This design comes from an exercise in tuning for small area and a short achievable clock period on the open sky130 flow, not from production work.
RTL that was checked went through simulation tests only; none was proved equivalent to the original.
Some runs may be left out. An edit can pass the tests and still lose a function that they never use.
Only the layout flow was run in runs 2 and 5 to 7; the RTL was not checked for function there.

Figure 1. Where the registers sit (run 1).
Other sequential cells in the stronger grey, the rest of the logic in the fainter grey.
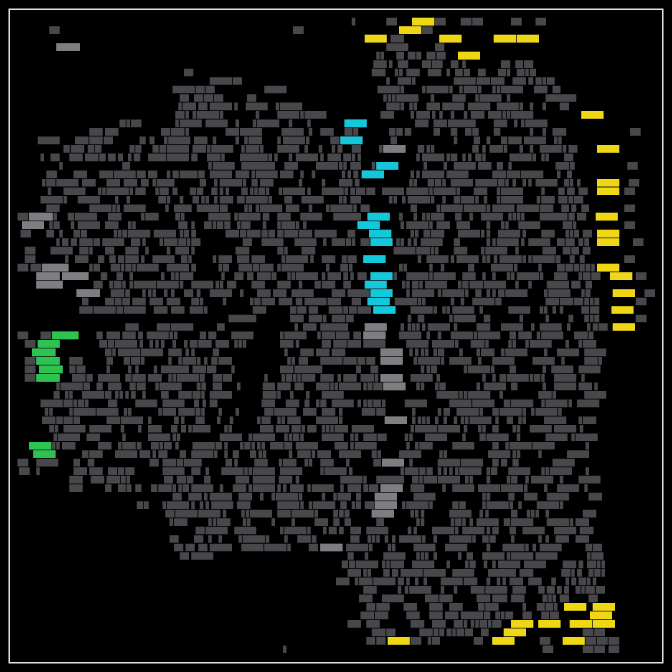
Figure 2. Signal wires by layer (run 1).
Two of the layers only.
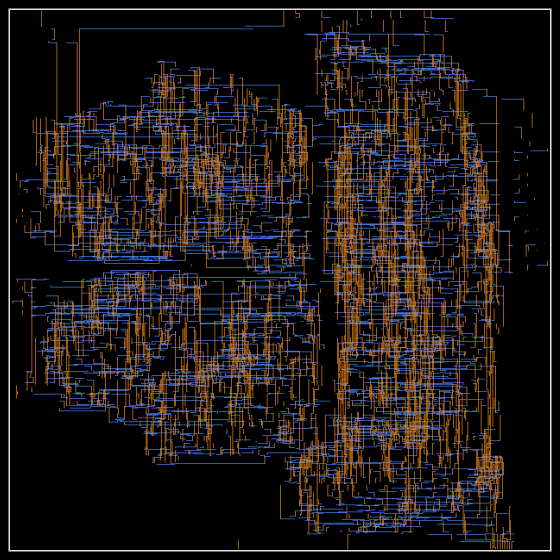
Figure 3. Clock routing (run 1).
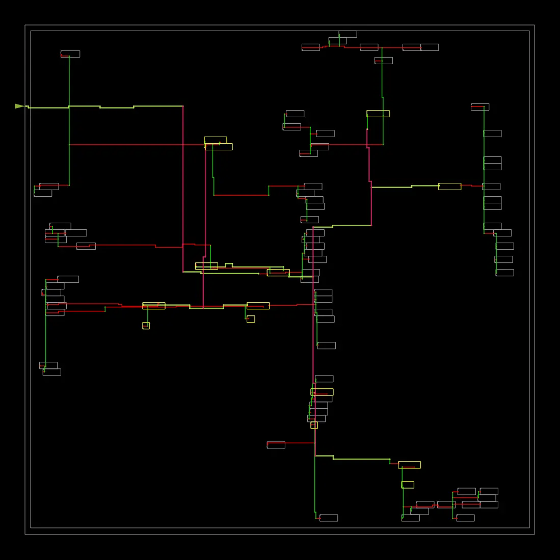
Figure 4. Signal wires on met1 (run 1).
Bar = 50 um. Supply wires on this layer in grey.
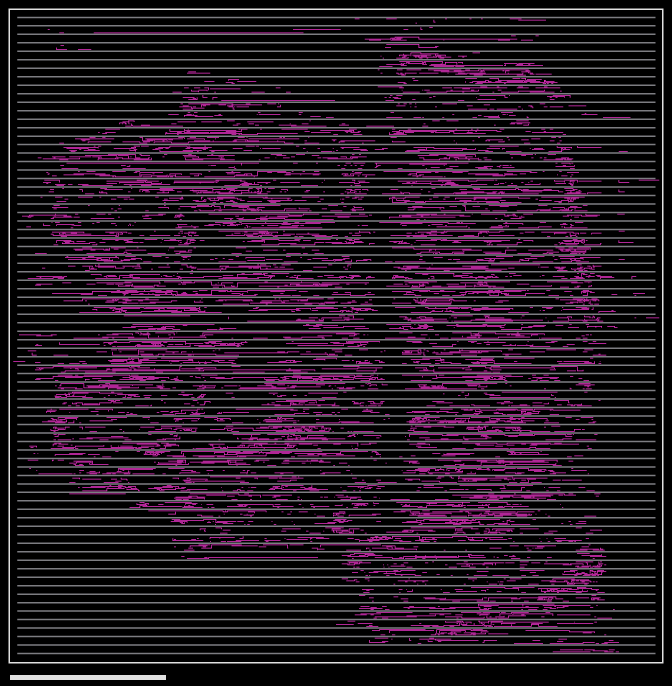
File: design.v
module timing (
    input clk,
    input [7:0] a,
    input [7:0] b,
    output [31:0] c
  );
  reg [7:0] a_d, a_q, b_d, b_q;
  reg [31:0] c_d, c_q;
  reg [15:0] temp1_d, temp1_q;
  reg [15:0] temp2_d, temp2_q;
  assign c = c_q;
  always @(*) begin
    a_d = a;
    b_d = b;
    temp1_d = (a_q * a_q) * (a_q * a_q);
    temp2_d = (b_q * b_q) * (b_q * b_q);
    c_d =  temp1_q * temp2_q;
  end
  always @(posedge clk) begin
    a_q <= a_d;
    b_q <= b_d;
    c_q <= c_d;
    temp1_q <= temp1_d;
    temp2_q <= temp2_d;
  end
endmodule
File: run.sh
#!/bin/bash
# synth_recipe.tcl (not shown) runs the flow's synth.tcl, then flattens the netlist and writes it again
# the make line also repeats each setting of config.mk as NAME=value (left out here)
make -C /OpenROAD-flow-scripts/flow DESIGN_CONFIG=/design/flow/config.mk WORK_HOME=/design/flow/orfs CLKGATE_MAP_FILE= SYNTH_SCRIPT=/design/flow/synth_recipe.tcl finish
File: config.mk
export PLATFORM = sky130hd
export DESIGN_NAME = timing
export DESIGN_NICKNAME = timing
export VERILOG_FILES = /design/flow/design.v
export SDC_FILE = /design/flow/constraint.sdc
export NUM_CORES = 4
export LEC_CHECK = 0
export CAP_MARGIN = 20
export CORE_MARGIN = 2
export CORE_UTILIZATION = 40
export SLEW_MARGIN = 20
File: constraint.sdc
create_clock -name core_clock -period 8.5 [get_ports {clk}]
set_input_delay 1.7000 -clock core_clock [delete_from_list [all_inputs] [get_ports {clk}]]
set_output_delay 1.7000 -clock core_clock [all_outputs]
set_load 0.01 [all_outputs]
==> run notes, run 1 <==
Buf/Inv on CP 4; R2R Setup Slk approximately 0.36 ns; GP Congestion between 0.8 and 0.9; # IOs 49; hold_ws just under 0.6 ns; min cycle time layout around 8.1 ns; Yosys warnings 1; Die W 209 um; final hold violation count 0; DRC Markers 0; area of the die ~44000 um^2; Die H between 200 and 250 um; outcome no timing/DRC/antenna violations; crit path DAT 8.38 ns; critical path class reg -> reg; Critical Path Most Common Cell fa_1; Reg clk slew, reported paths 0.07 ns; clock sink count 74; hold crit path type reg -> reg; Wirelength per Cell 13.4 um; Seq cells post-synth 74; Worst path max stage delay around 0.60 ns; Setup WS post-layout 0.357 ns; first-pass GRT wire length 57800 um; vias in the first global route approximately 12000; maxcap violations 0; most common cell after layout, fill and taps aside inv_1; synth-to-layout area growth 9.50%; number of flops mapped to enable cells by yosys 0; antenna cells 0; Core Area approximately 42000 um^2; Final period util between 90% and 100%; fin area between 15000 and 20000 um^2; worst slew pin tran between 0.8 and 0.9 ns; CTS root buf clkbuf_16; CP max stage cell or4b_2; DP Cell Count between 2000 and 2500; min-delay src a_q[0]; Finished Layout Cells ~2400; Post-CTS Setup Repair Bufs 0; Finish-stage setup viols 0; H-tree Lvls 3; CP top delay family adder cells; cts hold-fix bufs 0; Max-Slew Margin vs Limit 44.9%; most frequent cells in the layout inv_1 (436), fa_1 (306), ha_1 (260); initial antenna violation count 0; Seq/Total Area, Yosys under 10%; worst slack at placement approximately 0.044 ns; CP Capture Type flip-flop; R2R Path Start b_q[1]; DRT iter0 DRCs between 300 and 400; CP Launch Type flip-flop; Final TNS setup 0 ns; Post-Syn Area around 17000 um^2; Max FO, Critical Path 10; antenna-violating nets left 0; layout cell share with drive strength beyond 1 under 10%; Vias/cell ~4.7; post-synthesis cell type count 55; largest net degree at the start of global routing 18; Longest Clk Path Bufs 2; Achievable Freq 0.123 GHz; port bufs 46; insertion delay to the later sink of the worst-skew pair 0.38 ns; # rows 75; Gate Count Post-Synth roughly 1800; Slew Viols, Final 0; CTS tree built
-- Figure 1 (at the start) --
[yellow] c_q | placed flops: 30
[green] a_q | placed flops: 8 | where: left middle
[cyan] temp2_q | placed flops: 14

-- Figure 2 (at the start) --
[orange] metal 2 | wire length: 16100 um
[blue] metal 1 | wire length: 15300 um
via count: 11400
total wire length: 32700 um

-- Figure 3 (at the start) --
Final Skew: 0.0185 ns
seq_cells: 74
Clock buffer cells: 10
CTS buffer count: 9

-- Figure 4 (at the start) --
share of all routed wire: 47%
nets with wire on the layer: 2281
main direction: horizontal
wire length on this layer: 15300 um
longest straight run: 67.2 um
GR Layer Usage met1: 21.3%

run 1: final cells by class:
cell class                 instances  area, um^2
clock inverter                     4        53.8
timing repair buffer              54         520
tap                              539         674
inverter                         437        1640
fill                            4083       23300
clock buffer                      10         239
multi-input combinational       1316       13800
sequential                        74        1510
run 1: Yosys cell counts, types with 12 or more instances:
library cell	instances	area, um^2
inv_1	436	1640
a21oi_1	50	250
clkbuf_1	38	143
xnor2_1	75	657
and2_1	146	913
fa_1	306	6130
dfxtp_1	74	1480
ha_1	261	3270
o21a_1	12	90.1
a21o_1	19	143
o21ai_0	23	115
nand2_1	187	702
nor2_1	57	214
xor2_1	26	228
run 1: routing by layer:
layer	up-vias	part of all wire [%]	track usage (%)
li1	5606	-	-
met1	5679	47	21.3
met2	135	49	28.3
met3	22	2.5	2.04
met4	0	1.2	3.87
met5	-	0	0
run 1: flip-flops by register name, indices dropped and copies added (netlist names):
name,count
c_q,30
temp2_q,14
b_q,8
temp1_q,14
a_q,8
run 1: kinds of logic (layout without fill, tap and decap cells):
group | after synthesis | after routing | synth area share [%]
other | 2 | 43 | 0.0446
adder cells (fa/ha/maj) | 567 | 567 | 55.8
AO/OA/AOI/OAI | 155 | 155 | 6.13
AND/OR/NAND/NOR | 444 | 444 | 12.9
buffers and inverters | 477 | 505 | 10.7
XOR/XNOR | 101 | 101 | 5.26
multiplexers | 6 | 6 | 0.379
flip-flops | 74 | 74 | 8.80
run 1: path summary, 6_finish.rpt:
check | endpoint | cells after the start
setup / recovery | temp2_q[14] | 26
hold / removal | temp1_q[0] | 1
setup reg to reg | temp2_q[14] | 26
hold reg to reg | temp1_q[0] | 1
run 1: what timing repair did:
action,CTS,global route
endpoints found under the hold margin,0,0
pin swaps,0,4
endpoints found under the setup margin,1,7
resized for setup,1,40
Figure 5. I/O nets highlighted (run 1).
Bar = 50 um.
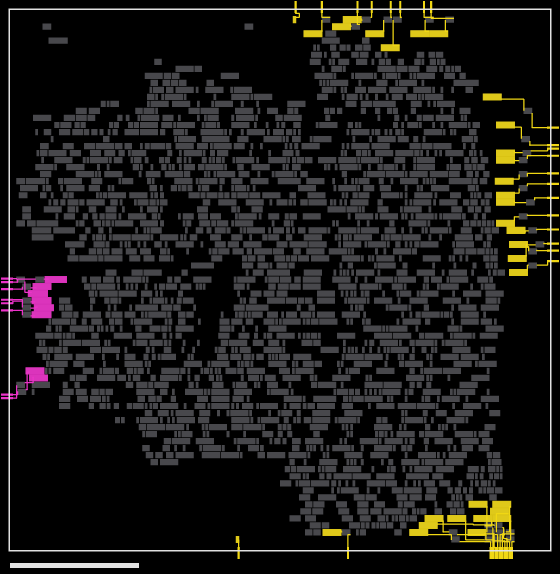

--- run 2 (changed files replaced; the others as in run 1) ---
==> design.v <==
module timing (
    input clk,
    input [7:0] a,
    input [7:0] b,
    output [31:0] c
  );
  function [11:0] p4hi(input [7:0] v);
    case (v)
      8'd0: p4hi = 12'd0;
      8'd1: p4hi = 12'd0;
      8'd2: p4hi = 12'd1;
      8'd3: p4hi = 12'd5;
      8'd4: p4hi = 12'd16;
      8'd5: p4hi = 12'd39;
      8'd6: p4hi = 12'd81;
      8'd7: p4hi = 12'd150;
      8'd8: p4hi = 12'd256;
      8'd9: p4hi = 12'd410;
      8'd10: p4hi = 12'd625;
      8'd11: p4hi = 12'd915;
      8'd12: p4hi = 12'd1296;
      8'd13: p4hi = 12'd1785;
      8'd14: p4hi = 12'd2401;
      8'd15: p4hi = 12'd3164;
      8'd16: p4hi = 12'd0;
      8'd17: p4hi = 12'd1124;
      8'd18: p4hi = 12'd2465;
      8'd19: p4hi = 12'd4049;
      8'd20: p4hi = 12'd1808;
      8'd21: p4hi = 12'd3963;
      8'd22: p4hi = 12'd2353;
      8'd23: p4hi = 12'd1106;
      8'd24: p4hi = 12'd256;
      8'd25: p4hi = 12'd3934;
      8'd26: p4hi = 12'd3985;
      8'd27: p4hi = 12'd447;
      8'd28: p4hi = 12'd1552;
      8'd29: p4hi = 12'd3245;
      8'd30: p4hi = 12'd1473;
      8'd31: p4hi = 12'd376;
      8'd32: p4hi = 12'd0;
      8'd33: p4hi = 12'd392;
      8'd34: p4hi = 12'd1601;
      8'd35: p4hi = 12'd3677;
      8'd36: p4hi = 12'd2576;
      8'd37: p4hi = 12'd2447;
      8'd38: p4hi = 12'd3345;
      8'd39: p4hi = 12'd1230;
      8'd40: p4hi = 12'd256;
      8'd41: p4hi = 12'd482;
      8'd42: p4hi = 12'd1969;
      8'd43: p4hi = 12'd683;
      8'd44: p4hi = 12'd784;
      8'd45: p4hi = 12'd2337;
      8'd46: p4hi = 12'd1313;
      8'd47: p4hi = 12'd1876;
      8'd48: p4hi = 12'd0;
      8'd49: p4hi = 12'd3948;
      8'd50: p4hi = 12'd1505;
      8'd51: p4hi = 12'd937;
      8'd52: p4hi = 12'd2320;
      8'd53: p4hi = 12'd1635;
      8'd54: p4hi = 12'd3057;
      8'd55: p4hi = 12'd2570;
      8'd56: p4hi = 12'd256;
      8'd57: p4hi = 12'd294;
      8'd58: p4hi = 12'd2769;
      8'd59: p4hi = 12'd3671;
      8'd60: p4hi = 12'd3088;
      8'd61: p4hi = 12'd1109;
      8'd62: p4hi = 12'd1921;
      8'd63: p4hi = 12'd1520;
      8'd64: p4hi = 12'd0;
      8'd65: p4hi = 12'd1552;
      8'd66: p4hi = 12'd2177;
      8'd67: p4hi = 12'd1973;
      8'd68: p4hi = 12'd1040;
      8'd69: p4hi = 12'd3575;
      8'd70: p4hi = 12'd1489;
      8'd71: p4hi = 12'd3078;
      8'd72: p4hi = 12'd256;
      8'd73: p4hi = 12'd1322;
      8'd74: p4hi = 12'd2289;
      8'd75: p4hi = 12'd3267;
      8'd76: p4hi = 12'd272;
      8'd77: p4hi = 12'd1609;
      8'd78: p4hi = 12'd3297;
      8'd79: p4hi = 12'd1356;
      8'd80: p4hi = 12'd0;
      8'd81: p4hi = 12'd3444;
      8'd82: p4hi = 12'd3617;
      8'd83: p4hi = 12'd641;
      8'd84: p4hi = 12'd2832;
      8'd85: p4hi = 12'd2123;
      8'd86: p4hi = 12'd2737;
      8'd87: p4hi = 12'd706;
      8'd88: p4hi = 12'd256;
      8'd89: p4hi = 12'd1518;
      8'd90: p4hi = 12'd529;
      8'd91: p4hi = 12'd1519;
      8'd92: p4hi = 12'd528;
      8'd93: p4hi = 12'd1789;
      8'd94: p4hi = 12'd1345;
      8'd95: p4hi = 12'd3432;
      8'd96: p4hi = 12'd0;
      8'd97: p4hi = 12'd3480;
      8'd98: p4hi = 12'd1729;
      8'd99: p4hi = 12'd3085;
      8'd100: p4hi = 12'd3600;
      8'd101: p4hi = 12'd3423;
      8'd102: p4hi = 12'd2705;
      8'd103: p4hi = 12'd1598;
      8'd104: p4hi = 12'd256;
      8'd105: p4hi = 12'd2930;
      8'd106: p4hi = 12'd1585;
      8'd107: p4hi = 12'd475;
      8'd108: p4hi = 12'd3856;
      8'd109: p4hi = 12'd3697;
      8'd110: p4hi = 12'd161;
      8'd111: p4hi = 12'd1604;
      8'd112: p4hi = 12'd0;
      8'd113: p4hi = 12'd3708;
      8'd114: p4hi = 12'd609;
      8'd115: p4hi = 12'd3161;
      8'd116: p4hi = 12'd3344;
      8'd117: p4hi = 12'd1331;
      8'd118: p4hi = 12'd1393;
      8'd119: p4hi = 12'd3706;
      8'd120: p4hi = 12'd256;
      8'd121: p4hi = 12'd3510;
      8'd122: p4hi = 12'd1361;
      8'd123: p4hi = 12'd2183;
      8'd124: p4hi = 12'd2064;
      8'd125: p4hi = 12'd1189;
      8'd126: p4hi = 12'd3841;
      8'd127: p4hi = 12'd2016;
      8'd128: p4hi = 12'd0;
      8'd129: p4hi = 12'd2080;
      8'd130: p4hi = 12'd257;
      8'd131: p4hi = 12'd2917;
      8'd132: p4hi = 12'd2064;
      8'd133: p4hi = 12'd1991;
      8'd134: p4hi = 12'd2897;
      8'd135: p4hi = 12'd886;
      8'd136: p4hi = 12'd256;
      8'd137: p4hi = 12'd1210;
      8'd138: p4hi = 12'd3953;
      8'd139: p4hi = 12'd499;
      8'd140: p4hi = 12'd3344;
      8'd141: p4hi = 12'd409;
      8'd142: p4hi = 12'd97;
      8'd143: p4hi = 12'd2620;
      8'd144: p4hi = 12'd0;
      8'd145: p4hi = 12'd644;
      8'd146: p4hi = 12'd673;
      8'd147: p4hi = 12'd305;
      8'd148: p4hi = 12'd3856;
      8'd149: p4hi = 12'd3355;
      8'd150: p4hi = 12'd3121;
      8'd151: p4hi = 12'd3378;
      8'd152: p4hi = 12'd256;
      8'd153: p4hi = 12'd2174;
      8'd154: p4hi = 12'd1169;
      8'd155: p4hi = 12'd1567;
      8'd156: p4hi = 12'd3600;
      8'd157: p4hi = 12'd3405;
      8'd158: p4hi = 12'd1217;
      8'd159: p4hi = 12'd1368;
      8'd160: p4hi = 12'd0;
      8'd161: p4hi = 12'd1448;
      8'd162: p4hi = 12'd1857;
      8'd163: p4hi = 12'd1469;
      8'd164: p4hi = 12'd528;
      8'd165: p4hi = 12'd3375;
      8'd166: p4hi = 12'd2065;
      8'd167: p4hi = 12'd942;
      8'd168: p4hi = 12'd256;
      8'd169: p4hi = 12'd258;
      8'd170: p4hi = 12'd1201;
      8'd171: p4hi = 12'd3339;
      8'd172: p4hi = 12'd2832;
      8'd173: p4hi = 12'd4033;
      8'd174: p4hi = 12'd3105;
      8'd175: p4hi = 12'd308;
      8'd176: p4hi = 12'd0;
      8'd177: p4hi = 12'd2444;
      8'd178: p4hi = 12'd3809;
      8'd179: p4hi = 12'd265;
      8'd180: p4hi = 12'd272;
      8'd181: p4hi = 12'd3;
      8'd182: p4hi = 12'd3825;
      8'd183: p4hi = 12'd3818;
      8'd184: p4hi = 12'd256;
      8'd185: p4hi = 12'd1606;
      8'd186: p4hi = 12'd4049;
      8'd187: p4hi = 12'd3767;
      8'd188: p4hi = 12'd1040;
      8'd189: p4hi = 12'd245;
      8'd190: p4hi = 12'd1665;
      8'd191: p4hi = 12'd1488;
      8'd192: p4hi = 12'd0;
      8'd193: p4hi = 12'd1584;
      8'd194: p4hi = 12'd2433;
      8'd195: p4hi = 12'd2837;
      8'd196: p4hi = 12'd3088;
      8'd197: p4hi = 12'd3479;
      8'd198: p4hi = 12'd209;
      8'd199: p4hi = 12'd1766;
      8'd200: p4hi = 12'd256;
      8'd201: p4hi = 12'd74;
      8'd202: p4hi = 12'd1521;
      8'd203: p4hi = 12'd803;
      8'd204: p4hi = 12'd2320;
      8'd205: p4hi = 12'd2281;
      8'd206: p4hi = 12'd993;
      8'd207: p4hi = 12'd2860;
      8'd208: p4hi = 12'd0;
      8'd209: p4hi = 12'd916;
      8'd210: p4hi = 12'd1825;
      8'd211: p4hi = 12'd3041;
      8'd212: p4hi = 12'd784;
      8'd213: p4hi = 12'd3563;
      8'd214: p4hi = 12'd3505;
      8'd215: p4hi = 12'd930;
      8'd216: p4hi = 12'd256;
      8'd217: p4hi = 12'd1806;
      8'd218: p4hi = 12'd1809;
      8'd219: p4hi = 12'd591;
      8'd220: p4hi = 12'd2576;
      8'd221: p4hi = 12'd3997;
      8'd222: p4hi = 12'd1089;
      8'd223: p4hi = 12'd2376;
      8'd224: p4hi = 12'd0;
      8'd225: p4hi = 12'd2488;
      8'd226: p4hi = 12'd1985;
      8'd227: p4hi = 12'd2925;
      8'd228: p4hi = 12'd1552;
      8'd229: p4hi = 12'd2303;
      8'd230: p4hi = 12'd1425;
      8'd231: p4hi = 12'd3358;
      8'd232: p4hi = 12'd256;
      8'd233: p4hi = 12'd658;
      8'd234: p4hi = 12'd817;
      8'd235: p4hi = 12'd1083;
      8'd236: p4hi = 12'd1808;
      8'd237: p4hi = 12'd3345;
      8'd238: p4hi = 12'd1953;
      8'd239: p4hi = 12'd2084;
      8'd240: p4hi = 12'd0;
      8'd241: p4hi = 12'd156;
      8'd242: p4hi = 12'd2913;
      8'd243: p4hi = 12'd441;
      8'd244: p4hi = 12'd1296;
      8'd245: p4hi = 12'd1747;
      8'd246: p4hi = 12'd2161;
      8'd247: p4hi = 12'd2906;
      8'd248: p4hi = 12'd256;
      8'd249: p4hi = 12'd2774;
      8'd250: p4hi = 12'd2641;
      8'd251: p4hi = 12'd231;
      8'd252: p4hi = 12'd16;
      8'd253: p4hi = 12'd2373;
      8'd254: p4hi = 12'd3585;
      8'd255: p4hi = 12'd4032;
      default: p4hi = 12'd0;
    endcase
  endfunction
  reg [7:0] a_q, b_q;
  reg [11:0] x_q, y_q;
  reg a0_q, b0_q;
  reg [11:0] lo_q;
  reg cy_q;
  reg [19:0] hs_q, hc_q;
  wire s1, k2, s3, k4, s5, k6, s7, k8, s9, k10, s11, k12, s13, k14, s15, k16, s17, k18, s19, k20, s21, k22, s23, k24, s25, k26, s27, k28, s29, k30, s31, k32, s33, k34, s35, k36, s37, k38, s39, k40, s41, k42, s43, k44, s45, k46, s47, k48, s49, k50, s51, k52, s53, k54, s55, k56, s57, k58, s59, k60, s61, k62, s63, k64, s65, k66, s67, k68, s69, k70, s71, k72, s73, k74, s75, k76, s77, k78, s79, k80, s81, k82, s83, k84, s85, k86, s87, k88, s89, k90, s91, k92, s93, k94, s95, k96, s97, k98, s99, k100, s101, k102, s103, k104, s105, k106, s107, k108, s109, k110, s111, k112, s113, k114, s115, k116, s117, k118, s119, k120, s121, k122, s123, k124, s125, k126, s127, k128, s129, k130, s131, k132, s133, k134, s135, k136, s137, k138, s139, k140, s141, k142, s143, k144, s145, k146, s147, k148, s149, k150, s151, k152, s153, k154, s155, k156, s157, k158, s159, k160, s161, k162, s163, k164, s165, k166, s167, k168, s169, k170, s171, k172, s173, k174, s175, k176, s177, k178, s179, k180, s181, k182, s183, k184, s185, k186, s187, k188, s189, k190, s191, k192, s193, k194, s195, k196, s197, k198, s199, k200, s201, k202, s203, k204, s205, k206, s207, k208, s209, k210, s211, k212, s213, k214, s215, k216, s217, k218, s219, k220, s221, k222, s223, k224, s225, k226, s227, k228, s229, k230, s231, k232, s233, k234, s235, k236, s237, k238, s239, k240, s241, k242, s243, k244, s245, k246, s247, k248, s249, k250, s251, k252, p253, p254, p255, p256, p257, p258, p259, p260, p261, p262, p263;
  ha_cell us1 (.a(x_q[0] & y_q[7]), .b(x_q[1] & y_q[6]), .s(s1), .co(k2));
  ha_cell us3 (.a(x_q[0] & y_q[8]), .b(x_q[1] & y_q[7]), .s(s3), .co(k4));
  fa_cell us5 (.a(x_q[0] & y_q[9]), .b(x_q[1] & y_q[8]), .c(x_q[2] & y_q[7]), .s(s5), .co(k6));
  fa_cell us7 (.a(x_q[0] & y_q[10]), .b(x_q[1] & y_q[9]), .c(x_q[2] & y_q[8]), .s(s7), .co(k8));
  ha_cell us9 (.a(x_q[3] & y_q[7]), .b(x_q[4] & y_q[6]), .s(s9), .co(k10));
  fa_cell us11 (.a(x_q[0] & y_q[11]), .b(x_q[1] & y_q[10]), .c(x_q[2] & y_q[9]), .s(s11), .co(k12));
  fa_cell us13 (.a(x_q[3] & y_q[8]), .b(x_q[4] & y_q[7]), .c(x_q[5] & y_q[6]), .s(s13), .co(k14));
  ha_cell us15 (.a(x_q[6] & y_q[5]), .b(x_q[7] & y_q[4]), .s(s15), .co(k16));
  fa_cell us17 (.a(x_q[1] & y_q[11]), .b(x_q[2] & y_q[10]), .c(x_q[3] & y_q[9]), .s(s17), .co(k18));
  fa_cell us19 (.a(x_q[4] & y_q[8]), .b(x_q[5] & y_q[7]), .c(x_q[6] & y_q[6]), .s(s19), .co(k20));
  ha_cell us21 (.a(x_q[7] & y_q[5]), .b(x_q[8] & y_q[4]), .s(s21), .co(k22));
  fa_cell us23 (.a(x_q[2] & y_q[11]), .b(x_q[3] & y_q[10]), .c(x_q[4] & y_q[9]), .s(s23), .co(k24));
  fa_cell us25 (.a(x_q[5] & y_q[8]), .b(x_q[6] & y_q[7]), .c(x_q[7] & y_q[6]), .s(s25), .co(k26));
  fa_cell us27 (.a(x_q[3] & y_q[11]), .b(x_q[4] & y_q[10]), .c(x_q[5] & y_q[9]), .s(s27), .co(k28));
  ha_cell us29 (.a(x_q[0] & y_q[4]), .b(x_q[1] & y_q[3]), .s(s29), .co(k30));
  fa_cell us31 (.a(x_q[0] & y_q[5]), .b(x_q[1] & y_q[4]), .c(x_q[2] & y_q[3]), .s(s31), .co(k32));
  ha_cell us33 (.a(x_q[3] & y_q[2]), .b(x_q[4] & y_q[1]), .s(s33), .co(k34));
  fa_cell us35 (.a(x_q[0] & y_q[6]), .b(x_q[1] & y_q[5]), .c(x_q[2] & y_q[4]), .s(s35), .co(k36));
  fa_cell us37 (.a(x_q[3] & y_q[3]), .b(x_q[4] & y_q[2]), .c(x_q[5] & y_q[1]), .s(s37), .co(k38));
  ha_cell us39 (.a(x_q[6] & y_q[0]), .b(a0_q & y_q[10]), .s(s39), .co(k40));
  fa_cell us41 (.a(x_q[2] & y_q[5]), .b(x_q[3] & y_q[4]), .c(x_q[4] & y_q[3]), .s(s41), .co(k42));
  fa_cell us43 (.a(x_q[5] & y_q[2]), .b(x_q[6] & y_q[1]), .c(x_q[7] & y_q[0]), .s(s43), .co(k44));
  fa_cell us45 (.a(a0_q & y_q[11]), .b(b0_q & x_q[11]), .c(s1), .s(s45), .co(k46));
  fa_cell us47 (.a(x_q[2] & y_q[6]), .b(x_q[3] & y_q[5]), .c(x_q[4] & y_q[4]), .s(s47), .co(k48));
  fa_cell us49 (.a(x_q[5] & y_q[3]), .b(x_q[6] & y_q[2]), .c(x_q[7] & y_q[1]), .s(s49), .co(k50));
  fa_cell us51 (.a(x_q[8] & y_q[0]), .b(k2), .c(s3), .s(s51), .co(k52));
  fa_cell us53 (.a(x_q[3] & y_q[6]), .b(x_q[4] & y_q[5]), .c(x_q[5] & y_q[4]), .s(s53), .co(k54));
  fa_cell us55 (.a(x_q[6] & y_q[3]), .b(x_q[7] & y_q[2]), .c(x_q[8] & y_q[1]), .s(s55), .co(k56));
  fa_cell us57 (.a(x_q[9] & y_q[0]), .b(k4), .c(s5), .s(s57), .co(k58));
  fa_cell us59 (.a(x_q[5] & y_q[5]), .b(x_q[6] & y_q[4]), .c(x_q[7] & y_q[3]), .s(s59), .co(k60));
  fa_cell us61 (.a(x_q[8] & y_q[2]), .b(x_q[9] & y_q[1]), .c(x_q[10] & y_q[0]), .s(s61), .co(k62));
  fa_cell us63 (.a(s9), .b(k6), .c(s7), .s(s63), .co(k64));
  fa_cell us65 (.a(x_q[8] & y_q[3]), .b(x_q[9] & y_q[2]), .c(x_q[10] & y_q[1]), .s(s65), .co(k66));
  fa_cell us67 (.a(x_q[11] & y_q[0]), .b(k10), .c(s15), .s(s67), .co(k68));
  fa_cell us69 (.a(k8), .b(s11), .c(s13), .s(s69), .co(k70));
  fa_cell us71 (.a(x_q[9] & y_q[3]), .b(x_q[10] & y_q[2]), .c(x_q[11] & y_q[1]), .s(s71), .co(k72));
  fa_cell us73 (.a(k16), .b(s21), .c(k12), .s(s73), .co(k74));
  fa_cell us75 (.a(k14), .b(s17), .c(s19), .s(s75), .co(k76));
  fa_cell us77 (.a(x_q[8] & y_q[5]), .b(x_q[9] & y_q[4]), .c(x_q[10] & y_q[3]), .s(s77), .co(k78));
  fa_cell us79 (.a(x_q[11] & y_q[2]), .b(k22), .c(k18), .s(s79), .co(k80));
  fa_cell us81 (.a(k20), .b(s23), .c(s25), .s(s81), .co(k82));
  fa_cell us83 (.a(x_q[6] & y_q[8]), .b(x_q[7] & y_q[7]), .c(x_q[8] & y_q[6]), .s(s83), .co(k84));
  fa_cell us85 (.a(x_q[9] & y_q[5]), .b(x_q[10] & y_q[4]), .c(x_q[11] & y_q[3]), .s(s85), .co(k86));
  fa_cell us87 (.a(k24), .b(k26), .c(s27), .s(s87), .co(k88));
  fa_cell us89 (.a(x_q[4] & y_q[11]), .b(x_q[5] & y_q[10]), .c(x_q[6] & y_q[9]), .s(s89), .co(k90));
  fa_cell us91 (.a(x_q[7] & y_q[8]), .b(x_q[8] & y_q[7]), .c(x_q[9] & y_q[6]), .s(s91), .co(k92));
  fa_cell us93 (.a(x_q[10] & y_q[5]), .b(x_q[11] & y_q[4]), .c(k28), .s(s93), .co(k94));
  fa_cell us95 (.a(x_q[5] & y_q[11]), .b(x_q[6] & y_q[10]), .c(x_q[7] & y_q[9]), .s(s95), .co(k96));
  fa_cell us97 (.a(x_q[8] & y_q[8]), .b(x_q[9] & y_q[7]), .c(x_q[10] & y_q[6]), .s(s97), .co(k98));
  fa_cell us99 (.a(x_q[6] & y_q[11]), .b(x_q[7] & y_q[10]), .c(x_q[8] & y_q[9]), .s(s99), .co(k100));
  ha_cell us101 (.a(x_q[0] & y_q[2]), .b(x_q[1] & y_q[1]), .s(s101), .co(k102));
  fa_cell us103 (.a(x_q[0] & y_q[3]), .b(x_q[1] & y_q[2]), .c(x_q[2] & y_q[1]), .s(s103), .co(k104));
  ha_cell us105 (.a(x_q[3] & y_q[0]), .b(a0_q & y_q[7]), .s(s105), .co(k106));
  fa_cell us107 (.a(x_q[2] & y_q[2]), .b(x_q[3] & y_q[1]), .c(x_q[4] & y_q[0]), .s(s107), .co(k108));
  fa_cell us109 (.a(a0_q & y_q[8]), .b(b0_q & x_q[8]), .c(s29), .s(s109), .co(k110));
  fa_cell us111 (.a(x_q[5] & y_q[0]), .b(a0_q & y_q[9]), .c(b0_q & x_q[9]), .s(s111), .co(k112));
  fa_cell us113 (.a(k30), .b(s33), .c(s31), .s(s113), .co(k114));
  fa_cell us115 (.a(b0_q & x_q[10]), .b(k34), .c(s39), .s(s115), .co(k116));
  fa_cell us117 (.a(k32), .b(s35), .c(s37), .s(s117), .co(k118));
  fa_cell us119 (.a(k40), .b(k36), .c(k38), .s(s119), .co(k120));
  fa_cell us121 (.a(s41), .b(s43), .c(s45), .s(s121), .co(k122));
  fa_cell us123 (.a(k42), .b(k44), .c(s47), .s(s123), .co(k124));
  fa_cell us125 (.a(s49), .b(k46), .c(s51), .s(s125), .co(k126));
  fa_cell us127 (.a(k48), .b(k50), .c(s53), .s(s127), .co(k128));
  fa_cell us129 (.a(s55), .b(k52), .c(s57), .s(s129), .co(k130));
  fa_cell us131 (.a(k54), .b(k56), .c(s59), .s(s131), .co(k132));
  fa_cell us133 (.a(s61), .b(k58), .c(s63), .s(s133), .co(k134));
  fa_cell us135 (.a(k60), .b(k62), .c(s65), .s(s135), .co(k136));
  fa_cell us137 (.a(s67), .b(k64), .c(s69), .s(s137), .co(k138));
  fa_cell us139 (.a(k66), .b(s71), .c(k68), .s(s139), .co(k140));
  fa_cell us141 (.a(s73), .b(k70), .c(s75), .s(s141), .co(k142));
  fa_cell us143 (.a(k72), .b(s77), .c(k74), .s(s143), .co(k144));
  fa_cell us145 (.a(s79), .b(k76), .c(s81), .s(s145), .co(k146));
  fa_cell us147 (.a(k78), .b(s83), .c(s85), .s(s147), .co(k148));
  fa_cell us149 (.a(k80), .b(k82), .c(s87), .s(s149), .co(k150));
  fa_cell us151 (.a(k84), .b(k86), .c(s89), .s(s151), .co(k152));
  fa_cell us153 (.a(s91), .b(s93), .c(k88), .s(s153), .co(k154));
  fa_cell us155 (.a(x_q[11] & y_q[5]), .b(k90), .c(k92), .s(s155), .co(k156));
  fa_cell us157 (.a(s95), .b(s97), .c(k94), .s(s157), .co(k158));
  fa_cell us159 (.a(x_q[9] & y_q[8]), .b(x_q[10] & y_q[7]), .c(x_q[11] & y_q[6]), .s(s159), .co(k160));
  fa_cell us161 (.a(k96), .b(k98), .c(s99), .s(s161), .co(k162));
  fa_cell us163 (.a(x_q[7] & y_q[11]), .b(x_q[8] & y_q[10]), .c(x_q[9] & y_q[9]), .s(s163), .co(k164));
  fa_cell us165 (.a(x_q[10] & y_q[8]), .b(x_q[11] & y_q[7]), .c(k100), .s(s165), .co(k166));
  fa_cell us167 (.a(x_q[8] & y_q[11]), .b(x_q[9] & y_q[10]), .c(x_q[10] & y_q[9]), .s(s167), .co(k168));
  ha_cell us169 (.a(x_q[0] & y_q[1]), .b(x_q[1] & y_q[0]), .s(s169), .co(k170));
  fa_cell us171 (.a(x_q[2] & y_q[0]), .b(a0_q & y_q[6]), .c(b0_q & x_q[6]), .s(s171), .co(k172));
  fa_cell us173 (.a(b0_q & x_q[7]), .b(k102), .c(s105), .s(s173), .co(k174));
  fa_cell us175 (.a(k106), .b(k104), .c(s107), .s(s175), .co(k176));
  fa_cell us177 (.a(k108), .b(s111), .c(k110), .s(s177), .co(k178));
  fa_cell us179 (.a(k112), .b(s115), .c(k114), .s(s179), .co(k180));
  fa_cell us181 (.a(k116), .b(s119), .c(k118), .s(s181), .co(k182));
  fa_cell us183 (.a(k120), .b(s123), .c(k122), .s(s183), .co(k184));
  fa_cell us185 (.a(k124), .b(s127), .c(k126), .s(s185), .co(k186));
  fa_cell us187 (.a(k128), .b(s131), .c(k130), .s(s187), .co(k188));
  fa_cell us189 (.a(k132), .b(s135), .c(k134), .s(s189), .co(k190));
  fa_cell us191 (.a(k136), .b(s139), .c(k138), .s(s191), .co(k192));
  fa_cell us193 (.a(k140), .b(s143), .c(k142), .s(s193), .co(k194));
  fa_cell us195 (.a(s147), .b(k144), .c(k146), .s(s195), .co(k196));
  fa_cell us197 (.a(k148), .b(s151), .c(s153), .s(s197), .co(k198));
  fa_cell us199 (.a(s155), .b(k152), .c(s157), .s(s199), .co(k200));
  fa_cell us201 (.a(s159), .b(k156), .c(s161), .s(s201), .co(k202));
  fa_cell us203 (.a(k160), .b(s163), .c(s165), .s(s203), .co(k204));
  fa_cell us205 (.a(x_q[11] & y_q[8]), .b(k164), .c(s167), .s(s205), .co(k206));
  fa_cell us207 (.a(x_q[9] & y_q[11]), .b(x_q[10] & y_q[10]), .c(x_q[11] & y_q[9]), .s(s207), .co(k208));
  ha_cell us209 (.a(x_q[0] & y_q[0]), .b(a0_q & y_q[4]), .s(s209), .co(k210));
  fa_cell us211 (.a(a0_q & y_q[5]), .b(b0_q & x_q[5]), .c(s169), .s(s211), .co(k212));
  fa_cell us213 (.a(k170), .b(s101), .c(s171), .s(s213), .co(k214));
  fa_cell us215 (.a(k172), .b(s103), .c(s173), .s(s215), .co(k216));
  fa_cell us217 (.a(k174), .b(s109), .c(s175), .s(s217), .co(k218));
  fa_cell us219 (.a(k176), .b(s113), .c(s177), .s(s219), .co(k220));
  fa_cell us221 (.a(s117), .b(k178), .c(s179), .s(s221), .co(k222));
  fa_cell us223 (.a(s121), .b(k180), .c(s181), .s(s223), .co(k224));
  fa_cell us225 (.a(s125), .b(k182), .c(s183), .s(s225), .co(k226));
  fa_cell us227 (.a(s129), .b(k184), .c(s185), .s(s227), .co(k228));
  fa_cell us229 (.a(s133), .b(k186), .c(s187), .s(s229), .co(k230));
  fa_cell us231 (.a(s137), .b(k188), .c(s189), .s(s231), .co(k232));
  fa_cell us233 (.a(s141), .b(k190), .c(s191), .s(s233), .co(k234));
  fa_cell us235 (.a(s145), .b(k192), .c(s193), .s(s235), .co(k236));
  fa_cell us237 (.a(s149), .b(k194), .c(s195), .s(s237), .co(k238));
  fa_cell us239 (.a(k150), .b(k196), .c(s197), .s(s239), .co(k240));
  fa_cell us241 (.a(k154), .b(s199), .c(k198), .s(s241), .co(k242));
  fa_cell us243 (.a(k158), .b(s201), .c(k200), .s(s243), .co(k244));
  fa_cell us245 (.a(k162), .b(s203), .c(k202), .s(s245), .co(k246));
  fa_cell us247 (.a(k166), .b(s205), .c(k204), .s(s247), .co(k248));
  fa_cell us249 (.a(k168), .b(s207), .c(k206), .s(s249), .co(k250));
  fa_cell us251 (.a(x_q[10] & y_q[11]), .b(x_q[11] & y_q[10]), .c(k208), .s(s251), .co(k252));
  assign p253 = a0_q & b0_q;
  assign p254 = a0_q & y_q[0];
  assign p255 = b0_q & x_q[0];
  assign p256 = a0_q & y_q[1];
  assign p257 = b0_q & x_q[1];
  assign p258 = a0_q & y_q[2];
  assign p259 = b0_q & x_q[2];
  assign p260 = a0_q & y_q[3];
  assign p261 = b0_q & x_q[3];
  assign p262 = b0_q & x_q[4];
  assign p263 = x_q[11] & y_q[11];
  wire [11:0] s_lo = {s215, s213, s211, p262, p260, p258, p256, p254, 1'b0, 1'b0, 1'b0, p253};
  wire [11:0] c_lo = {k214, k212, k210, s209, p261, p259, p257, p255, 1'b0, 1'b0, 1'b0, 1'b0};
  wire [19:0] s_hi = {1'b0, p263, s251, s249, s247, s245, s243, s241, s239, s237, s235, s233, s231, s229, s227, s225, s223, s221, s219, s217};
  wire [19:0] c_hi = {1'b0, k252, k250, k248, k246, k244, k242, k240, k238, k236, k234, k232, k230, k228, k226, k224, k222, k220, k218, k216};
  wire [12:0] lo_sum = s_lo + c_lo;
  always @(posedge clk) begin
    a_q <= a;
    b_q <= b;
    x_q <= p4hi(a_q);
    y_q <= p4hi(b_q);
    a0_q <= a_q[0];
    b0_q <= b_q[0];
    lo_q <= lo_sum[11:0];
    cy_q <= lo_sum[12];
    hs_q <= s_hi;
    hc_q <= c_hi;
  end
  wire [19:0] hi_sum = hs_q + hc_q + cy_q;
  assign c = {hi_sum, lo_q};
endmodule
module fa_cell (input a, input b, input c, output s, output co);
  assign {co, s} = a + b + c;
endmodule
module ha_cell (input a, input b, output s, output co);
  assign {co, s} = a + b;
endmodule
==> config.mk <==
export PLATFORM = sky130hd
export DESIGN_NAME = timing
export DESIGN_NICKNAME = timing
export VERILOG_FILES = /design/flow/design.v
export SDC_FILE = /design/flow/constraint.sdc
export NUM_CORES = 4
export LEC_CHECK = 0
export ABC_AREA = 1
export CAP_MARGIN = 20
export CORE_MARGIN = 2
export CORE_UTILIZATION = 40
export SLEW_MARGIN = 20
export SYNTH_HIERARCHICAL = 1
Figure 6. I/O nets highlighted (run 2).
Bar = 50 um.
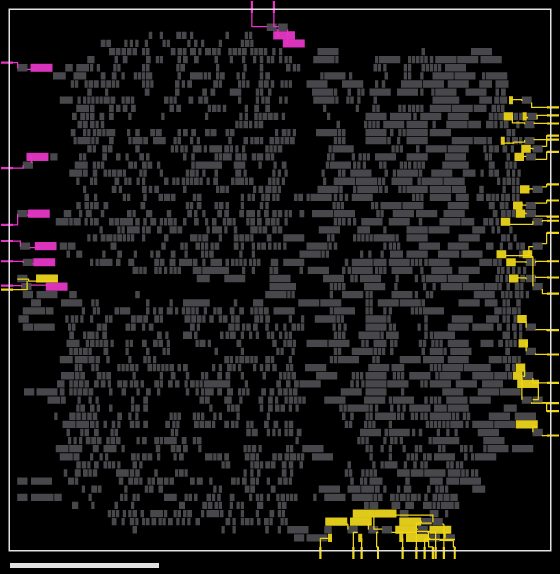
[yellow] c | bits: 32 | direction: output | edge: 20 right, 11 bottom, 1 left | end cells: 32 | wire: 346 um
[magenta] a | bits: 8 | direction: input | edge: 6 left, 2 top | end cells: 8 | wire: 69.7 um

==> run 2 against run 1 <==
Hold slack improved by 0.030 ns. Critical endpoint is now c[28]. Core utilization decreased by 0.77 points. Highest routed layer unchanged. Fmax increased by 78%. Critical path type is now reg -> out. Still clean on timing, DRC and antenna. Synthesized cell count increased by 9.2%. Via count increased by 17%. First-iteration DRC count increased to 3.8 times the previous value. Worst setup slack improved by 3.6 ns. Cell area decreased by 28%.
==> run notes, run 2 <==
Yosys warnings 7; vias in the first global route 13100; first drt pass iteration count 5; Worst path max stage delay approximately 0.54 ns; area leader, netlist nand2_1; Final Skew ~0.018 ns; gr usage total roughly 28%; min cycle time layout about 4.6 ns; # IOs 49; Final TNS setup 0 ns; Buf/Inv on CP 1; most common cell after layout, fill and taps aside nand2_1; Final #Nets 2161; post-synthesis cell type count 45; CP max stage cell clkdlybuf4s50_1; critical path class reg -> out; DRT iter0 DRCs roughly 1500; grt total ovfl 0; Longest Clk Path Bufs 2; hold path cells 2; Core Area around 31000 um^2; Reg2Reg Depth 7; via count approximately 13000; met3 Usage GRT around 5.0%; CTS tree built; Largest regs hc_q (19), hs_q (19); area of the die roughly 33000 um^2; R2R Setup Slk between 5 and 6 ns; Synth top cells by count nand2_1 (722), nand3_1 (309), inv_1 (246); Seq/Total Area, Yosys between 10% and 20%; cts hold-fix bufs 0; Die H 181 um; maxcap violations 0; Vias/cell between 5 and 6; CP Depth 10; hold crit path type reg -> reg; Max-Slew Margin vs Limit between 20% and 30%; Wirelength per Cell about 20 um; port bufs between 40 and 50; GP Congestion 0.990; synth-to-layout area growth 6.08%; antenna-violating nets left 0; Slew Viols, Final 0; CTS buffer count 9; Gate Count Post-Synth approximately 2000; post-synth top area share between 20 and 25%; outcome no timing/DRC/antenna violations; gr busiest metal met2; CP Launch Type flip-flop; PostCTS Resize Cnt 0; final hold violation count 0; DRC Markers 0; Die W approximately 180 um; CP Capture Type output pin; Max FO, Critical Path 3; antenna cells 0; DP Cell Count 2342; Post-Syn Area between 10000 and 15000 um^2; Achievable Freq around 0.22 GHz; GR Layer Usage met1 a little under two fifths; CP top delay family adder cells; number of flops mapped to enable cells by yosys 0; Post-Syn Area per Cell roughly 6.3 um^2; first-pass GRT wire length approximately 73000 um; Post-CTS Setup Repair Bufs 0; WP data required 6.80 ns; FFs w/ async S/R, synth 0%; CTS root buf clkbuf_16; crit path DAT 2.87 ns; Cell Chain, Critical Path fa_1 > fa_1 > nand3_1 > nand2_1 > nand3_1 > nand2_1 > nand3_1 > nand2_1 > xor2_1 > clkdlybuf4s50_1; H-tree Lvls 3; layout cell share with drive strength beyond 1 approximately 3.5%; hold_ws between 0.6 and 0.7 ns; Final period util a little over half; dominant cells by area after synthesis nand2_1 (22%), fa_1 (19%), dfxtp_1 (14%); Finished Core Util between 40% and 50%; most frequent cells in the layout nand2_1 (722), nand3_1 (309), inv_1 (246); Finish-stage setup viols 0; Seq cells post-synth 90; HPWL Detailed approximately 32000 um; RSZ-0062 raised after global routing no; GR Util met2 between 40% and 50%; ys flop type dfxtp_1; worst slew pin tran approximately 1.1 ns; Initial Utilization 40.9%; Reg clk slew, reported paths around 0.08 ns; # rows between 60 and 70; Finished Layout Cells ~2400; total wire length ~46000 um; most common cell in the netlist nand2_1; largest net degree at the start of global routing 60; initial antenna violation count 0
Figure 7. Clock routing (run 2).
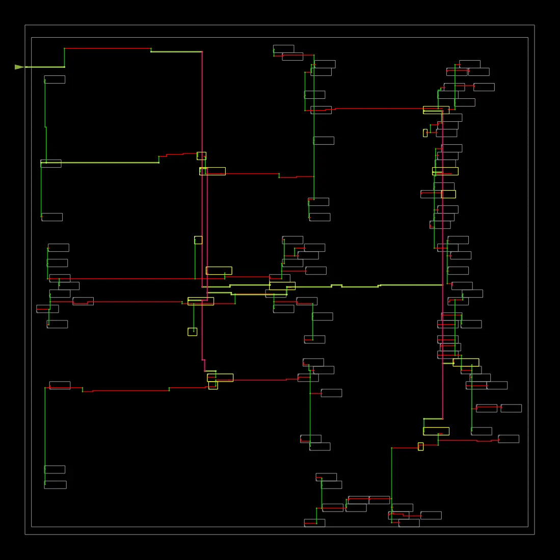
clock sink count: 90
Clock buffer cells: 11
insertion delay to the later sink of the worst-skew pair: 0.37 ns

-- run 2: final timing paths --
check              to   start
min            x_q[6]  a_q[7]
max reg2reg  hs_q[11]  x_q[5]
min reg2reg    x_q[6]  a_q[7]
max             c[28]    cy_q
-- run 2: logic make-up after synthesis --
| group | Yosys count | synth area share, % |
|---|---|---|
| adders and majority gates | 187 | 25.6 |
| AOI/OAI and AO/OA | 143 | 6.21 |
| buffers and inverters | 364 | 12.1 |
| and+or+nand+nor | 1188 | 40.2 |
| DFF | 90 | 14.3 |
| other | 1 | 0.0298 |
| xor gates and xnor gates | 21 | 1.46 |
-- run 2: cell type report --
type	count	area, um^2
Timing Repair Buffer	56	533
Inverter	258	971
Clock inverter	5	38.8
Clock buffer	11	243
Sequential cell	90	1800
Fill cell	3266	17400
Tap cell	396	495
Multi-Input combinational cell	1542	9240
-- run 2: Yosys stat by module (local to each module, per instance) --
| module | cell area, um^2 | times used | cells inside | flip-flops and latches |
|---|---|---|---|---|
| ha_cell | 12.5 | 12 | 1 | 0 |
| timing | 10100 | 1 | 1868 | 90 |
| fa_cell | 20.0 | 114 | 1 | 0 |
-- run 2: through the flow --
stage,worst slack (ns),cell area [um^2]
detailed placement,4.29,13000
global placement,4.30,13000
global route,3.72,13300
finish,3.93,13300
floorplan,4.94,12600
CTS,3.89,13300
-- run 2: routing by layer --
metal / share of wire, % / routed length, um / vias up
li1: - / - / 6163
met1: 42 / 19200 / 6269
met2: 44 / 20300 / 816
met3: 9.6 / 4390 / 159
met4: 4.4 / 2020 / 0
met5: 0 / 0 / -
-- run 2: worst reg2reg max path: cells and delay by family, from the launching register on --
| kind | cells | cell delay (ns) |
|---|---|---|
| and+or+nand+nor | 1 | 0.12 |
| buffers and inverters | 1 | 0.10 |
| DFF | 1 | 0.74 |
| adders and majority gates | 5 | 2.28 |
--- run 3 (changed files replaced; the others as in run 2) ---
==> design.v <==
module timing (
    input clk,
    input [7:0] a,
    input [7:0] b,
    output [31:0] c
  );
  wire [11:0] x, y;
  p4tab ta (.v(a), .p(x));
  p4tab tb (.v(b), .p(y));
  reg [11:0] x_q, y_q;
  reg a0_q, b0_q;
  reg [11:0] lo_q, lo2_q;
  reg cy_q;
  reg [19:0] hs_q, hc_q, hi_q;
  wire p1, p2, p3, p4, p5, p6, p7, p8, p9, p10, p11, p12, p13, p14, p15, p16, p17, p18, p19, p20, p21, p22, p23, p24, p25, p26, p27, p28, p29, p30, p31, p32, p33, p34, p35, p36, p37, p38, p39, p40, p41, p42, p43, p44, p45, p46, p47, p48, p49, p50, p51, p52, p53, p54, p55, p56, p57, p58, p59, p60, p61, p62, p63, p64, p65, p66, p67, p68, p69, p70, p71, p72, p73, p74, p75, p76, p77, p78, p79, p80, p81, p82, p83, p84, p85, p86, p87, p88, p89, p90, p91, p92, p93, p94, p95, p96, p97, p98, p99, p100, p101, p102, p103, p104, p105, p106, p107, p108, p109, p110, p111, p112, p113, p114, p115, p116, p117, p118, p119, p120, p121, p122, p123, p124, p125, p126, p127, p128, p129, p130, p131, p132, p133, p134, p135, p136, p137, p138, p139, p140, p141, p142, p143, p144, p145, p146, p147, p148, p149, p150, p151, p152, p153, p154, p155, p156, p157, p158, p159, p160, p161, p162, p163, p164, p165, p166, p167, p168, p169, s170, k171, s172, k173, s174, k175, s176, k177, s178, k179, s180, k181, s182, k183, s184, k185, s186, k187, s188, k189, s190, k191, s192, k193, s194, k195, s196, k197, s198, k199, s200, k201, s202, k203, s204, k205, s206, k207, s208, k209, s210, k211, s212, k213, s214, k215, s216, k217, s218, k219, s220, k221, s222, k223, s224, k225, s226, k227, s228, k229, s230, k231, s232, k233, s234, k235, s236, k237, s238, k239, s240, k241, s242, k243, s244, k245, s246, k247, s248, k249, s250, k251, s252, k253, s254, k255, s256, k257, s258, k259, s260, k261, s262, k263, s264, k265, s266, k267, s268, k269, s270, k271, s272, k273, s274, k275, s276, k277, s278, k279, s280, k281, s282, k283, s284, k285, s286, k287, s288, k289, s290, k291, s292, k293, s294, k295, s296, k297, s298, k299, s300, k301, s302, k303, s304, k305, s306, k307, s308, k309, s310, k311, s312, k313, s314, k315, s316, k317, s318, k319, s320, k321, s322, k323, s324, k325, s326, k327, s328, k329, s330, k331, s332, k333, s334, k335, s336, k337, s338, k339, s340, k341, s342, k343, s344, k345, s346, k347, s348, k349, s350, k351, s352, k353, s354, k355, s356, k357, s358, k359, s360, k361, s362, k363, s364, k365, s366, k367, s368, k369, s370, k371, s372, k373, s374, k375, s376, k377, s378, k379, s380, k381, s382, k383, s384, k385, s386, k387, s388, k389, s390, k391, s392, k393, s394, k395, s396, k397, s398, k399, s400, k401, s402, k403, s404, k405, s406, k407, s408, k409, s410, k411, s412, k413, s414, k415, s416, k417, s418, k419, s420, k421;
  assign p1 = ~(x_q[0] & y_q[0]);
  assign p2 = ~(x_q[0] & y_q[1]);
  assign p3 = ~(x_q[0] & y_q[2]);
  assign p4 = ~(x_q[0] & y_q[3]);
  assign p5 = ~(x_q[0] & y_q[4]);
  assign p6 = ~(x_q[0] & y_q[5]);
  assign p7 = ~(x_q[0] & y_q[6]);
  assign p8 = ~(x_q[0] & y_q[7]);
  assign p9 = ~(x_q[0] & y_q[8]);
  assign p10 = ~(x_q[0] & y_q[9]);
  assign p11 = ~(x_q[0] & y_q[10]);
  assign p12 = ~(x_q[0] & y_q[11]);
  assign p13 = ~(x_q[1] & y_q[0]);
  assign p14 = ~(x_q[1] & y_q[1]);
  assign p15 = ~(x_q[1] & y_q[2]);
  assign p16 = ~(x_q[1] & y_q[3]);
  assign p17 = ~(x_q[1] & y_q[4]);
  assign p18 = ~(x_q[1] & y_q[5]);
  assign p19 = ~(x_q[1] & y_q[6]);
  assign p20 = ~(x_q[1] & y_q[7]);
  assign p21 = ~(x_q[1] & y_q[8]);
  assign p22 = ~(x_q[1] & y_q[9]);
  assign p23 = ~(x_q[1] & y_q[10]);
  assign p24 = ~(x_q[1] & y_q[11]);
  assign p25 = ~(x_q[2] & y_q[0]);
  assign p26 = ~(x_q[2] & y_q[1]);
  assign p27 = ~(x_q[2] & y_q[2]);
  assign p28 = ~(x_q[2] & y_q[3]);
  assign p29 = ~(x_q[2] & y_q[4]);
  assign p30 = ~(x_q[2] & y_q[5]);
  assign p31 = ~(x_q[2] & y_q[6]);
  assign p32 = ~(x_q[2] & y_q[7]);
  assign p33 = ~(x_q[2] & y_q[8]);
  assign p34 = ~(x_q[2] & y_q[9]);
  assign p35 = ~(x_q[2] & y_q[10]);
  assign p36 = ~(x_q[2] & y_q[11]);
  assign p37 = ~(x_q[3] & y_q[0]);
  assign p38 = ~(x_q[3] & y_q[1]);
  assign p39 = ~(x_q[3] & y_q[2]);
  assign p40 = ~(x_q[3] & y_q[3]);
  assign p41 = ~(x_q[3] & y_q[4]);
  assign p42 = ~(x_q[3] & y_q[5]);
  assign p43 = ~(x_q[3] & y_q[6]);
  assign p44 = ~(x_q[3] & y_q[7]);
  assign p45 = ~(x_q[3] & y_q[8]);
  assign p46 = ~(x_q[3] & y_q[9]);
  assign p47 = ~(x_q[3] & y_q[10]);
  assign p48 = ~(x_q[3] & y_q[11]);
  assign p49 = ~(x_q[4] & y_q[0]);
  assign p50 = ~(x_q[4] & y_q[1]);
  assign p51 = ~(x_q[4] & y_q[2]);
  assign p52 = ~(x_q[4] & y_q[3]);
  assign p53 = ~(x_q[4] & y_q[4]);
  assign p54 = ~(x_q[4] & y_q[5]);
  assign p55 = ~(x_q[4] & y_q[6]);
  assign p56 = ~(x_q[4] & y_q[7]);
  assign p57 = ~(x_q[4] & y_q[8]);
  assign p58 = ~(x_q[4] & y_q[9]);
  assign p59 = ~(x_q[4] & y_q[10]);
  assign p60 = ~(x_q[4] & y_q[11]);
  assign p61 = ~(x_q[5] & y_q[0]);
  assign p62 = ~(x_q[5] & y_q[1]);
  assign p63 = ~(x_q[5] & y_q[2]);
  assign p64 = ~(x_q[5] & y_q[3]);
  assign p65 = ~(x_q[5] & y_q[4]);
  assign p66 = ~(x_q[5] & y_q[5]);
  assign p67 = ~(x_q[5] & y_q[6]);
  assign p68 = ~(x_q[5] & y_q[7]);
  assign p69 = ~(x_q[5] & y_q[8]);
  assign p70 = ~(x_q[5] & y_q[9]);
  assign p71 = ~(x_q[5] & y_q[10]);
  assign p72 = ~(x_q[5] & y_q[11]);
  assign p73 = ~(x_q[6] & y_q[0]);
  assign p74 = ~(x_q[6] & y_q[1]);
  assign p75 = ~(x_q[6] & y_q[2]);
  assign p76 = ~(x_q[6] & y_q[3]);
  assign p77 = ~(x_q[6] & y_q[4]);
  assign p78 = ~(x_q[6] & y_q[5]);
  assign p79 = ~(x_q[6] & y_q[6]);
  assign p80 = ~(x_q[6] & y_q[7]);
  assign p81 = ~(x_q[6] & y_q[8]);
  assign p82 = ~(x_q[6] & y_q[9]);
  assign p83 = ~(x_q[6] & y_q[10]);
  assign p84 = ~(x_q[6] & y_q[11]);
  assign p85 = ~(x_q[7] & y_q[0]);
  assign p86 = ~(x_q[7] & y_q[1]);
  assign p87 = ~(x_q[7] & y_q[2]);
  assign p88 = ~(x_q[7] & y_q[3]);
  assign p89 = ~(x_q[7] & y_q[4]);
  assign p90 = ~(x_q[7] & y_q[5]);
  assign p91 = ~(x_q[7] & y_q[6]);
  assign p92 = ~(x_q[7] & y_q[7]);
  assign p93 = ~(x_q[7] & y_q[8]);
  assign p94 = ~(x_q[7] & y_q[9]);
  assign p95 = ~(x_q[7] & y_q[10]);
  assign p96 = ~(x_q[7] & y_q[11]);
  assign p97 = ~(x_q[8] & y_q[0]);
  assign p98 = ~(x_q[8] & y_q[1]);
  assign p99 = ~(x_q[8] & y_q[2]);
  assign p100 = ~(x_q[8] & y_q[3]);
  assign p101 = ~(x_q[8] & y_q[4]);
  assign p102 = ~(x_q[8] & y_q[5]);
  assign p103 = ~(x_q[8] & y_q[6]);
  assign p104 = ~(x_q[8] & y_q[7]);
  assign p105 = ~(x_q[8] & y_q[8]);
  assign p106 = ~(x_q[8] & y_q[9]);
  assign p107 = ~(x_q[8] & y_q[10]);
  assign p108 = ~(x_q[8] & y_q[11]);
  assign p109 = ~(x_q[9] & y_q[0]);
  assign p110 = ~(x_q[9] & y_q[1]);
  assign p111 = ~(x_q[9] & y_q[2]);
  assign p112 = ~(x_q[9] & y_q[3]);
  assign p113 = ~(x_q[9] & y_q[4]);
  assign p114 = ~(x_q[9] & y_q[5]);
  assign p115 = ~(x_q[9] & y_q[6]);
  assign p116 = ~(x_q[9] & y_q[7]);
  assign p117 = ~(x_q[9] & y_q[8]);
  assign p118 = ~(x_q[9] & y_q[9]);
  assign p119 = ~(x_q[9] & y_q[10]);
  assign p120 = ~(x_q[9] & y_q[11]);
  assign p121 = ~(x_q[10] & y_q[0]);
  assign p122 = ~(x_q[10] & y_q[1]);
  assign p123 = ~(x_q[10] & y_q[2]);
  assign p124 = ~(x_q[10] & y_q[3]);
  assign p125 = ~(x_q[10] & y_q[4]);
  assign p126 = ~(x_q[10] & y_q[5]);
  assign p127 = ~(x_q[10] & y_q[6]);
  assign p128 = ~(x_q[10] & y_q[7]);
  assign p129 = ~(x_q[10] & y_q[8]);
  assign p130 = ~(x_q[10] & y_q[9]);
  assign p131 = ~(x_q[10] & y_q[10]);
  assign p132 = ~(x_q[10] & y_q[11]);
  assign p133 = ~(x_q[11] & y_q[0]);
  assign p134 = ~(x_q[11] & y_q[1]);
  assign p135 = ~(x_q[11] & y_q[2]);
  assign p136 = ~(x_q[11] & y_q[3]);
  assign p137 = ~(x_q[11] & y_q[4]);
  assign p138 = ~(x_q[11] & y_q[5]);
  assign p139 = ~(x_q[11] & y_q[6]);
  assign p140 = ~(x_q[11] & y_q[7]);
  assign p141 = ~(x_q[11] & y_q[8]);
  assign p142 = ~(x_q[11] & y_q[9]);
  assign p143 = ~(x_q[11] & y_q[10]);
  assign p144 = ~(x_q[11] & y_q[11]);
  assign p145 = ~(a0_q & y_q[0]);
  assign p146 = ~(b0_q & x_q[0]);
  assign p147 = ~(a0_q & y_q[1]);
  assign p148 = ~(b0_q & x_q[1]);
  assign p149 = ~(a0_q & y_q[2]);
  assign p150 = ~(b0_q & x_q[2]);
  assign p151 = ~(a0_q & y_q[3]);
  assign p152 = ~(b0_q & x_q[3]);
  assign p153 = ~(a0_q & y_q[4]);
  assign p154 = ~(b0_q & x_q[4]);
  assign p155 = ~(a0_q & y_q[5]);
  assign p156 = ~(b0_q & x_q[5]);
  assign p157 = ~(a0_q & y_q[6]);
  assign p158 = ~(b0_q & x_q[6]);
  assign p159 = ~(a0_q & y_q[7]);
  assign p160 = ~(b0_q & x_q[7]);
  assign p161 = ~(a0_q & y_q[8]);
  assign p162 = ~(b0_q & x_q[8]);
  assign p163 = ~(a0_q & y_q[9]);
  assign p164 = ~(b0_q & x_q[9]);
  assign p165 = ~(a0_q & y_q[10]);
  assign p166 = ~(b0_q & x_q[10]);
  assign p167 = ~(a0_q & y_q[11]);
  assign p168 = ~(b0_q & x_q[11]);
  assign p169 = ~(a0_q & b0_q);
  han_cell us170 (.a(p8), .b(p19), .s(s170), .co(k171));
  han_cell us172 (.a(p9), .b(p20), .s(s172), .co(k173));
  fa_cell us174 (.a(p10), .b(p21), .c(p32), .s(s174), .co(k175));
  fa_cell us176 (.a(p11), .b(p22), .c(p33), .s(s176), .co(k177));
  han_cell us178 (.a(p44), .b(p55), .s(s178), .co(k179));
  fa_cell us180 (.a(p12), .b(p23), .c(p34), .s(s180), .co(k181));
  fa_cell us182 (.a(p45), .b(p56), .c(p67), .s(s182), .co(k183));
  han_cell us184 (.a(p78), .b(p89), .s(s184), .co(k185));
  fa_cell us186 (.a(p24), .b(p35), .c(p46), .s(s186), .co(k187));
  fa_cell us188 (.a(p57), .b(p68), .c(p79), .s(s188), .co(k189));
  han_cell us190 (.a(p90), .b(p101), .s(s190), .co(k191));
  fa_cell us192 (.a(p36), .b(p47), .c(p58), .s(s192), .co(k193));
  fa_cell us194 (.a(p69), .b(p80), .c(p91), .s(s194), .co(k195));
  fa_cell us196 (.a(p48), .b(p59), .c(p70), .s(s196), .co(k197));
  han_cell us198 (.a(p5), .b(p16), .s(s198), .co(k199));
  fa_cell us200 (.a(p6), .b(p17), .c(p28), .s(s200), .co(k201));
  han_cell us202 (.a(p39), .b(p50), .s(s202), .co(k203));
  fa_cell us204 (.a(p7), .b(p18), .c(p29), .s(s204), .co(k205));
  fa_cell us206 (.a(p40), .b(p51), .c(p62), .s(s206), .co(k207));
  han_cell us208 (.a(p73), .b(p165), .s(s208), .co(k209));
  fa_cell us210 (.a(p30), .b(p41), .c(p52), .s(s210), .co(k211));
  fa_cell us212 (.a(p63), .b(p74), .c(p85), .s(s212), .co(k213));
  fa_cell us214 (.a(p167), .b(p168), .c(s170), .s(s214), .co(k215));
  fa_cell us216 (.a(p31), .b(p42), .c(p53), .s(s216), .co(k217));
  fa_cell us218 (.a(p64), .b(p75), .c(p86), .s(s218), .co(k219));
  fa_cell us220 (.a(p97), .b(k171), .c(s172), .s(s220), .co(k221));
  fa_cell us222 (.a(p43), .b(p54), .c(p65), .s(s222), .co(k223));
  fa_cell us224 (.a(p76), .b(p87), .c(p98), .s(s224), .co(k225));
  fa_cell us226 (.a(p109), .b(k173), .c(s174), .s(s226), .co(k227));
  fa_cell us228 (.a(p66), .b(p77), .c(p88), .s(s228), .co(k229));
  fa_cell us230 (.a(p99), .b(p110), .c(p121), .s(s230), .co(k231));
  fa_cell us232 (.a(s178), .b(k175), .c(s176), .s(s232), .co(k233));
  fa_cell us234 (.a(p100), .b(p111), .c(p122), .s(s234), .co(k235));
  fa_cell us236 (.a(p133), .b(k179), .c(s184), .s(s236), .co(k237));
  fa_cell us238 (.a(k177), .b(s180), .c(s182), .s(s238), .co(k239));
  fa_cell us240 (.a(p112), .b(p123), .c(p134), .s(s240), .co(k241));
  fa_cell us242 (.a(k185), .b(s190), .c(k181), .s(s242), .co(k243));
  fa_cell us244 (.a(k183), .b(s186), .c(s188), .s(s244), .co(k245));
  fa_cell us246 (.a(p102), .b(p113), .c(p124), .s(s246), .co(k247));
  fa_cell us248 (.a(p135), .b(k191), .c(k187), .s(s248), .co(k249));
  fa_cell us250 (.a(k189), .b(s192), .c(s194), .s(s250), .co(k251));
  fa_cell us252 (.a(p81), .b(p92), .c(p103), .s(s252), .co(k253));
  fa_cell us254 (.a(p114), .b(p125), .c(p136), .s(s254), .co(k255));
  fa_cell us256 (.a(k193), .b(k195), .c(s196), .s(s256), .co(k257));
  fa_cell us258 (.a(p60), .b(p71), .c(p82), .s(s258), .co(k259));
  fa_cell us260 (.a(p93), .b(p104), .c(p115), .s(s260), .co(k261));
  fa_cell us262 (.a(p126), .b(p137), .c(k197), .s(s262), .co(k263));
  fa_cell us264 (.a(p72), .b(p83), .c(p94), .s(s264), .co(k265));
  fa_cell us266 (.a(p105), .b(p116), .c(p127), .s(s266), .co(k267));
  fa_cell us268 (.a(p84), .b(p95), .c(p106), .s(s268), .co(k269));
  han_cell us270 (.a(p3), .b(p14), .s(s270), .co(k271));
  fa_cell us272 (.a(p4), .b(p15), .c(p26), .s(s272), .co(k273));
  han_cell us274 (.a(p37), .b(p159), .s(s274), .co(k275));
  fa_cell us276 (.a(p27), .b(p38), .c(p49), .s(s276), .co(k277));
  fa_cell us278 (.a(p161), .b(p162), .c(s198), .s(s278), .co(k279));
  fa_cell us280 (.a(p61), .b(p163), .c(p164), .s(s280), .co(k281));
  fa_cell us282 (.a(k199), .b(s202), .c(s200), .s(s282), .co(k283));
  fa_cell us284 (.a(p166), .b(k203), .c(s208), .s(s284), .co(k285));
  fa_cell us286 (.a(k201), .b(s204), .c(s206), .s(s286), .co(k287));
  fa_cell us288 (.a(k209), .b(k205), .c(k207), .s(s288), .co(k289));
  fa_cell us290 (.a(s210), .b(s212), .c(s214), .s(s290), .co(k291));
  fa_cell us292 (.a(k211), .b(k213), .c(s216), .s(s292), .co(k293));
  fa_cell us294 (.a(s218), .b(k215), .c(s220), .s(s294), .co(k295));
  fa_cell us296 (.a(k217), .b(k219), .c(s222), .s(s296), .co(k297));
  fa_cell us298 (.a(s224), .b(k221), .c(s226), .s(s298), .co(k299));
  fa_cell us300 (.a(k223), .b(k225), .c(s228), .s(s300), .co(k301));
  fa_cell us302 (.a(s230), .b(k227), .c(s232), .s(s302), .co(k303));
  fa_cell us304 (.a(k229), .b(k231), .c(s234), .s(s304), .co(k305));
  fa_cell us306 (.a(s236), .b(k233), .c(s238), .s(s306), .co(k307));
  fa_cell us308 (.a(k235), .b(s240), .c(k237), .s(s308), .co(k309));
  fa_cell us310 (.a(s242), .b(k239), .c(s244), .s(s310), .co(k311));
  fa_cell us312 (.a(k241), .b(s246), .c(k243), .s(s312), .co(k313));
  fa_cell us314 (.a(s248), .b(k245), .c(s250), .s(s314), .co(k315));
  fa_cell us316 (.a(k247), .b(s252), .c(s254), .s(s316), .co(k317));
  fa_cell us318 (.a(k249), .b(k251), .c(s256), .s(s318), .co(k319));
  fa_cell us320 (.a(k253), .b(k255), .c(s258), .s(s320), .co(k321));
  fa_cell us322 (.a(s260), .b(s262), .c(k257), .s(s322), .co(k323));
  fa_cell us324 (.a(p138), .b(k259), .c(k261), .s(s324), .co(k325));
  fa_cell us326 (.a(s264), .b(s266), .c(k263), .s(s326), .co(k327));
  fa_cell us328 (.a(p117), .b(p128), .c(p139), .s(s328), .co(k329));
  fa_cell us330 (.a(k265), .b(k267), .c(s268), .s(s330), .co(k331));
  fa_cell us332 (.a(p96), .b(p107), .c(p118), .s(s332), .co(k333));
  fa_cell us334 (.a(p129), .b(p140), .c(k269), .s(s334), .co(k335));
  fa_cell us336 (.a(p108), .b(p119), .c(p130), .s(s336), .co(k337));
  han_cell us338 (.a(p2), .b(p13), .s(s338), .co(k339));
  fa_cell us340 (.a(p25), .b(p157), .c(p158), .s(s340), .co(k341));
  fa_cell us342 (.a(p160), .b(k271), .c(s274), .s(s342), .co(k343));
  fa_cell us344 (.a(k275), .b(k273), .c(s276), .s(s344), .co(k345));
  fa_cell us346 (.a(k277), .b(s280), .c(k279), .s(s346), .co(k347));
  fa_cell us348 (.a(k281), .b(s284), .c(k283), .s(s348), .co(k349));
  fa_cell us350 (.a(k285), .b(s288), .c(k287), .s(s350), .co(k351));
  fa_cell us352 (.a(k289), .b(s292), .c(k291), .s(s352), .co(k353));
  fa_cell us354 (.a(k293), .b(s296), .c(k295), .s(s354), .co(k355));
  fa_cell us356 (.a(k297), .b(s300), .c(k299), .s(s356), .co(k357));
  fa_cell us358 (.a(k301), .b(s304), .c(k303), .s(s358), .co(k359));
  fa_cell us360 (.a(k305), .b(s308), .c(k307), .s(s360), .co(k361));
  fa_cell us362 (.a(k309), .b(s312), .c(k311), .s(s362), .co(k363));
  fa_cell us364 (.a(s316), .b(k313), .c(k315), .s(s364), .co(k365));
  fa_cell us366 (.a(k317), .b(s320), .c(s322), .s(s366), .co(k367));
  fa_cell us368 (.a(s324), .b(k321), .c(s326), .s(s368), .co(k369));
  fa_cell us370 (.a(s328), .b(k325), .c(s330), .s(s370), .co(k371));
  fa_cell us372 (.a(k329), .b(s332), .c(s334), .s(s372), .co(k373));
  fa_cell us374 (.a(p141), .b(k333), .c(s336), .s(s374), .co(k375));
  fa_cell us376 (.a(p120), .b(p131), .c(p142), .s(s376), .co(k377));
  han_cell us378 (.a(p1), .b(p153), .s(s378), .co(k379));
  fa_cell us380 (.a(p155), .b(p156), .c(s338), .s(s380), .co(k381));
  fa_cell us382 (.a(k339), .b(s270), .c(s340), .s(s382), .co(k383));
  fa_cell us384 (.a(k341), .b(s272), .c(s342), .s(s384), .co(k385));
  fa_cell us386 (.a(k343), .b(s278), .c(s344), .s(s386), .co(k387));
  fa_cell us388 (.a(k345), .b(s282), .c(s346), .s(s388), .co(k389));
  fa_cell us390 (.a(s286), .b(k347), .c(s348), .s(s390), .co(k391));
  fa_cell us392 (.a(s290), .b(k349), .c(s350), .s(s392), .co(k393));
  fa_cell us394 (.a(s294), .b(k351), .c(s352), .s(s394), .co(k395));
  fa_cell us396 (.a(s298), .b(k353), .c(s354), .s(s396), .co(k397));
  fa_cell us398 (.a(s302), .b(k355), .c(s356), .s(s398), .co(k399));
  fa_cell us400 (.a(s306), .b(k357), .c(s358), .s(s400), .co(k401));
  fa_cell us402 (.a(s310), .b(k359), .c(s360), .s(s402), .co(k403));
  fa_cell us404 (.a(s314), .b(k361), .c(s362), .s(s404), .co(k405));
  fa_cell us406 (.a(s318), .b(k363), .c(s364), .s(s406), .co(k407));
  fa_cell us408 (.a(k319), .b(k365), .c(s366), .s(s408), .co(k409));
  fa_cell us410 (.a(k323), .b(s368), .c(k367), .s(s410), .co(k411));
  fa_cell us412 (.a(k327), .b(s370), .c(k369), .s(s412), .co(k413));
  fa_cell us414 (.a(k331), .b(s372), .c(k371), .s(s414), .co(k415));
  fa_cell us416 (.a(k335), .b(s374), .c(k373), .s(s416), .co(k417));
  fa_cell us418 (.a(k337), .b(s376), .c(k375), .s(s418), .co(k419));
  fa_cell us420 (.a(p132), .b(p143), .c(k377), .s(s420), .co(k421));
  wire [11:0] s_lo = {s384, s382, s380, p154, p151, p149, p147, p145, 1'b0, 1'b0, 1'b0, p169};
  wire [11:0] c_lo = {k383, k381, k379, s378, p152, p150, p148, p146, 1'b0, 1'b0, 1'b0, 1'b0};
  wire [19:0] s_hi = {1'b0, p144, s420, s418, s416, s414, s412, s410, s408, s406, s404, s402, s400, s398, s396, s394, s392, s390, s388, s386};
  wire [19:0] c_hi = {1'b0, k421, k419, k417, k415, k413, k411, k409, k407, k405, k403, k401, k399, k397, k395, k393, k391, k389, k387, k385};
  wire [12:0] lo_sum = (s_lo ^ 12'hff1) + (c_lo ^ 12'hff0);
  wire [19:0] hi_sum = (hs_q ^ 20'h7ffff) + (hc_q ^ 20'h7ffff) + cy_q;
  assign c = {hi_q, lo2_q};
  always @(posedge clk) begin
    x_q <= x;
    y_q <= y;
    a0_q <= a[0];
    b0_q <= b[0];
    lo_q <= lo_sum[11:0];
    cy_q <= lo_sum[12];
    hs_q <= s_hi;
    hc_q <= c_hi;
    lo2_q <= lo_q;
    hi_q <= hi_sum;
  end
endmodule
module fa_cell (input a, input b, input c, output s, output co);
  assign {co, s} = a + b + c;
endmodule
module ha_cell (input a, input b, output s, output co);
  assign {co, s} = a + b;
endmodule
module han_cell (input a, input b, output s, output co);
  assign s = ~(a ^ b);
  assign co = a | b;
endmodule
module p4tab (input [7:0] v, output reg [11:0] p);
  always @* case (v)
    8'd0: p = 12'd0;
    8'd1: p = 12'd0;
    8'd2: p = 12'd1;
    8'd3: p = 12'd5;
    8'd4: p = 12'd16;
    8'd5: p = 12'd39;
    8'd6: p = 12'd81;
    8'd7: p = 12'd150;
    8'd8: p = 12'd256;
    8'd9: p = 12'd410;
    8'd10: p = 12'd625;
    8'd11: p = 12'd915;
    8'd12: p = 12'd1296;
    8'd13: p = 12'd1785;
    8'd14: p = 12'd2401;
    8'd15: p = 12'd3164;
    8'd16: p = 12'd0;
    8'd17: p = 12'd1124;
    8'd18: p = 12'd2465;
    8'd19: p = 12'd4049;
    8'd20: p = 12'd1808;
    8'd21: p = 12'd3963;
    8'd22: p = 12'd2353;
    8'd23: p = 12'd1106;
    8'd24: p = 12'd256;
    8'd25: p = 12'd3934;
    8'd26: p = 12'd3985;
    8'd27: p = 12'd447;
    8'd28: p = 12'd1552;
    8'd29: p = 12'd3245;
    8'd30: p = 12'd1473;
    8'd31: p = 12'd376;
    8'd32: p = 12'd0;
    8'd33: p = 12'd392;
    8'd34: p = 12'd1601;
    8'd35: p = 12'd3677;
    8'd36: p = 12'd2576;
    8'd37: p = 12'd2447;
    8'd38: p = 12'd3345;
    8'd39: p = 12'd1230;
    8'd40: p = 12'd256;
    8'd41: p = 12'd482;
    8'd42: p = 12'd1969;
    8'd43: p = 12'd683;
    8'd44: p = 12'd784;
    8'd45: p = 12'd2337;
    8'd46: p = 12'd1313;
    8'd47: p = 12'd1876;
    8'd48: p = 12'd0;
    8'd49: p = 12'd3948;
    8'd50: p = 12'd1505;
    8'd51: p = 12'd937;
    8'd52: p = 12'd2320;
    8'd53: p = 12'd1635;
    8'd54: p = 12'd3057;
    8'd55: p = 12'd2570;
    8'd56: p = 12'd256;
    8'd57: p = 12'd294;
    8'd58: p = 12'd2769;
    8'd59: p = 12'd3671;
    8'd60: p = 12'd3088;
    8'd61: p = 12'd1109;
    8'd62: p = 12'd1921;
    8'd63: p = 12'd1520;
    8'd64: p = 12'd0;
    8'd65: p = 12'd1552;
    8'd66: p = 12'd2177;
    8'd67: p = 12'd1973;
    8'd68: p = 12'd1040;
    8'd69: p = 12'd3575;
    8'd70: p = 12'd1489;
    8'd71: p = 12'd3078;
    8'd72: p = 12'd256;
    8'd73: p = 12'd1322;
    8'd74: p = 12'd2289;
    8'd75: p = 12'd3267;
    8'd76: p = 12'd272;
    8'd77: p = 12'd1609;
    8'd78: p = 12'd3297;
    8'd79: p = 12'd1356;
    8'd80: p = 12'd0;
    8'd81: p = 12'd3444;
    8'd82: p = 12'd3617;
    8'd83: p = 12'd641;
    8'd84: p = 12'd2832;
    8'd85: p = 12'd2123;
    8'd86: p = 12'd2737;
    8'd87: p = 12'd706;
    8'd88: p = 12'd256;
    8'd89: p = 12'd1518;
    8'd90: p = 12'd529;
    8'd91: p = 12'd1519;
    8'd92: p = 12'd528;
    8'd93: p = 12'd1789;
    8'd94: p = 12'd1345;
    8'd95: p = 12'd3432;
    8'd96: p = 12'd0;
    8'd97: p = 12'd3480;
    8'd98: p = 12'd1729;
    8'd99: p = 12'd3085;
    8'd100: p = 12'd3600;
    8'd101: p = 12'd3423;
    8'd102: p = 12'd2705;
    8'd103: p = 12'd1598;
    8'd104: p = 12'd256;
    8'd105: p = 12'd2930;
    8'd106: p = 12'd1585;
    8'd107: p = 12'd475;
    8'd108: p = 12'd3856;
    8'd109: p = 12'd3697;
    8'd110: p = 12'd161;
    8'd111: p = 12'd1604;
    8'd112: p = 12'd0;
    8'd113: p = 12'd3708;
    8'd114: p = 12'd609;
    8'd115: p = 12'd3161;
    8'd116: p = 12'd3344;
    8'd117: p = 12'd1331;
    8'd118: p = 12'd1393;
    8'd119: p = 12'd3706;
    8'd120: p = 12'd256;
    8'd121: p = 12'd3510;
    8'd122: p = 12'd1361;
    8'd123: p = 12'd2183;
    8'd124: p = 12'd2064;
    8'd125: p = 12'd1189;
    8'd126: p = 12'd3841;
    8'd127: p = 12'd2016;
    8'd128: p = 12'd0;
    8'd129: p = 12'd2080;
    8'd130: p = 12'd257;
    8'd131: p = 12'd2917;
    8'd132: p = 12'd2064;
    8'd133: p = 12'd1991;
    8'd134: p = 12'd2897;
    8'd135: p = 12'd886;
    8'd136: p = 12'd256;
    8'd137: p = 12'd1210;
    8'd138: p = 12'd3953;
    8'd139: p = 12'd499;
    8'd140: p = 12'd3344;
    8'd141: p = 12'd409;
    8'd142: p = 12'd97;
    8'd143: p = 12'd2620;
    8'd144: p = 12'd0;
    8'd145: p = 12'd644;
    8'd146: p = 12'd673;
    8'd147: p = 12'd305;
    8'd148: p = 12'd3856;
    8'd149: p = 12'd3355;
    8'd150: p = 12'd3121;
    8'd151: p = 12'd3378;
    8'd152: p = 12'd256;
    8'd153: p = 12'd2174;
    8'd154: p = 12'd1169;
    8'd155: p = 12'd1567;
    8'd156: p = 12'd3600;
    8'd157: p = 12'd3405;
    8'd158: p = 12'd1217;
    8'd159: p = 12'd1368;
    8'd160: p = 12'd0;
    8'd161: p = 12'd1448;
    8'd162: p = 12'd1857;
    8'd163: p = 12'd1469;
    8'd164: p = 12'd528;
    8'd165: p = 12'd3375;
    8'd166: p = 12'd2065;
    8'd167: p = 12'd942;
    8'd168: p = 12'd256;
    8'd169: p = 12'd258;
    8'd170: p = 12'd1201;
    8'd171: p = 12'd3339;
    8'd172: p = 12'd2832;
    8'd173: p = 12'd4033;
    8'd174: p = 12'd3105;
    8'd175: p = 12'd308;
    8'd176: p = 12'd0;
    8'd177: p = 12'd2444;
    8'd178: p = 12'd3809;
    8'd179: p = 12'd265;
    8'd180: p = 12'd272;
    8'd181: p = 12'd3;
    8'd182: p = 12'd3825;
    8'd183: p = 12'd3818;
    8'd184: p = 12'd256;
    8'd185: p = 12'd1606;
    8'd186: p = 12'd4049;
    8'd187: p = 12'd3767;
    8'd188: p = 12'd1040;
    8'd189: p = 12'd245;
    8'd190: p = 12'd1665;
    8'd191: p = 12'd1488;
    8'd192: p = 12'd0;
    8'd193: p = 12'd1584;
    8'd194: p = 12'd2433;
    8'd195: p = 12'd2837;
    8'd196: p = 12'd3088;
    8'd197: p = 12'd3479;
    8'd198: p = 12'd209;
    8'd199: p = 12'd1766;
    8'd200: p = 12'd256;
    8'd201: p = 12'd74;
    8'd202: p = 12'd1521;
    8'd203: p = 12'd803;
    8'd204: p = 12'd2320;
    8'd205: p = 12'd2281;
    8'd206: p = 12'd993;
    8'd207: p = 12'd2860;
    8'd208: p = 12'd0;
    8'd209: p = 12'd916;
    8'd210: p = 12'd1825;
    8'd211: p = 12'd3041;
    8'd212: p = 12'd784;
    8'd213: p = 12'd3563;
    8'd214: p = 12'd3505;
    8'd215: p = 12'd930;
    8'd216: p = 12'd256;
    8'd217: p = 12'd1806;
    8'd218: p = 12'd1809;
    8'd219: p = 12'd591;
    8'd220: p = 12'd2576;
    8'd221: p = 12'd3997;
    8'd222: p = 12'd1089;
    8'd223: p = 12'd2376;
    8'd224: p = 12'd0;
    8'd225: p = 12'd2488;
    8'd226: p = 12'd1985;
    8'd227: p = 12'd2925;
    8'd228: p = 12'd1552;
    8'd229: p = 12'd2303;
    8'd230: p = 12'd1425;
    8'd231: p = 12'd3358;
    8'd232: p = 12'd256;
    8'd233: p = 12'd658;
    8'd234: p = 12'd817;
    8'd235: p = 12'd1083;
    8'd236: p = 12'd1808;
    8'd237: p = 12'd3345;
    8'd238: p = 12'd1953;
    8'd239: p = 12'd2084;
    8'd240: p = 12'd0;
    8'd241: p = 12'd156;
    8'd242: p = 12'd2913;
    8'd243: p = 12'd441;
    8'd244: p = 12'd1296;
    8'd245: p = 12'd1747;
    8'd246: p = 12'd2161;
    8'd247: p = 12'd2906;
    8'd248: p = 12'd256;
    8'd249: p = 12'd2774;
    8'd250: p = 12'd2641;
    8'd251: p = 12'd231;
    8'd252: p = 12'd16;
    8'd253: p = 12'd2373;
    8'd254: p = 12'd3585;
    8'd255: p = 12'd4032;
    default: p = 12'd0;
  endcase
endmodule
==> run 3 against run 2 <==
Die area up 0.55%. Core utilization decreased by 0.41 points. First-iteration DRC count fell by 0.81%. Critical path depth rose by 2. Still clean on timing, DRC and antenna. Highest routed layer unchanged. Fmax up 3.2%. Non-clock buffer count rose by 3. Sequential share of layout area grew 1.8 points. Largest cell class unchanged. Flip-flop and latch count grew 13.
==> run notes, run 3 <==
Slew Viols, Final 0; largest family of logic cells by synthesized area simple AND/OR/NAND/NOR gates; H-tree Lvls 3; CTS buffer count 9; min cycle time layout about 4.4 ns; Reg2Reg Depth 6; WP data required 8.80 ns; XOR/XNOR Fraction of Synth Area roughly 1.0%; Largest Register hi_q; Post-CTS Setup Repair Bufs 0; number of flops mapped to enable cells by yosys 0; Max FO, Critical Path 39; layout cell share with drive strength beyond 1 under 10%; most common cell after layout, fill and taps aside nand2_1; Final TNS setup 0 ns; Worst R2R End hs_q[8]; mux cell area share after synthesis 0%; Yosys warnings 8; Worst Hold Path EP lo2_q[11]; vias in the first global route around 13000; most common cell in the netlist nand2_1; # rows 65; Max-Slew Margin vs Limit a little under two fifths; Seq cells post-synth 103; post-synthesis compound-gate area fraction 6.33%; Vias/cell between 5 and 6; GP Congestion ~1.1; largest net degree at the start of global routing 50; Die H between 150 and 200 um; antenna cells 0; Reg clk slew, reported paths 0.08 ns; hold path cells 0; grt total ovfl 0; most frequent cells in the layout nand2_1 (781), nand3_1 (271), inv_1 (194); initial antenna violation count 0; gr usage total 27.8%; post-synthesis cell type count 35; min-delay src lo_q[11]; HPWL Detailed 32900 um; outcome no timing/DRC/antenna violations; hold crit path type reg -> reg; Setup WS post-layout between 4 and 5 ns; Largest regs hi_q (20), hc_q (19), hs_q (19); # IOs 49; antenna-violating nets left 0; Core Area 31300 um^2; Seq/Total Area, Yosys 16.3%; worst slack at placement about 4 ns; R2R Setup Slk roughly 5 ns; synth-to-layout area growth 6.41%; first-pass GRT wire length around 72000 um; Die W 182 um; Initial Utilization slightly above 40%; ys flop type dfxtp_1; area leader, netlist nand2_1; cts hold-fix bufs 0; Post-Syn Area approximately 13000 um^2; Gate Count Post-Synth around 2000; area of the die about 33000 um^2; hold_ws between 0.3 and 0.4 ns; final hold violation count 0; CTS tree built; fin area between 10000 and 15000 um^2; dominant cells by area after synthesis nand2_1 (23%), fa_1 (19%), dfxtp_1 (16%); Post-Syn Area per Cell 6.35 um^2; Achievable Freq roughly 0.23 GHz; Synth top cells by count nand2_1 (781), nand3_1 (271), inv_1 (194); post-synth top area share 23.2%; Final period util a little over half; DP Area between 10000 and 15000 um^2; RSZ-0062 raised after global routing no; simple-gate share of the synthesized area 40.3%; Longest Clk Path Bufs 2; number of flip-flops in the largest register 20; Finish-stage setup viols 0; CTS root buf clkbuf_16; CP Launch Type primary input; post-synthesis adder-cell area fraction 25.5%; port bufs 45; DRT iter0 DRCs around 1500; Worst Setup SP b[3]; insertion delay to the later sink of the worst-skew pair between 0.3 and 0.4 ns; Final #Nets about 2200; critical path class in -> reg; worst slew pin tran 0.935 ns; PostCTS Resize Cnt 0; FFs w/ async S/R, synth 0%; maxcap violations 0; CP Capture Type flip-flop; crit path DAT approximately 4.7 ns; R2R Path Start y_q[8]; Wirelength per Cell approximately 19 um; first drt pass iteration count 6; DRC Markers 0
-- run 3: cell type report --
cell class,count,area [um^2]
clock buffer,10,239
clock inverter,6,75.1
fill,3400,17900
inverter,203,762
multi-input combinational,1580,9250
sequential,103,2060
tap,402,503
timing repair buffer,59,556
-- run 3: worst max path at each step --
stage                     slack, ns      end  cells past startpoint
after floorplan                5.24   x_q[7]                     13
after global placement         3.79  x_q[10]                     13
after detailed placement       3.91  y_q[11]                     14
after CTS                      4.28  y_q[11]                     14
after global routing           3.97  y_q[11]                     14
final                          4.08  y_q[11]                     12
-- run 3: cells by family (layout without fill, tap and decap cells) --
kind of cell    Yosys count  after routing
flops                   103            103
simple gates           1222           1222
other cells               1              3
buf+inv                 308            278
fa+ha+maj               187            187
xor+xnor                 15             15
compound gates          153            153
-- run 3: modules after synthesis, one instance, submodules excluded --
module    flops+latches  cell area, um^2  times used
timing              103             4390           1
fa_cell               0             20.0         114
han_cell              0             27.5          12
p4tab                 0             2810           2
-- run 3: worst max-delay path, stage by stage --
cell and delay [ns]:
clkdlybuf4s50_1 0.85, buf_4 0.53, nand2_1 0.39, inv_1 0.54, nand3_1 0.14, nand2_1 0.12
inv_1 0.04, nand2_1 0.06, nand3_1 0.10, nand2_1 0.09, nand2_1 0.05, nand2_1 0.09
-- run 3: layer usage --
layer	part of all wire [%]	track usage (%)
met1	41	36.5
met2	44	43.6
met3	10	4.57
met4	5.2	15.4
met5	0	0
-- run 3: metrics by stage --
stage                     utilization, %  cells
after floorplan                        -   1991
final                               42.9   2363
after global routing                42.9   2363
after detailed placement            41.9   2347
after CTS                           42.9   2363
after global placement              41.9   2347
Figure 8. Clock routing (run 3).
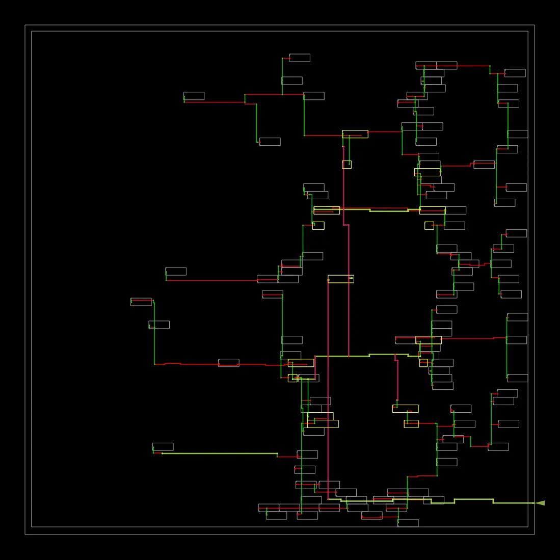
seq_cells: 103
Final Skew: 0.0145 ns
Clock buffer cells: 10
clock sink count: 103

Figure 9. Signal wires on met1 (run 3).
Bar = 50 um. Supply wires on this layer in grey.
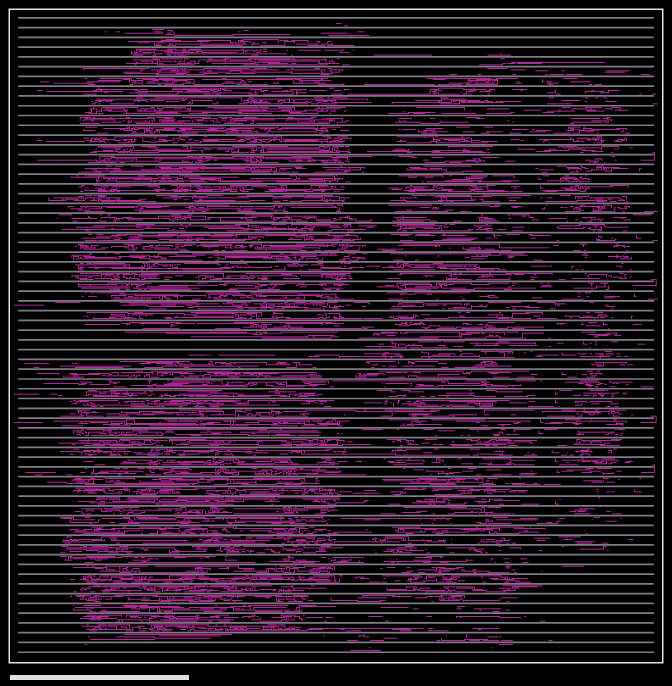
longest straight run: 50.6 um
main direction: horizontal
wire length on this layer: 18700 um
nets with wire on the layer: 1957
share of all routed wire: 41%
via count: 13400
GR Layer Usage met1: 36.5%
total wire length: 45700 um

--- run 4 (diff from run 3) ---
--- a/config.mk
+++ b/config.mk
@@ -10,4 +10,5 @@
 export CORE_MARGIN = 2
 export CORE_UTILIZATION = 40
+export SETUP_SLACK_MARGIN = 5
 export SLEW_MARGIN = 20
 export SYNTH_HIERARCHICAL = 1
Figure 10. Signal wires on met1 (run 4).
Bar = 50 um. Supply wires on this layer in grey.
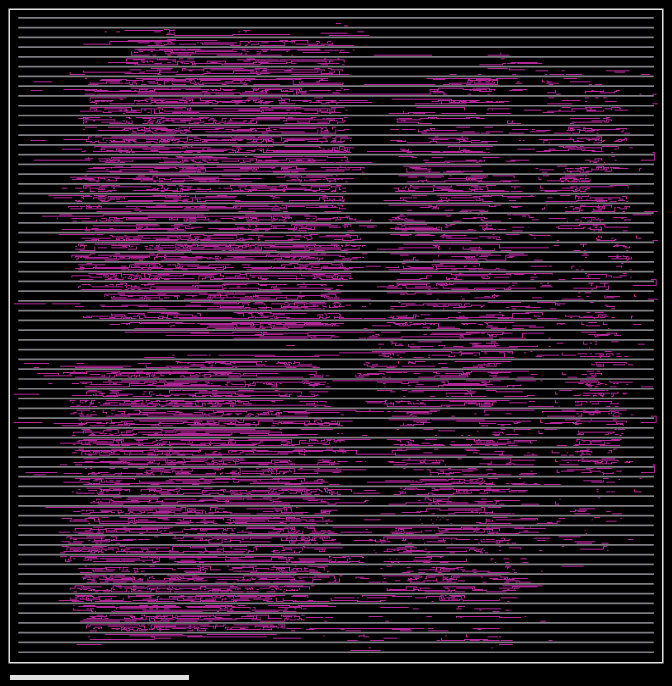
longest straight run: 43.2 um
share of all routed wire: 41%

Figure 11. Signal wires by layer (run 4).
Two of the layers only.
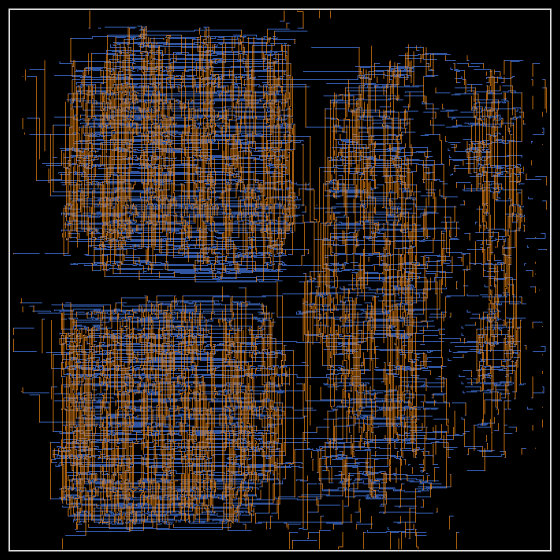
[orange] metal 2 | wire length: 20.5 mm
[blue] metal 1 | wire length: 19200 um

==> run 4 against run 3 <==
Synthesized area unchanged. Worst setup slack improved by 0.94 ns. Synthesized cell count did not move. Cell area rose by 3.9%. Largest cell class unchanged. Non-clock buffer count increased by 25. Critical path type unchanged. Hold slack hardly changed.
==> run notes, run 4 <==
Achievable Freq 0.287 GHz; Setup WS post-layout between 5 and 6 ns; Worst R2R End hs_q[8]; hold_ws around 0.33 ns; Longest Clk Path Bufs 2; multi-input logic area 9290 um^2; Finish-stage setup viols 0; Final period util between 40% and 50%; Worst Setup SP b[3]; CP Capture Point y_q[9]; port bufs 45; grt total ovfl 0; CP Capture Type flip-flop; antenna-violating nets left 0; final hold violation count 0; Seq cells post-synth 103; # rows 65; H-tree Lvls 3; Gate Count Post-Synth 1989; first-pass GRT wire length 73600 um; Largest regs hi_q (20), hc_q (19), hs_q (19); most common cell in the netlist nand2_1; dominant cells by area after synthesis nand2_1 (23%), fa_1 (19%), dfxtp_1 (16%); Die H roughly 180 um; R2R Setup Slk just over 5 ns; Reg2Reg Depth 6; initial antenna violation count 0; clock sink count around 100; Max FO, Critical Path 48; Synth top cells by count nand2_1 (781), nand3_1 (271), inv_1 (194); total wire length about 47000 um; vias in the first global route about 13000; via count between 10000 and 15000; most common cell after layout, fill and taps aside nand2_1; crit path DAT between 3 and 4 ns; layout cell share with drive strength beyond 1 between 6 and 7%; area of the die 33000 um^2; CP Launch Type primary input; most frequent cells in the layout nand2_1 (771), nand3_1 (271), inv_1 (185); # IOs between 40 and 50; Post-Syn Area between 10000 and 15000 um^2; post-synth top area share ~23%; Die W around 180 um; critical path class in -> reg; storage element area around 2100 um^2; Largest Register hi_q; maxcap violations 0; DRC Markers 0; Post-Syn Area per Cell around 6.4 um^2; Slew Viols, Final 0; # fillers around 3400; Yosys warnings 8; R2R Path Start y_q[11]; CTS buffer count 9; Final TNS setup 0 ns; Vias/cell 5.69; post-synthesis cell type count 35; Finished Core Util between 40% and 50%; Initial Utilization between 40% and 50%; synth-to-layout area growth 10.5%; outcome no timing/DRC/antenna violations; DRT iter0 DRCs between 1000 and 1500; insertion delay to the later sink of the worst-skew pair 0.36 ns; Final #Nets about 2200; Core Area between 30000 and 40000 um^2; Seq/Total Area, Yosys between 10% and 20%; GP Congestion between 1 and 1.5; FFs w/ async S/R, synth 0%; ys flop type dfxtp_1; area leader, netlist nand2_1; RSZ-0062 raised after global routing yes; CTS root buf clkbuf_16; Reg clk slew, reported paths 0.08 ns; worst slew pin tran 0.703 ns; WP data required 8.80 ns; CTS tree built; first drt pass iteration count 7; antenna cells 0; number of flops mapped to enable cells by yosys 0; HPWL Detailed 32900 um; gr usage total 28.3%; Max-Slew Margin vs Limit around 53%; largest net degree at the start of global routing 50
## run 4: cell counts after synthesis
No cell type changed its count.
## run 4: layout make-up
class | count | share of cell area [%]
Clock buffer | 10 | 1.71
Clock inverter | 6 | 0.538
Inverter | 203 | 5.85
Multi-Input combinational cell | 1580 | 66.5
Sequential cell | 103 | 14.8
Tap cell | 402 | 3.60
Timing Repair Buffer | 84 | 6.85
Timing Repair inverter | 2 | 0.108
## run 4: metrics by stage
stage | cells | instance area [um^2]
global route | 2390 | 14000
finish | 2390 | 14000
detailed placement | 2347 | 13100
CTS | 2387 | 13900
global placement | 2347 | 13100
floorplan | 1991 | 12600
## run 4: cells by family (layout without fill, tap and decap cells)
kind of cell               Yosys count  after routing  synth area share [%]
AOI/OAI and AO/OA                  153            153                  6.33
xor gates and xnor gates            15             15                  1.04
adders and majority gates          187            187                  25.5
buffers and inverters              308            305                  10.5
DFF                                103            103                  16.3
other                                1              3                0.0297
and+or+nand+nor                   1222           1222                  40.3
## run 4: worst min path at each step
stage	slack, ns	start	cells after the start	endpoint
2_1_floorplan	0.31	lo_q[0]	0	lo2_q[0]
3_3_place_gp	0.31	lo_q[7]	0	lo2_q[7]
3_5_place_dp	0.31	lo_q[11]	0	lo2_q[11]
4_1_cts	0.33	lo_q[11]	0	lo2_q[11]
5_1_grt	0.34	lo_q[7]	0	lo2_q[7]
6_report	0.33	lo_q[11]	0	lo2_q[11]
## run 4: timing repair
item | CTS | global route
hold buffers | 0 | 0
setup buffers | 19 | 1
cloned | 5 | 2
resized for setup | 64 | 26
endpoints found under the setup margin | 23 | 24
## run 4: per-module statistics from Yosys (local to each module, per instance)
module    times used  flip-flops and latches  cell area, um^2
p4tab              2                       0             2810
fa_cell          114                       0             20.0
han_cell          12                       0             27.5
timing             1                     103             4390
## run 4: per-layer routing
metal  global-route usage [%]  share of wire [%]  vias up
met4                     16.2                5.3        0
li1                         -                  -     6239
met3                     4.73                 11      193
met1                     37.1                 41     6301
met2                     44.2                 43      872
met5                        0                  0        -
## run 4: worst max-delay path, cell delays in order
cell and delay [ns]:
clkdlybuf4s15_2 0.34, inv_2 0.11, buf_6 0.36, nand2_1 0.34
inv_2 0.29, nand2_2 0.15, nand3_1 0.10, nor2_1 0.04
nor2_1 0.08, nand2_1 0.06, nand2_1 0.06, nand2_1 0.04
nand2_1 0.08
Figure 12. I/O nets highlighted (run 4).
Bar = 50 um.
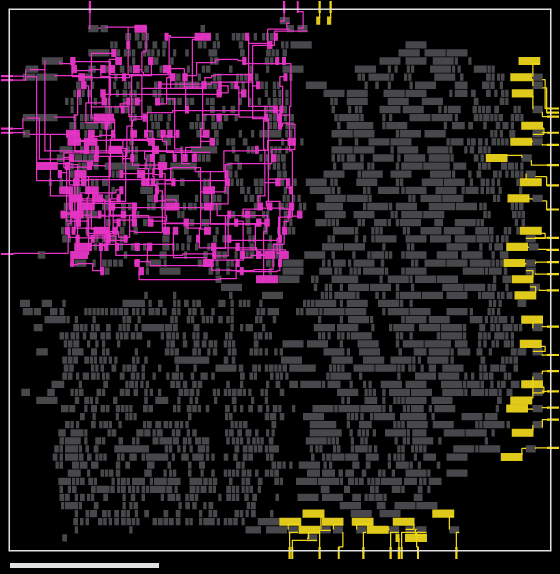

## Run 5: large edit since run 4, in outline
design.v: 601 -> 1722 lines; modules unchanged: 3
  timing: edited, 330 -> 1640 lines
  g_a211o: new, 3 lines
  g_a21o: new, 3 lines
  g_a22o: new, 3 lines
  g_a311o: new, 3 lines
  g_a311oi: new, 3 lines
  g_a31oi: new, 3 lines
  g_a32oi: new, 3 lines
  g_and2: new, 3 lines
  g_clkinv: new, 3 lines
  g_nand2: new, 3 lines
  g_nand2b: new, 3 lines
  g_nand3: new, 3 lines
  g_nand4: new, 3 lines
  g_nor2: new, 3 lines
  g_o21a: new, 3 lines
  g_o21ai: new, 3 lines
  g_o21bai: new, 3 lines
  g_o221a: new, 3 lines
  g_o22ai: new, 3 lines
  g_o311a: new, 3 lines
  g_o311ai: new, 3 lines
  g_o41a: new, 3 lines
  g_or3: new, 3 lines
  g_xor2: new, 3 lines
  removed: p4tab
==> module g_o21a as of run 5 <==
module g_o21a (input A1, input A2, input B1, output X);
  assign X = (A1&B1) | (A2&B1);
endmodule
==> module g_nand3 as of run 5 <==
module g_nand3 (input A, input B, input C, output Y);
  assign Y = (~A) | (~B) | (~C);
endmodule
==> module g_o311ai as of run 5 <==
module g_o311ai (input A1, input A2, input A3, input B1, input C1, output Y);
  assign Y = (~A1&~A2&~A3) | (~B1) | (~C1);
endmodule
==> module g_clkinv as of run 5 <==
module g_clkinv (input A, output Y);
  assign Y = (~A);
endmodule
==> module g_a31oi as of run 5 <==
module g_a31oi (input A1, input A2, input A3, input B1, output Y);
  assign Y = (~A1&~B1) | (~A2&~B1) | (~A3&~B1);
endmodule
==> module g_a22o as of run 5 <==
module g_a22o (input A1, input A2, input B1, input B2, output X);
  assign X = (B1&B2) | (A1&A2);
endmodule
==> module g_nor2 as of run 5 <==
module g_nor2 (input A, input B, output Y);
  assign Y = (~A&~B);
endmodule
==> module g_o21bai as of run 5 <==
module g_o21bai (input A1, input A2, input B1_N, output Y);
  assign Y = (~A1&~A2) | (B1_N);
endmodule
==> module g_or3 as of run 5 <==
module g_or3 (input A, input B, input C, output X);
  assign X = (A) | (B) | (C);
endmodule
==> module g_a32oi as of run 5 <==
module g_a32oi (input A1, input A2, input A3, input B1, input B2, output Y);
  assign Y = (~A1&~B1) | (~A1&~B2) | (~A2&~B1) | (~A3&~B1) | (~A2&~B2) | (~A3&~B2);
endmodule
==> module g_a211o as of run 5 <==
module g_a211o (input A1, input A2, input B1, input C1, output X);
  assign X = (A1&A2) | (B1) | (C1);
endmodule
==> module g_o41a as of run 5 <==
module g_o41a (input A1, input A2, input A3, input A4, input B1, output X);
  assign X = (A1&B1) | (A2&B1) | (A3&B1) | (A4&B1);
endmodule
==> module g_o22ai as of run 5 <==
module g_o22ai (input A1, input A2, input B1, input B2, output Y);
  assign Y = (~B1&~B2) | (~A1&~A2);
endmodule
==> module g_nand4 as of run 5 <==
module g_nand4 (input A, input B, input C, input D, output Y);
  assign Y = (~A) | (~B) | (~C) | (~D);
endmodule
==> module g_a311o as of run 5 <==
module g_a311o (input A1, input A2, input A3, input B1, input C1, output X);
  assign X = (A1&A2&A3) | (B1) | (C1);
endmodule
==> module g_a311oi as of run 5 <==
module g_a311oi (input A1, input A2, input A3, input B1, input C1, output Y);
  assign Y = (~A1&~B1&~C1) | (~A2&~B1&~C1) | (~A3&~B1&~C1);
endmodule
==> module g_nand2 as of run 5 <==
module g_nand2 (input A, input B, output Y);
  assign Y = (~A) | (~B);
endmodule
==> module g_o311a as of run 5 <==
module g_o311a (input A1, input A2, input A3, input B1, input C1, output X);
  assign X = (A1&B1&C1) | (A2&B1&C1) | (A3&B1&C1);
endmodule
==> module g_o221a as of run 5 <==
module g_o221a (input A1, input A2, input B1, input B2, input C1, output X);
  assign X = (A1&B1&C1) | (A2&B1&C1) | (A1&B2&C1) | (A2&B2&C1);
endmodule
==> module g_nand2b as of run 5 <==
module g_nand2b (input A_N, input B, output Y);
  assign Y = (A_N) | (~B);
endmodule
==> module g_a21o as of run 5 <==
module g_a21o (input A1, input A2, input B1, output X);
  assign X = (A1&A2) | (B1);
endmodule
==> module g_and2 as of run 5 <==
module g_and2 (input A, input B, output X);
  assign X = (A&B);
endmodule
==> module g_o21ai as of run 5 <==
module g_o21ai (input A1, input A2, input B1, output Y);
  assign Y = (~A1&~A2) | (~B1);
endmodule
==> module g_xor2 as of run 5 <==
module g_xor2 (input A, input B, output X);
  assign X = (A&~B) | (~A&B);
endmodule
--- a/config.mk
+++ b/config.mk
@@ -6,5 +6,4 @@
 export NUM_CORES = 4
 export LEC_CHECK = 0
-export ABC_AREA = 1
 export CAP_MARGIN = 20
 export CORE_MARGIN = 2
Figure 13. I/O nets highlighted (run 5).
Bar = 50 um.
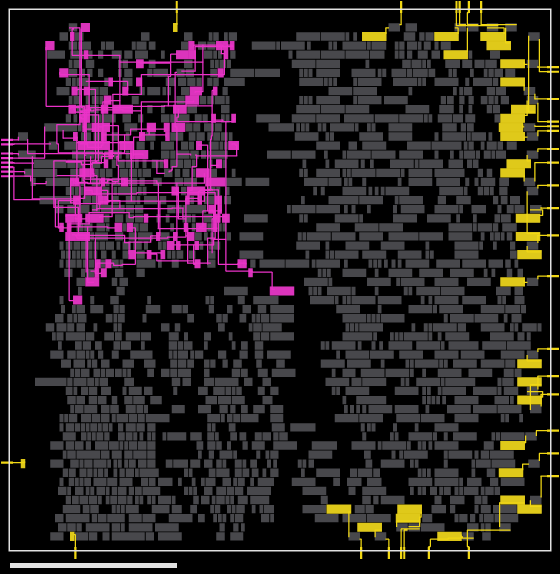
[magenta] a | bits: 8 | direction: input | edge: left | end cells: 108 | wire: 1960 um
[yellow] c | bits: 32 | direction: output | edge: 18 right, 7 bottom, 6 top, 1 left | end cells: 32 | wire: 406 um

==> run 5 against run 4 <==
Critical endpoint is now x_q[7]. Cell count down 22%. Global-route usage up 2.9 points. Sequential share of layout area grew 0.43 points. Routed wire length down 12%. Hold slack got worse by 0.0017 ns. Worst setup slack worse by 0.14 ns. Still clean. Largest cell class unchanged. Die area decreased by 21%. Cell area is 2.7% lower. Count of clock-buffer cells in the layout is the same.
==> run notes, run 5 <==
Final TNS setup 0 ns; antenna cells 0; min cycle time layout 3.63 ns; critical path class in -> reg; initial antenna violation count 0; met3 wire len ~4700 um; RSZ-0062 raised after global routing yes; hold crit path type reg -> reg; CTS root buf clkbuf_16; # IOs 49; Gate Count Post-Synth 1290; WP data required approximately 8.7 ns; most frequent cells in the layout nand2_1 (279), buf_4 (166), fa_1 (129); Max FO, Critical Path 8; first-pass GRT wire length around 63000 um; H-tree Lvls 3; CTS tree built; Synth top cells by count nand2_1 (291), nor2_1 (166), inv_1 (141); insertion delay to the later sink of the worst-skew pair 0.35 ns; CP Launch Type primary input; area of the die between 20000 and 30000 um^2; worst slew pin tran around 0.77 ns; layout cell share with drive strength beyond 1 between 20% and 30%; dominant cells by area after synthesis fa_1 (26%), dfxtp_1 (21%), nand2_1 (11%); DRT met1 WL approximately 16000 um; Largest regs hi_q (20), hc_q (19), hs_q (19); min-delay src lo_q[5]; Worst R2R End hs_q[8]; CTS buffer count 9; ys flop type dfxtp_1; outcome no timing/DRC/antenna violations; Slew Viols, Final 0; maxcap violations 0; Core Area around 24000 um^2; Longest Clk Path Bufs 2; post-synth top area share about a quarter; R2R Path Start y_q[4]; Die W roughly 160 um; synth-to-layout area growth 36.7%; largest net degree at the start of global routing 19; DP Cell Count between 1500 and 2000; grt total ovfl 0; Worst Hold Path EP lo2_q[5]; Top Layer Used met4; FFs w/ async S/R, synth 0%; crit path DAT between 3 and 4 ns; Final period util a little over two fifths; port bufs 45; hold path cells 0; CP Capture Type flip-flop; WL met2 about 18000 um; Post-Syn Area a little under 10000 um^2; # rows 57; Final #Nets between 1500 and 2000; DRT iter0 DRCs 1555; Max-Slew Margin vs Limit between 40% and 50%; vias in the first global route around 11000; Seq cells post-synth 103; HPWL Detailed approximately 28000 um; Vias/cell just over 6; antenna-violating nets left 0; total wire length 41500 um; GP Congestion about 1.1; Seq/Total Area, Yosys around 21%; Finish-stage setup viols 0; post-synthesis cell type count approximately 50; Initial Utilization roughly two fifths; Finished Layout Cells 1853; most common cell after layout, fill and taps aside nand2_1; Reg2Reg Depth 6; clock sink count 103; cts hold-fix bufs 0; first drt pass iteration count 7; area leader, netlist fa_1; R2R Setup Slk between 5 and 6 ns; Reg clk slew, reported paths 0.07 ns; DRC Markers 0; number of flops mapped to enable cells by yosys 0; final hold violation count 0; number of flip-flops in the largest register 20; Yosys warnings 7; most common cell in the netlist nand2_1; Achievable Freq approximately 0.28 GHz; Die H 162 um; Largest Register hi_q; Post-Syn Area per Cell roughly 7.7 um^2; Final Skew ~0.0086 ns
Figure 14. Signal wires by layer (run 5).
Two of the layers only.
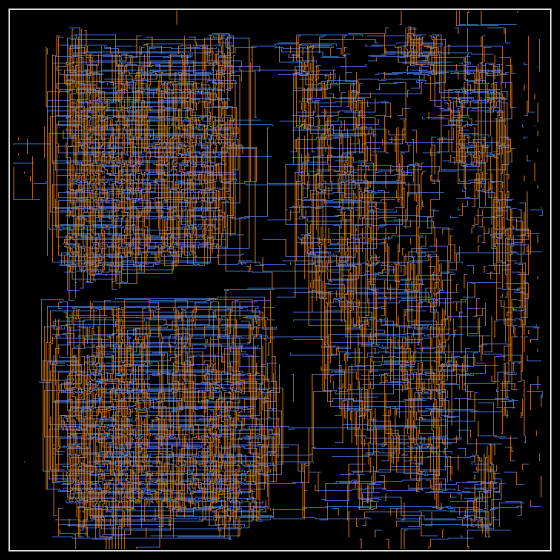
[orange] metal 2 | wire length: 17900 um
[blue] metal 1 | wire length: 15900 um
via count: 11300
gr usage total: 31.2%
Wirelength per Cell: 22.4 um

## run 5: cell count changes in the layout (fill, tap and decap cells not counted), sizes merged, moves of 16 or more
cell    delta
a31oi     +27
nor2      +52
o22ai     +16
inv       -68
o21ai     +48
nand3    -218
a21oi     -69
o311ai    +16
nand4     +17
nand2    -510
and2      +17
buf      +173
ha        -44
## run 5: worst max-delay path by stage
| stage | slack [ns] | startpoint | depth (start not counted) | end |
|---|---|---|---|---|
| floorplan | 4.98 | a[4] | 13 | x_q[7] |
| global placement | 2.64 | b[4] | 13 | y_q[9] |
| detailed placement | 2.89 | b[4] | 16 | y_q[9] |
| CTS | 4.91 | b[2] | 16 | y_q[7] |
| global route | 4.89 | b[5] | 13 | y_q[7] |
| finish | 4.87 | a[5] | 17 | x_q[7] |
## run 5: logic make-up (layout without fill, tap and decap cells)
| logic type | count (synthesis) | count (layout) | share of synthesized area [%] |
|---|---|---|---|
| AO/OA/AOI/OAI | 251 | 251 | 16.6 |
| multiplexers | 1 | 1 | 0.101 |
| AND/OR/NAND/NOR | 584 | 584 | 24.6 |
| XOR/XNOR | 22 | 22 | 1.94 |
| flip-flops | 103 | 103 | 20.8 |
| other | 2 | 15 | 0.0756 |
| adder cells (fa/ha/maj) | 155 | 155 | 29.3 |
| buffers and inverters | 172 | 398 | 6.62 |
## run 5: modules after synthesis (local to each module, per instance), a selection
module | flops+latches | copies in the design
g_a21o | 0 | 4
g_a31oi | 0 | 30
fa_cell | 0 | 126
g_a22o | 0 | 2
g_xor2 | 0 | 2
g_a32oi | 0 | 8
g_nor2 | 0 | 154
## run 5: per-layer routing
metal,up-vias,GRT usage [%]
met1,5381,38.8
met3,298,8.35
met2,876,49.9
met4,0,16.0
li1,4780,-
met5,-,0
## run 5: final cells by class
type	instances	area, um^2
flip-flops and latches	103	2070
inverters	141	606
repair buffers	241	2250
clock buffers	10	229
well taps	324	405
clock inverters	6	53.8
fillers	2212	10700
multi-input cells	1028	7970
## run 5: what timing repair did
| action | CTS | global route |
|---|---|---|
| gates resized for setup | 274 | 79 |
| pin swaps | 51 | 44 |
| setup buffers | 154 | 32 |
| setup endpoints to repair | 21 | 18 |
| cloned | 0 | 0 |
## run 5: through the flow
step | instance area [um^2] | hold WS (ns) | utilization (%) | setup WS, ns
global route | 13600 | 0.337 | 55.9 | 4.89
CTS | 13000 | 0.330 | 53.4 | 4.91
detailed placement | 10800 | 0.312 | 44.5 | 2.89
floorplan | 10000 | 0.310 | - | 4.98
finish | 13600 | 0.327 | 55.9 | 4.87
global placement | 10800 | 0.310 | 44.5 | 2.64
## run 5: critical path, cell delays in order
cell	delay, ns
buf_2	0.11
buf_12	0.14
clkinvlp_4	0.12
buf_6	0.13
nor2_4	0.05
inv_2	0.06
nor2_2	0.04
inv_1	0.11
buf_4	0.13
buf_4	0.09
buf_4	0.09
buf_4	0.09
buf_4	0.09
buf_4	0.09
nand2_1	0.04
a311oi_1	0.57
a31oi_1	0.18
--- run 6 (diff from run 5) ---
--- a/config.mk
+++ b/config.mk
@@ -12,2 +12,3 @@
 export SLEW_MARGIN = 20
 export SYNTH_HIERARCHICAL = 1
+export TNS_END_PERCENT = 0
==> run 6 against run 5 <==
Still clean. Sequential share of layout area grew 0.25 points. Flip-flop and latch count is the same. Via count shrank 2.2%. Non-clock buffer count shrank 20. Count of clock-buffer cells in the layout is the same. Worst setup slack gained 0.082 ns. Hold slack lost 0.0025 ns. First-iteration DRC count shrank 8.3%. Core utilization shrank 1.0 points. Critical path depth shrank 3. Die area is the same.
==> run notes, run 6 <==
antenna cells 0; Initial Utilization 40.9%; hold crit path type reg -> reg; CTS root buf clkbuf_16; # rows 57; number of flip-flops in the largest register 20; Post-Syn Area between 9000 and 10000 um^2; grt total ovfl 0; via count around 11000; maxcap violations 0; WP data required 8.78 ns; worst slew pin tran 0.772 ns; Finished Layout Cells 1833; vias in the first global route approximately 11000; Achievable Freq 0.282 GHz; post-synthesis cell type count 51; Die H roughly 160 um; CTS buffer count 9; Reg clk slew, reported paths 0.08 ns; port bufs 45; synth-to-layout area growth 34.2%; Vias/cell around 6; # fillers between 2000 and 2500; DRT iter0 DRCs between 1000 and 1500; largest net degree at the start of global routing 19; CP Capture Type flip-flop; Gate Count Post-Synth roughly 1300; Die W approximately 160 um; RSZ-0062 raised after global routing yes; most common cell after layout, fill and taps aside nand2_1; Final #Nets about 1700; # IOs around 50; initial antenna violation count 0; Final Skew around 0.012 ns; antenna-violating nets left 0; gr usage total a little under a third; Core Area between 20000 and 25000 um^2; Max FO, Critical Path 4; Worst R2R End hs_q[10]; CP Launch Type primary input; most frequent cells in the layout nand2_1 (283), buf_4 (143), fa_1 (129); CP max stage cell a311oi_2; first drt pass iteration count 7; cts hold-fix bufs 0; Largest Register hi_q; first-pass GRT wire length ~60000 um; H-tree Lvls 3; min cycle time layout approximately 3.5 ns; post-synth top area share 26.0%; R2R Setup Slk between 5 and 6 ns; GP Congestion between 1 and 1.5; CTS tree built; Seq cells post-synth 103; layout cell share with drive strength beyond 1 around 25%; Final TNS setup 0 ns; Slew Viols, Final 0; crit path DAT around 3.8 ns; outcome no timing/DRC/antenna violations; area leader, netlist fa_1; DP Cell Count approximately 1700; Max-Slew Margin vs Limit between 40% and 50%; WL met2 about 18000 um; Reg2Reg Depth 6; dominant cells by area after synthesis fa_1 (26%), dfxtp_1 (21%), nand2_1 (11%); DRC Markers 0; Wirelength per Cell about 22 um; clock sink count approximately 100; Largest regs hi_q (20), hc_q (19), hs_q (19); ys flop type dfxtp_1; R2R Path Start x_q[5]; Finish-stage setup viols 0; Final period util 41.7%; Worst path max stage delay roughly 0.41 ns; Post-Syn Area per Cell a little under 8 um^2; number of flops mapped to enable cells by yosys 0; FFs w/ async S/R, synth 0%; most common cell in the netlist nand2_1; Top Layer Used met4; Worst Setup SP a[3]; DRT met1 WL 15300 um; final hold violation count 0; met3 wire len between 4000 and 5000 um; area of the die 26100 um^2; Longest Clk Path Bufs 2; Seq/Total Area, Yosys 20.8%; HPWL Detailed approximately 28000 um; Yosys warnings 7; CP Capture Point x_q[6]; insertion delay to the later sink of the worst-skew pair 0.36 ns; critical path class in -> reg; Cell Chain, Critical Path buf_2 > buf_12 > clkinvlp_4 > buf_6 > buf_4 > o21ai_1 > nand2_2 > nand2_1 > nand4_1 > a311oi_2 > o22ai_1 > nand4_1 > o21ai_1 > a31oi_1; Synth top cells by count nand2_1 (291), nor2_1 (166), inv_1 (141); total wire length 40500 um
==> run 6: how the worst min path moves through the flow <==
stage	end	slack [ns]	startpoint	depth (start not counted)
6_report	lo2_q[5]	0.32	lo_q[5]	0
3_5_place_dp	lo2_q[9]	0.31	lo_q[9]	0
4_1_cts	lo2_q[5]	0.33	lo_q[5]	0
5_1_grt	lo2_q[0]	0.34	lo_q[0]	0
2_1_floorplan	lo2_q[0]	0.31	lo_q[0]	0
3_3_place_gp	lo2_q[8]	0.31	lo_q[8]	0
==> run 6: through the flow <==
stage / setup slack, ns / util (%) / instance area [um^2] / hold WS, ns
floorplan: 4.98 / - / 10000 / 0.310
global placement: 3.11 / 44.5 / 10800 / 0.310
detailed placement: 3.19 / 44.5 / 10800 / 0.312
CTS: 4.97 / 52.2 / 12700 / 0.327
global route: 4.86 / 54.9 / 13300 / 0.336
finish: 4.96 / 54.9 / 13300 / 0.325
==> run 6: layout make-up <==
class                   instances  area, um^2  share of cell area, %
inverters                     141         598                   4.48
clock buffers                  10         229                   1.72
flip-flops and latches        103        2070                   15.5
multi-input cells            1028        7970                   59.8
well taps                     324         405                   3.04
repair buffers                221        2020                   15.1
clock inverters                 6        51.3                  0.385
==> run 6: worst max-delay path, delay by kind of cell <==
| family | cells | cell delay [ns] |
|---|---|---|
| compound gates | 5 | 0.99 |
| simple gates | 4 | 0.45 |
| buf+inv | 5 | 0.66 |
==> run 6: Yosys stat by module (local to each module, per instance), a selection <==
| module | flops+latches | times used |
|---|---|---|
| g_a31oi | 0 | 30 |
| timing | 103 | 1 |
| g_nand4 | 0 | 32 |
| g_nand2b | 0 | 4 |
| g_o221a | 0 | 2 |
| g_a22o | 0 | 2 |
| g_a32oi | 0 | 8 |
| g_nand3 | 0 | 52 |
| g_clkinv | 0 | 88 |
| g_o21bai | 0 | 2 |
| g_or3 | 0 | 2 |
| fa_cell | 0 | 126 |
==> run 6: repair_timing <==
item	in CTS	in global routing
setup endpoints to repair	21	21
pin swaps	44	49
setup buffers	122	43
resized for setup	255	95
==> run 6: logic make-up (layout without fill, tap and decap cells) <==
| group | Yosys count | in the layout | synth area share (%) |
|---|---|---|---|
| and+or+nand+nor | 584 | 584 | 24.6 |
| AOI/OAI and AO/OA | 251 | 251 | 16.6 |
| buffers and inverters | 172 | 378 | 6.62 |
| adders and majority gates | 155 | 155 | 29.3 |
| DFF | 103 | 103 | 20.8 |
| xor gates and xnor gates | 22 | 22 | 1.94 |
| other | 2 | 15 | 0.0756 |
| muxes | 1 | 1 | 0.101 |
==> run 6: metal layers <==
metal / vias up / global-route usage (%)
met5: - / 0
met4: 0 / 16.7
met3: 275 / 7.52
met2: 817 / 48.7
met1: 5244 / 38.2
li1: 4746 / -
Figure 15. Signal wires by layer (run 6).
Two of the layers only.
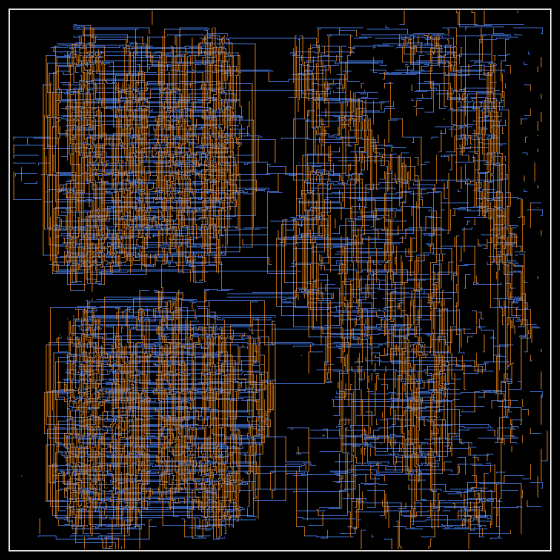
[blue] metal 1 | wire length: 15300 um
[orange] metal 2 | wire length: 18000 um

Figure 16. Where the registers sit (run 6).
Other sequential cells in the stronger grey, the rest of the logic in the fainter grey.
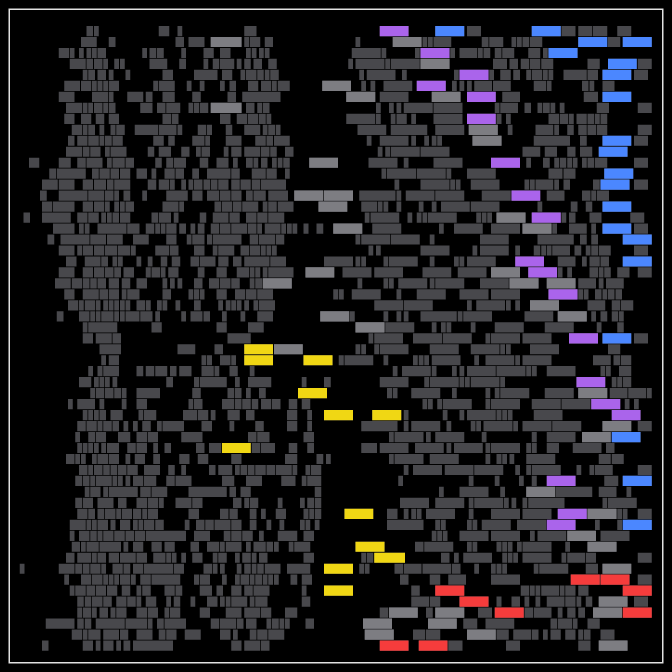
[yellow] y_q | placed flops: 12
[purple] hs_q | placed flops: 19
[red] lo2_q | placed flops: 9 | where: bottom right
[blue] hi_q | placed flops: 20
not coloured: 43

Figure 17. Signal wires on met1 (run 6).
Bar = 50 um. Supply wires on this layer in grey.
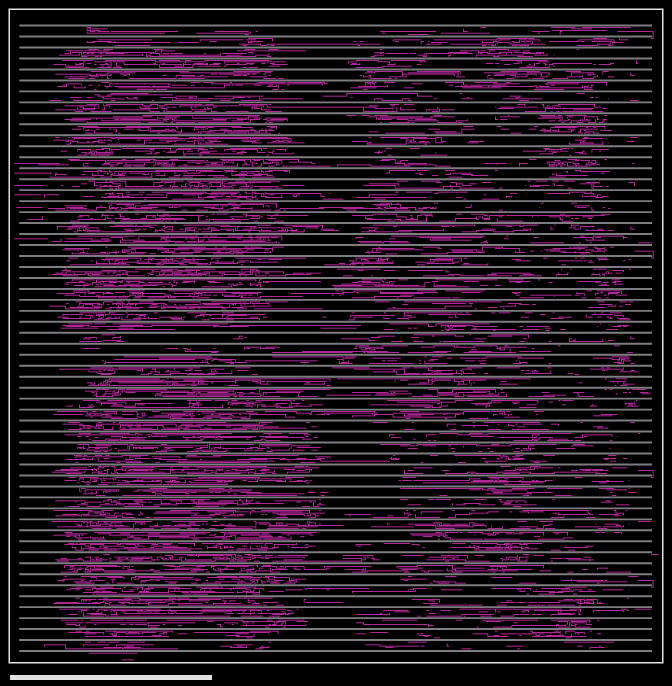

--- run 7 (diff from run 6) ---
--- a/config.mk
+++ b/config.mk
@@ -9,6 +9,6 @@
 export CORE_MARGIN = 2
 export CORE_UTILIZATION = 40
+export CTS_BUF_LIST = sky130_fd_sc_hd__clkbuf_4 sky130_fd_sc_hd__clkbuf_8
 export SETUP_SLACK_MARGIN = 5
 export SLEW_MARGIN = 20
 export SYNTH_HIERARCHICAL = 1
-export TNS_END_PERCENT = 0
Figure 18. Signal wires on met1 (run 7).
Bar = 50 um. Supply wires on this layer in grey.
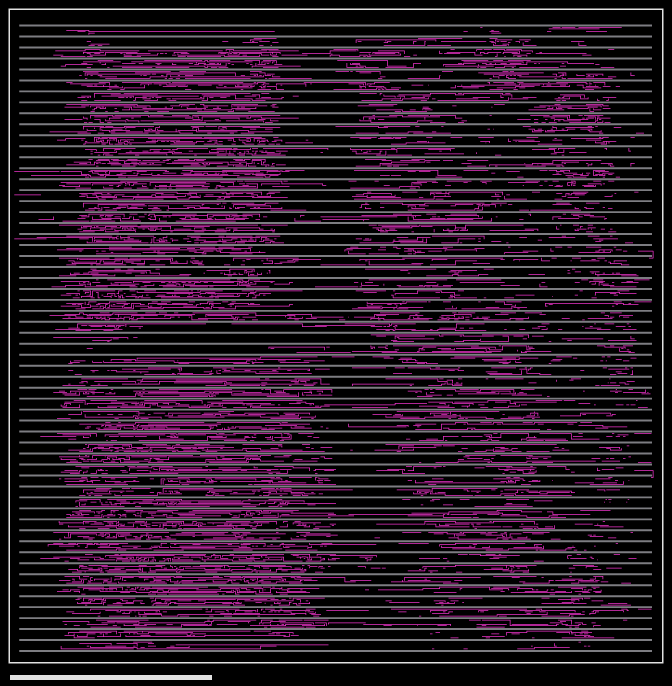
nets with wire on the layer: 1550
wire length on this layer: 15700 um
share of all routed wire: 38%
via count: 11300
GR Layer Usage met1: 39.1%
total wire length: 41100 um

==> run 7 against run 6 <==
Fmax shrank 1.9%. Synthesized cell count is the same. Worst setup slack lost 0.069 ns. Synthesized area is the same. Non-clock buffer count grew 15. Core utilization grew 0.53 points. Hold slack gained 0.0051 ns. Critical endpoint is now y_q[9]. Flip-flop and latch count is the same. First-iteration DRC count grew 5.8%. Die area is the same.
==> run notes, run 7 <==
area of the die approximately 26000 um^2; maxcap violations 0; most common cell after layout, fill and taps aside nand2_1; critical path class in -> reg; vias in the first global route approximately 11000; CP Launch Type primary input; Reg clk slew, reported paths ~0.11 ns; CP Capture Type flip-flop; R2R Path Start x_q[4]; antenna cells 0; Post-Syn Area approximately 9900 um^2; port bufs 45; most common cell in the netlist nand2_1; Die W 162 um; Largest regs hi_q (20), hc_q (19), hs_q (19); FFs w/ async S/R, synth 0%; area leader, netlist fa_1; Yosys warnings 7; CP Capture Point y_q[9]; Slew Viols, Final 0; Longest Clk Path Bufs 2; number of flops mapped to enable cells by yosys 0; CTS root buf clkbuf_8; R2R Setup Slk between 5 and 6 ns; worst slew pin tran around 0.72 ns; antenna-violating nets left 0; Setup WS post-layout 4.89 ns; Core Area approximately 24000 um^2; outcome no timing/DRC/antenna violations; most frequent cells in the layout nand2_1 (282), buf_4 (160), fa_1 (129); dominant cells by area after synthesis fa_1 (26%), dfxtp_1 (21%), nand2_1 (11%); Final #Nets about 1700; DRT iter0 DRCs 1509; post-synthesis cell type count slightly above 50; RSZ-0062 raised after global routing yes; # rows 57; min-delay src lo_q[6]; Vias/cell between 6 and 7; Finish-stage setup viols 0; gr usage total 30.8%; first-pass GRT wire length ~62000 um; worst slack at placement 2.89 ns; storage element area about 2100 um^2; CTS buffer count 9; layout cell share with drive strength beyond 1 approximately a quarter; clock sink count ~100; Achievable Freq around 0.28 GHz; ys flop type dfxtp_1; GP Congestion roughly 1.1; HPWL Detailed around 28000 um; Seq/Total Area, Yosys 20.8%; Final period util a little over two fifths; Worst R2R End hs_q[8]; WP data required a little under 9 ns; # fillers around 2300; Worst Setup SP b[6]; Final TNS setup 0 ns; min cycle time layout approximately 3.6 ns; Wirelength per Cell 22.2 um; Initial Utilization 40.9%; largest net degree at the start of global routing 19; hold crit path type reg -> reg; grt total ovfl 0; synth-to-layout area growth 35.5%; Reg2Reg Depth 6; multi-input logic area roughly 8000 um^2; Largest Register hi_q; Die H about 160 um; # IOs about 50; H-tree Lvls 3; Post-Syn Area per Cell 7.70 um^2; Synth top cells by count nand2_1 (291), nor2_1 (166), inv_1 (141); Gate Count Post-Synth approximately 1300; post-synth top area share between 20% and 30%; Max-Slew Margin vs Limit between 50% and 60%; Max FO, Critical Path 5; final hold violation count 0; DRC Markers 0; Seq cells post-synth ~100; CTS tree built; first drt pass iteration count 8; crit path DAT slightly below 4 ns; number of flip-flops in the largest register 20; initial antenna violation count 0
Figure 19. Clock routing (run 7).
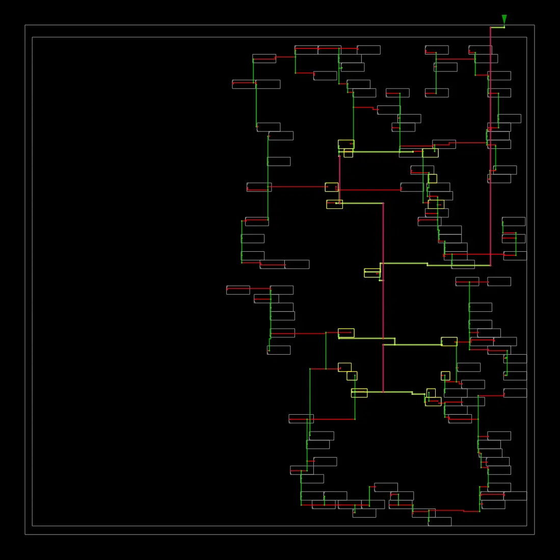
insertion delay to the later sink of the worst-skew pair: 0.38 ns
Final Skew: 0.0133 ns

-- run 7: cell counts after synthesis --
Identical to the previous run, type by type.
-- run 7: how the worst min path moves through the flow --
stage	endpoint	slack, ns	depth (start not counted)
after detailed placement	lo2_q[9]	0.31	0
after floorplan	lo2_q[0]	0.31	0
after global placement	lo2_q[8]	0.31	0
final	lo2_q[6]	0.33	0
after CTS	lo2_q[9]	0.34	0
after global routing	lo2_q[6]	0.34	0
-- run 7: layout make-up --
class | instances | area share (%)
clock buffers | 10 | 0.975
clock inverters | 6 | 0.399
inverters | 141 | 4.44
multi-input cells | 1028 | 59.2
flip-flops and latches | 103 | 15.4
well taps | 324 | 3.01
repair buffers | 236 | 16.6
-- run 7: repair_timing --
action,CTS,global route
pin swaps,44,48
endpoints found under the setup margin,21,17
hold buffers,0,0
endpoints found under the hold margin,0,0
buffers inserted,134,45
gates cloned,1,1
resized for setup,267,84
-- run 7: per-stage QoR --
step                      instance area, um^2  util (%)  std cells  hold WS, ns
final                                   13500      55.4       1848        0.330
after global routing                    13500      55.4       1848        0.337
after CTS                               12800      52.5       1802        0.338
after detailed placement                10800      44.5       1651        0.312
after global placement                  10800      44.5       1651        0.310
after floorplan                         10000         -       1303        0.310
-- run 7: metal layers --
layer	track usage [%]	part of all wire [%]
met1	39.1	38
met2	49.7	44
met3	6.99	11
met4	14.9	7.1
met5	0	0
-- run 7: kinds of logic after synthesis --
logic type	share of synthesized area [%]
xor gates and xnor gates	1.94
muxes	0.101
and+or+nand+nor	24.6
buffers and inverters	6.62
AOI/OAI and AO/OA	16.6
DFF	20.8
adders and majority gates	29.3
other	0.0756
-- run 7: worst max-delay path, cell delays in order --
cell and delay (ns):
clkdlybuf4s50_1 0.51, buf_12 0.13, clkinvlp_4 0.15, buf_12 0.17, nor2_4 0.15, o21ai_4 0.10, inv_1 0.10, o311ai_1 0.13
o22ai_1 0.31, o311ai_1 0.23, nand3_2 0.12, o21ai_2 0.07
-- run 7: Yosys stat by module, one instance, submodules excluded, excerpt --
module / cells / flip-flops and latches / cell area (um^2) / copies in the design
g_o41a: 1 / 0 / 11.3 / 2
g_a22o: 1 / 0 / 8.76 / 2
g_a211o: 1 / 0 / 8.76 / 2
g_and2: 1 / 0 / 6.26 / 6
g_xor2: 1 / 0 / 8.76 / 2
g_a32oi: 1 / 0 / 8.76 / 8
g_or3: 1 / 0 / 6.26 / 2
g_clkinv: 1 / 0 / 3.75 / 88
g_o311a: 1 / 0 / 10.0 / 2
g_o21ai: 1 / 0 / 5.00 / 82
g_o21a: 1 / 0 / 7.51 / 6

==> afterwards: timing with drivers on the ports <==
In the flow no input, the clock included, has a driving cell. The finished layouts below were timed again as built, in two steps. Step 1 assumes that a clkbuf_16 drives the clock port and a buf_2 every other input. Step 2 times the ports against the registers' clock, not the clock port: input delays grow and output delays shrink by t, the midpoint of the rising clock arrivals with the driver on. Slacks: ideal ports / drivers / drivers and shift; pairs: ideal ports / drivers.
run	t (ns)	slack for setup (ns)	worst data-port slew with drivers (ns)
run 1	0.417	0.357 / 0.357 / 0.357	0.03
run 2	0.413	3.934 / 3.883 / 4.296	0.03
run 3	0.401	4.077 / 4.097 / 3.696	0.03
run 4	0.400	5.018 / 5.041 / 4.641	0.03
run 5	0.388	4.874 / 4.888 / 4.500	0.09
run 6	0.398	4.956 / 4.954 / 4.557	0.10
run 7	0.416	4.887 / 4.899 / 4.483	0.09
After both steps setup and hold are still met in every run listed. The setup slack of run 7, which loses most, moves by +0.012 ns with the drivers and by -0.404 ns with both steps.
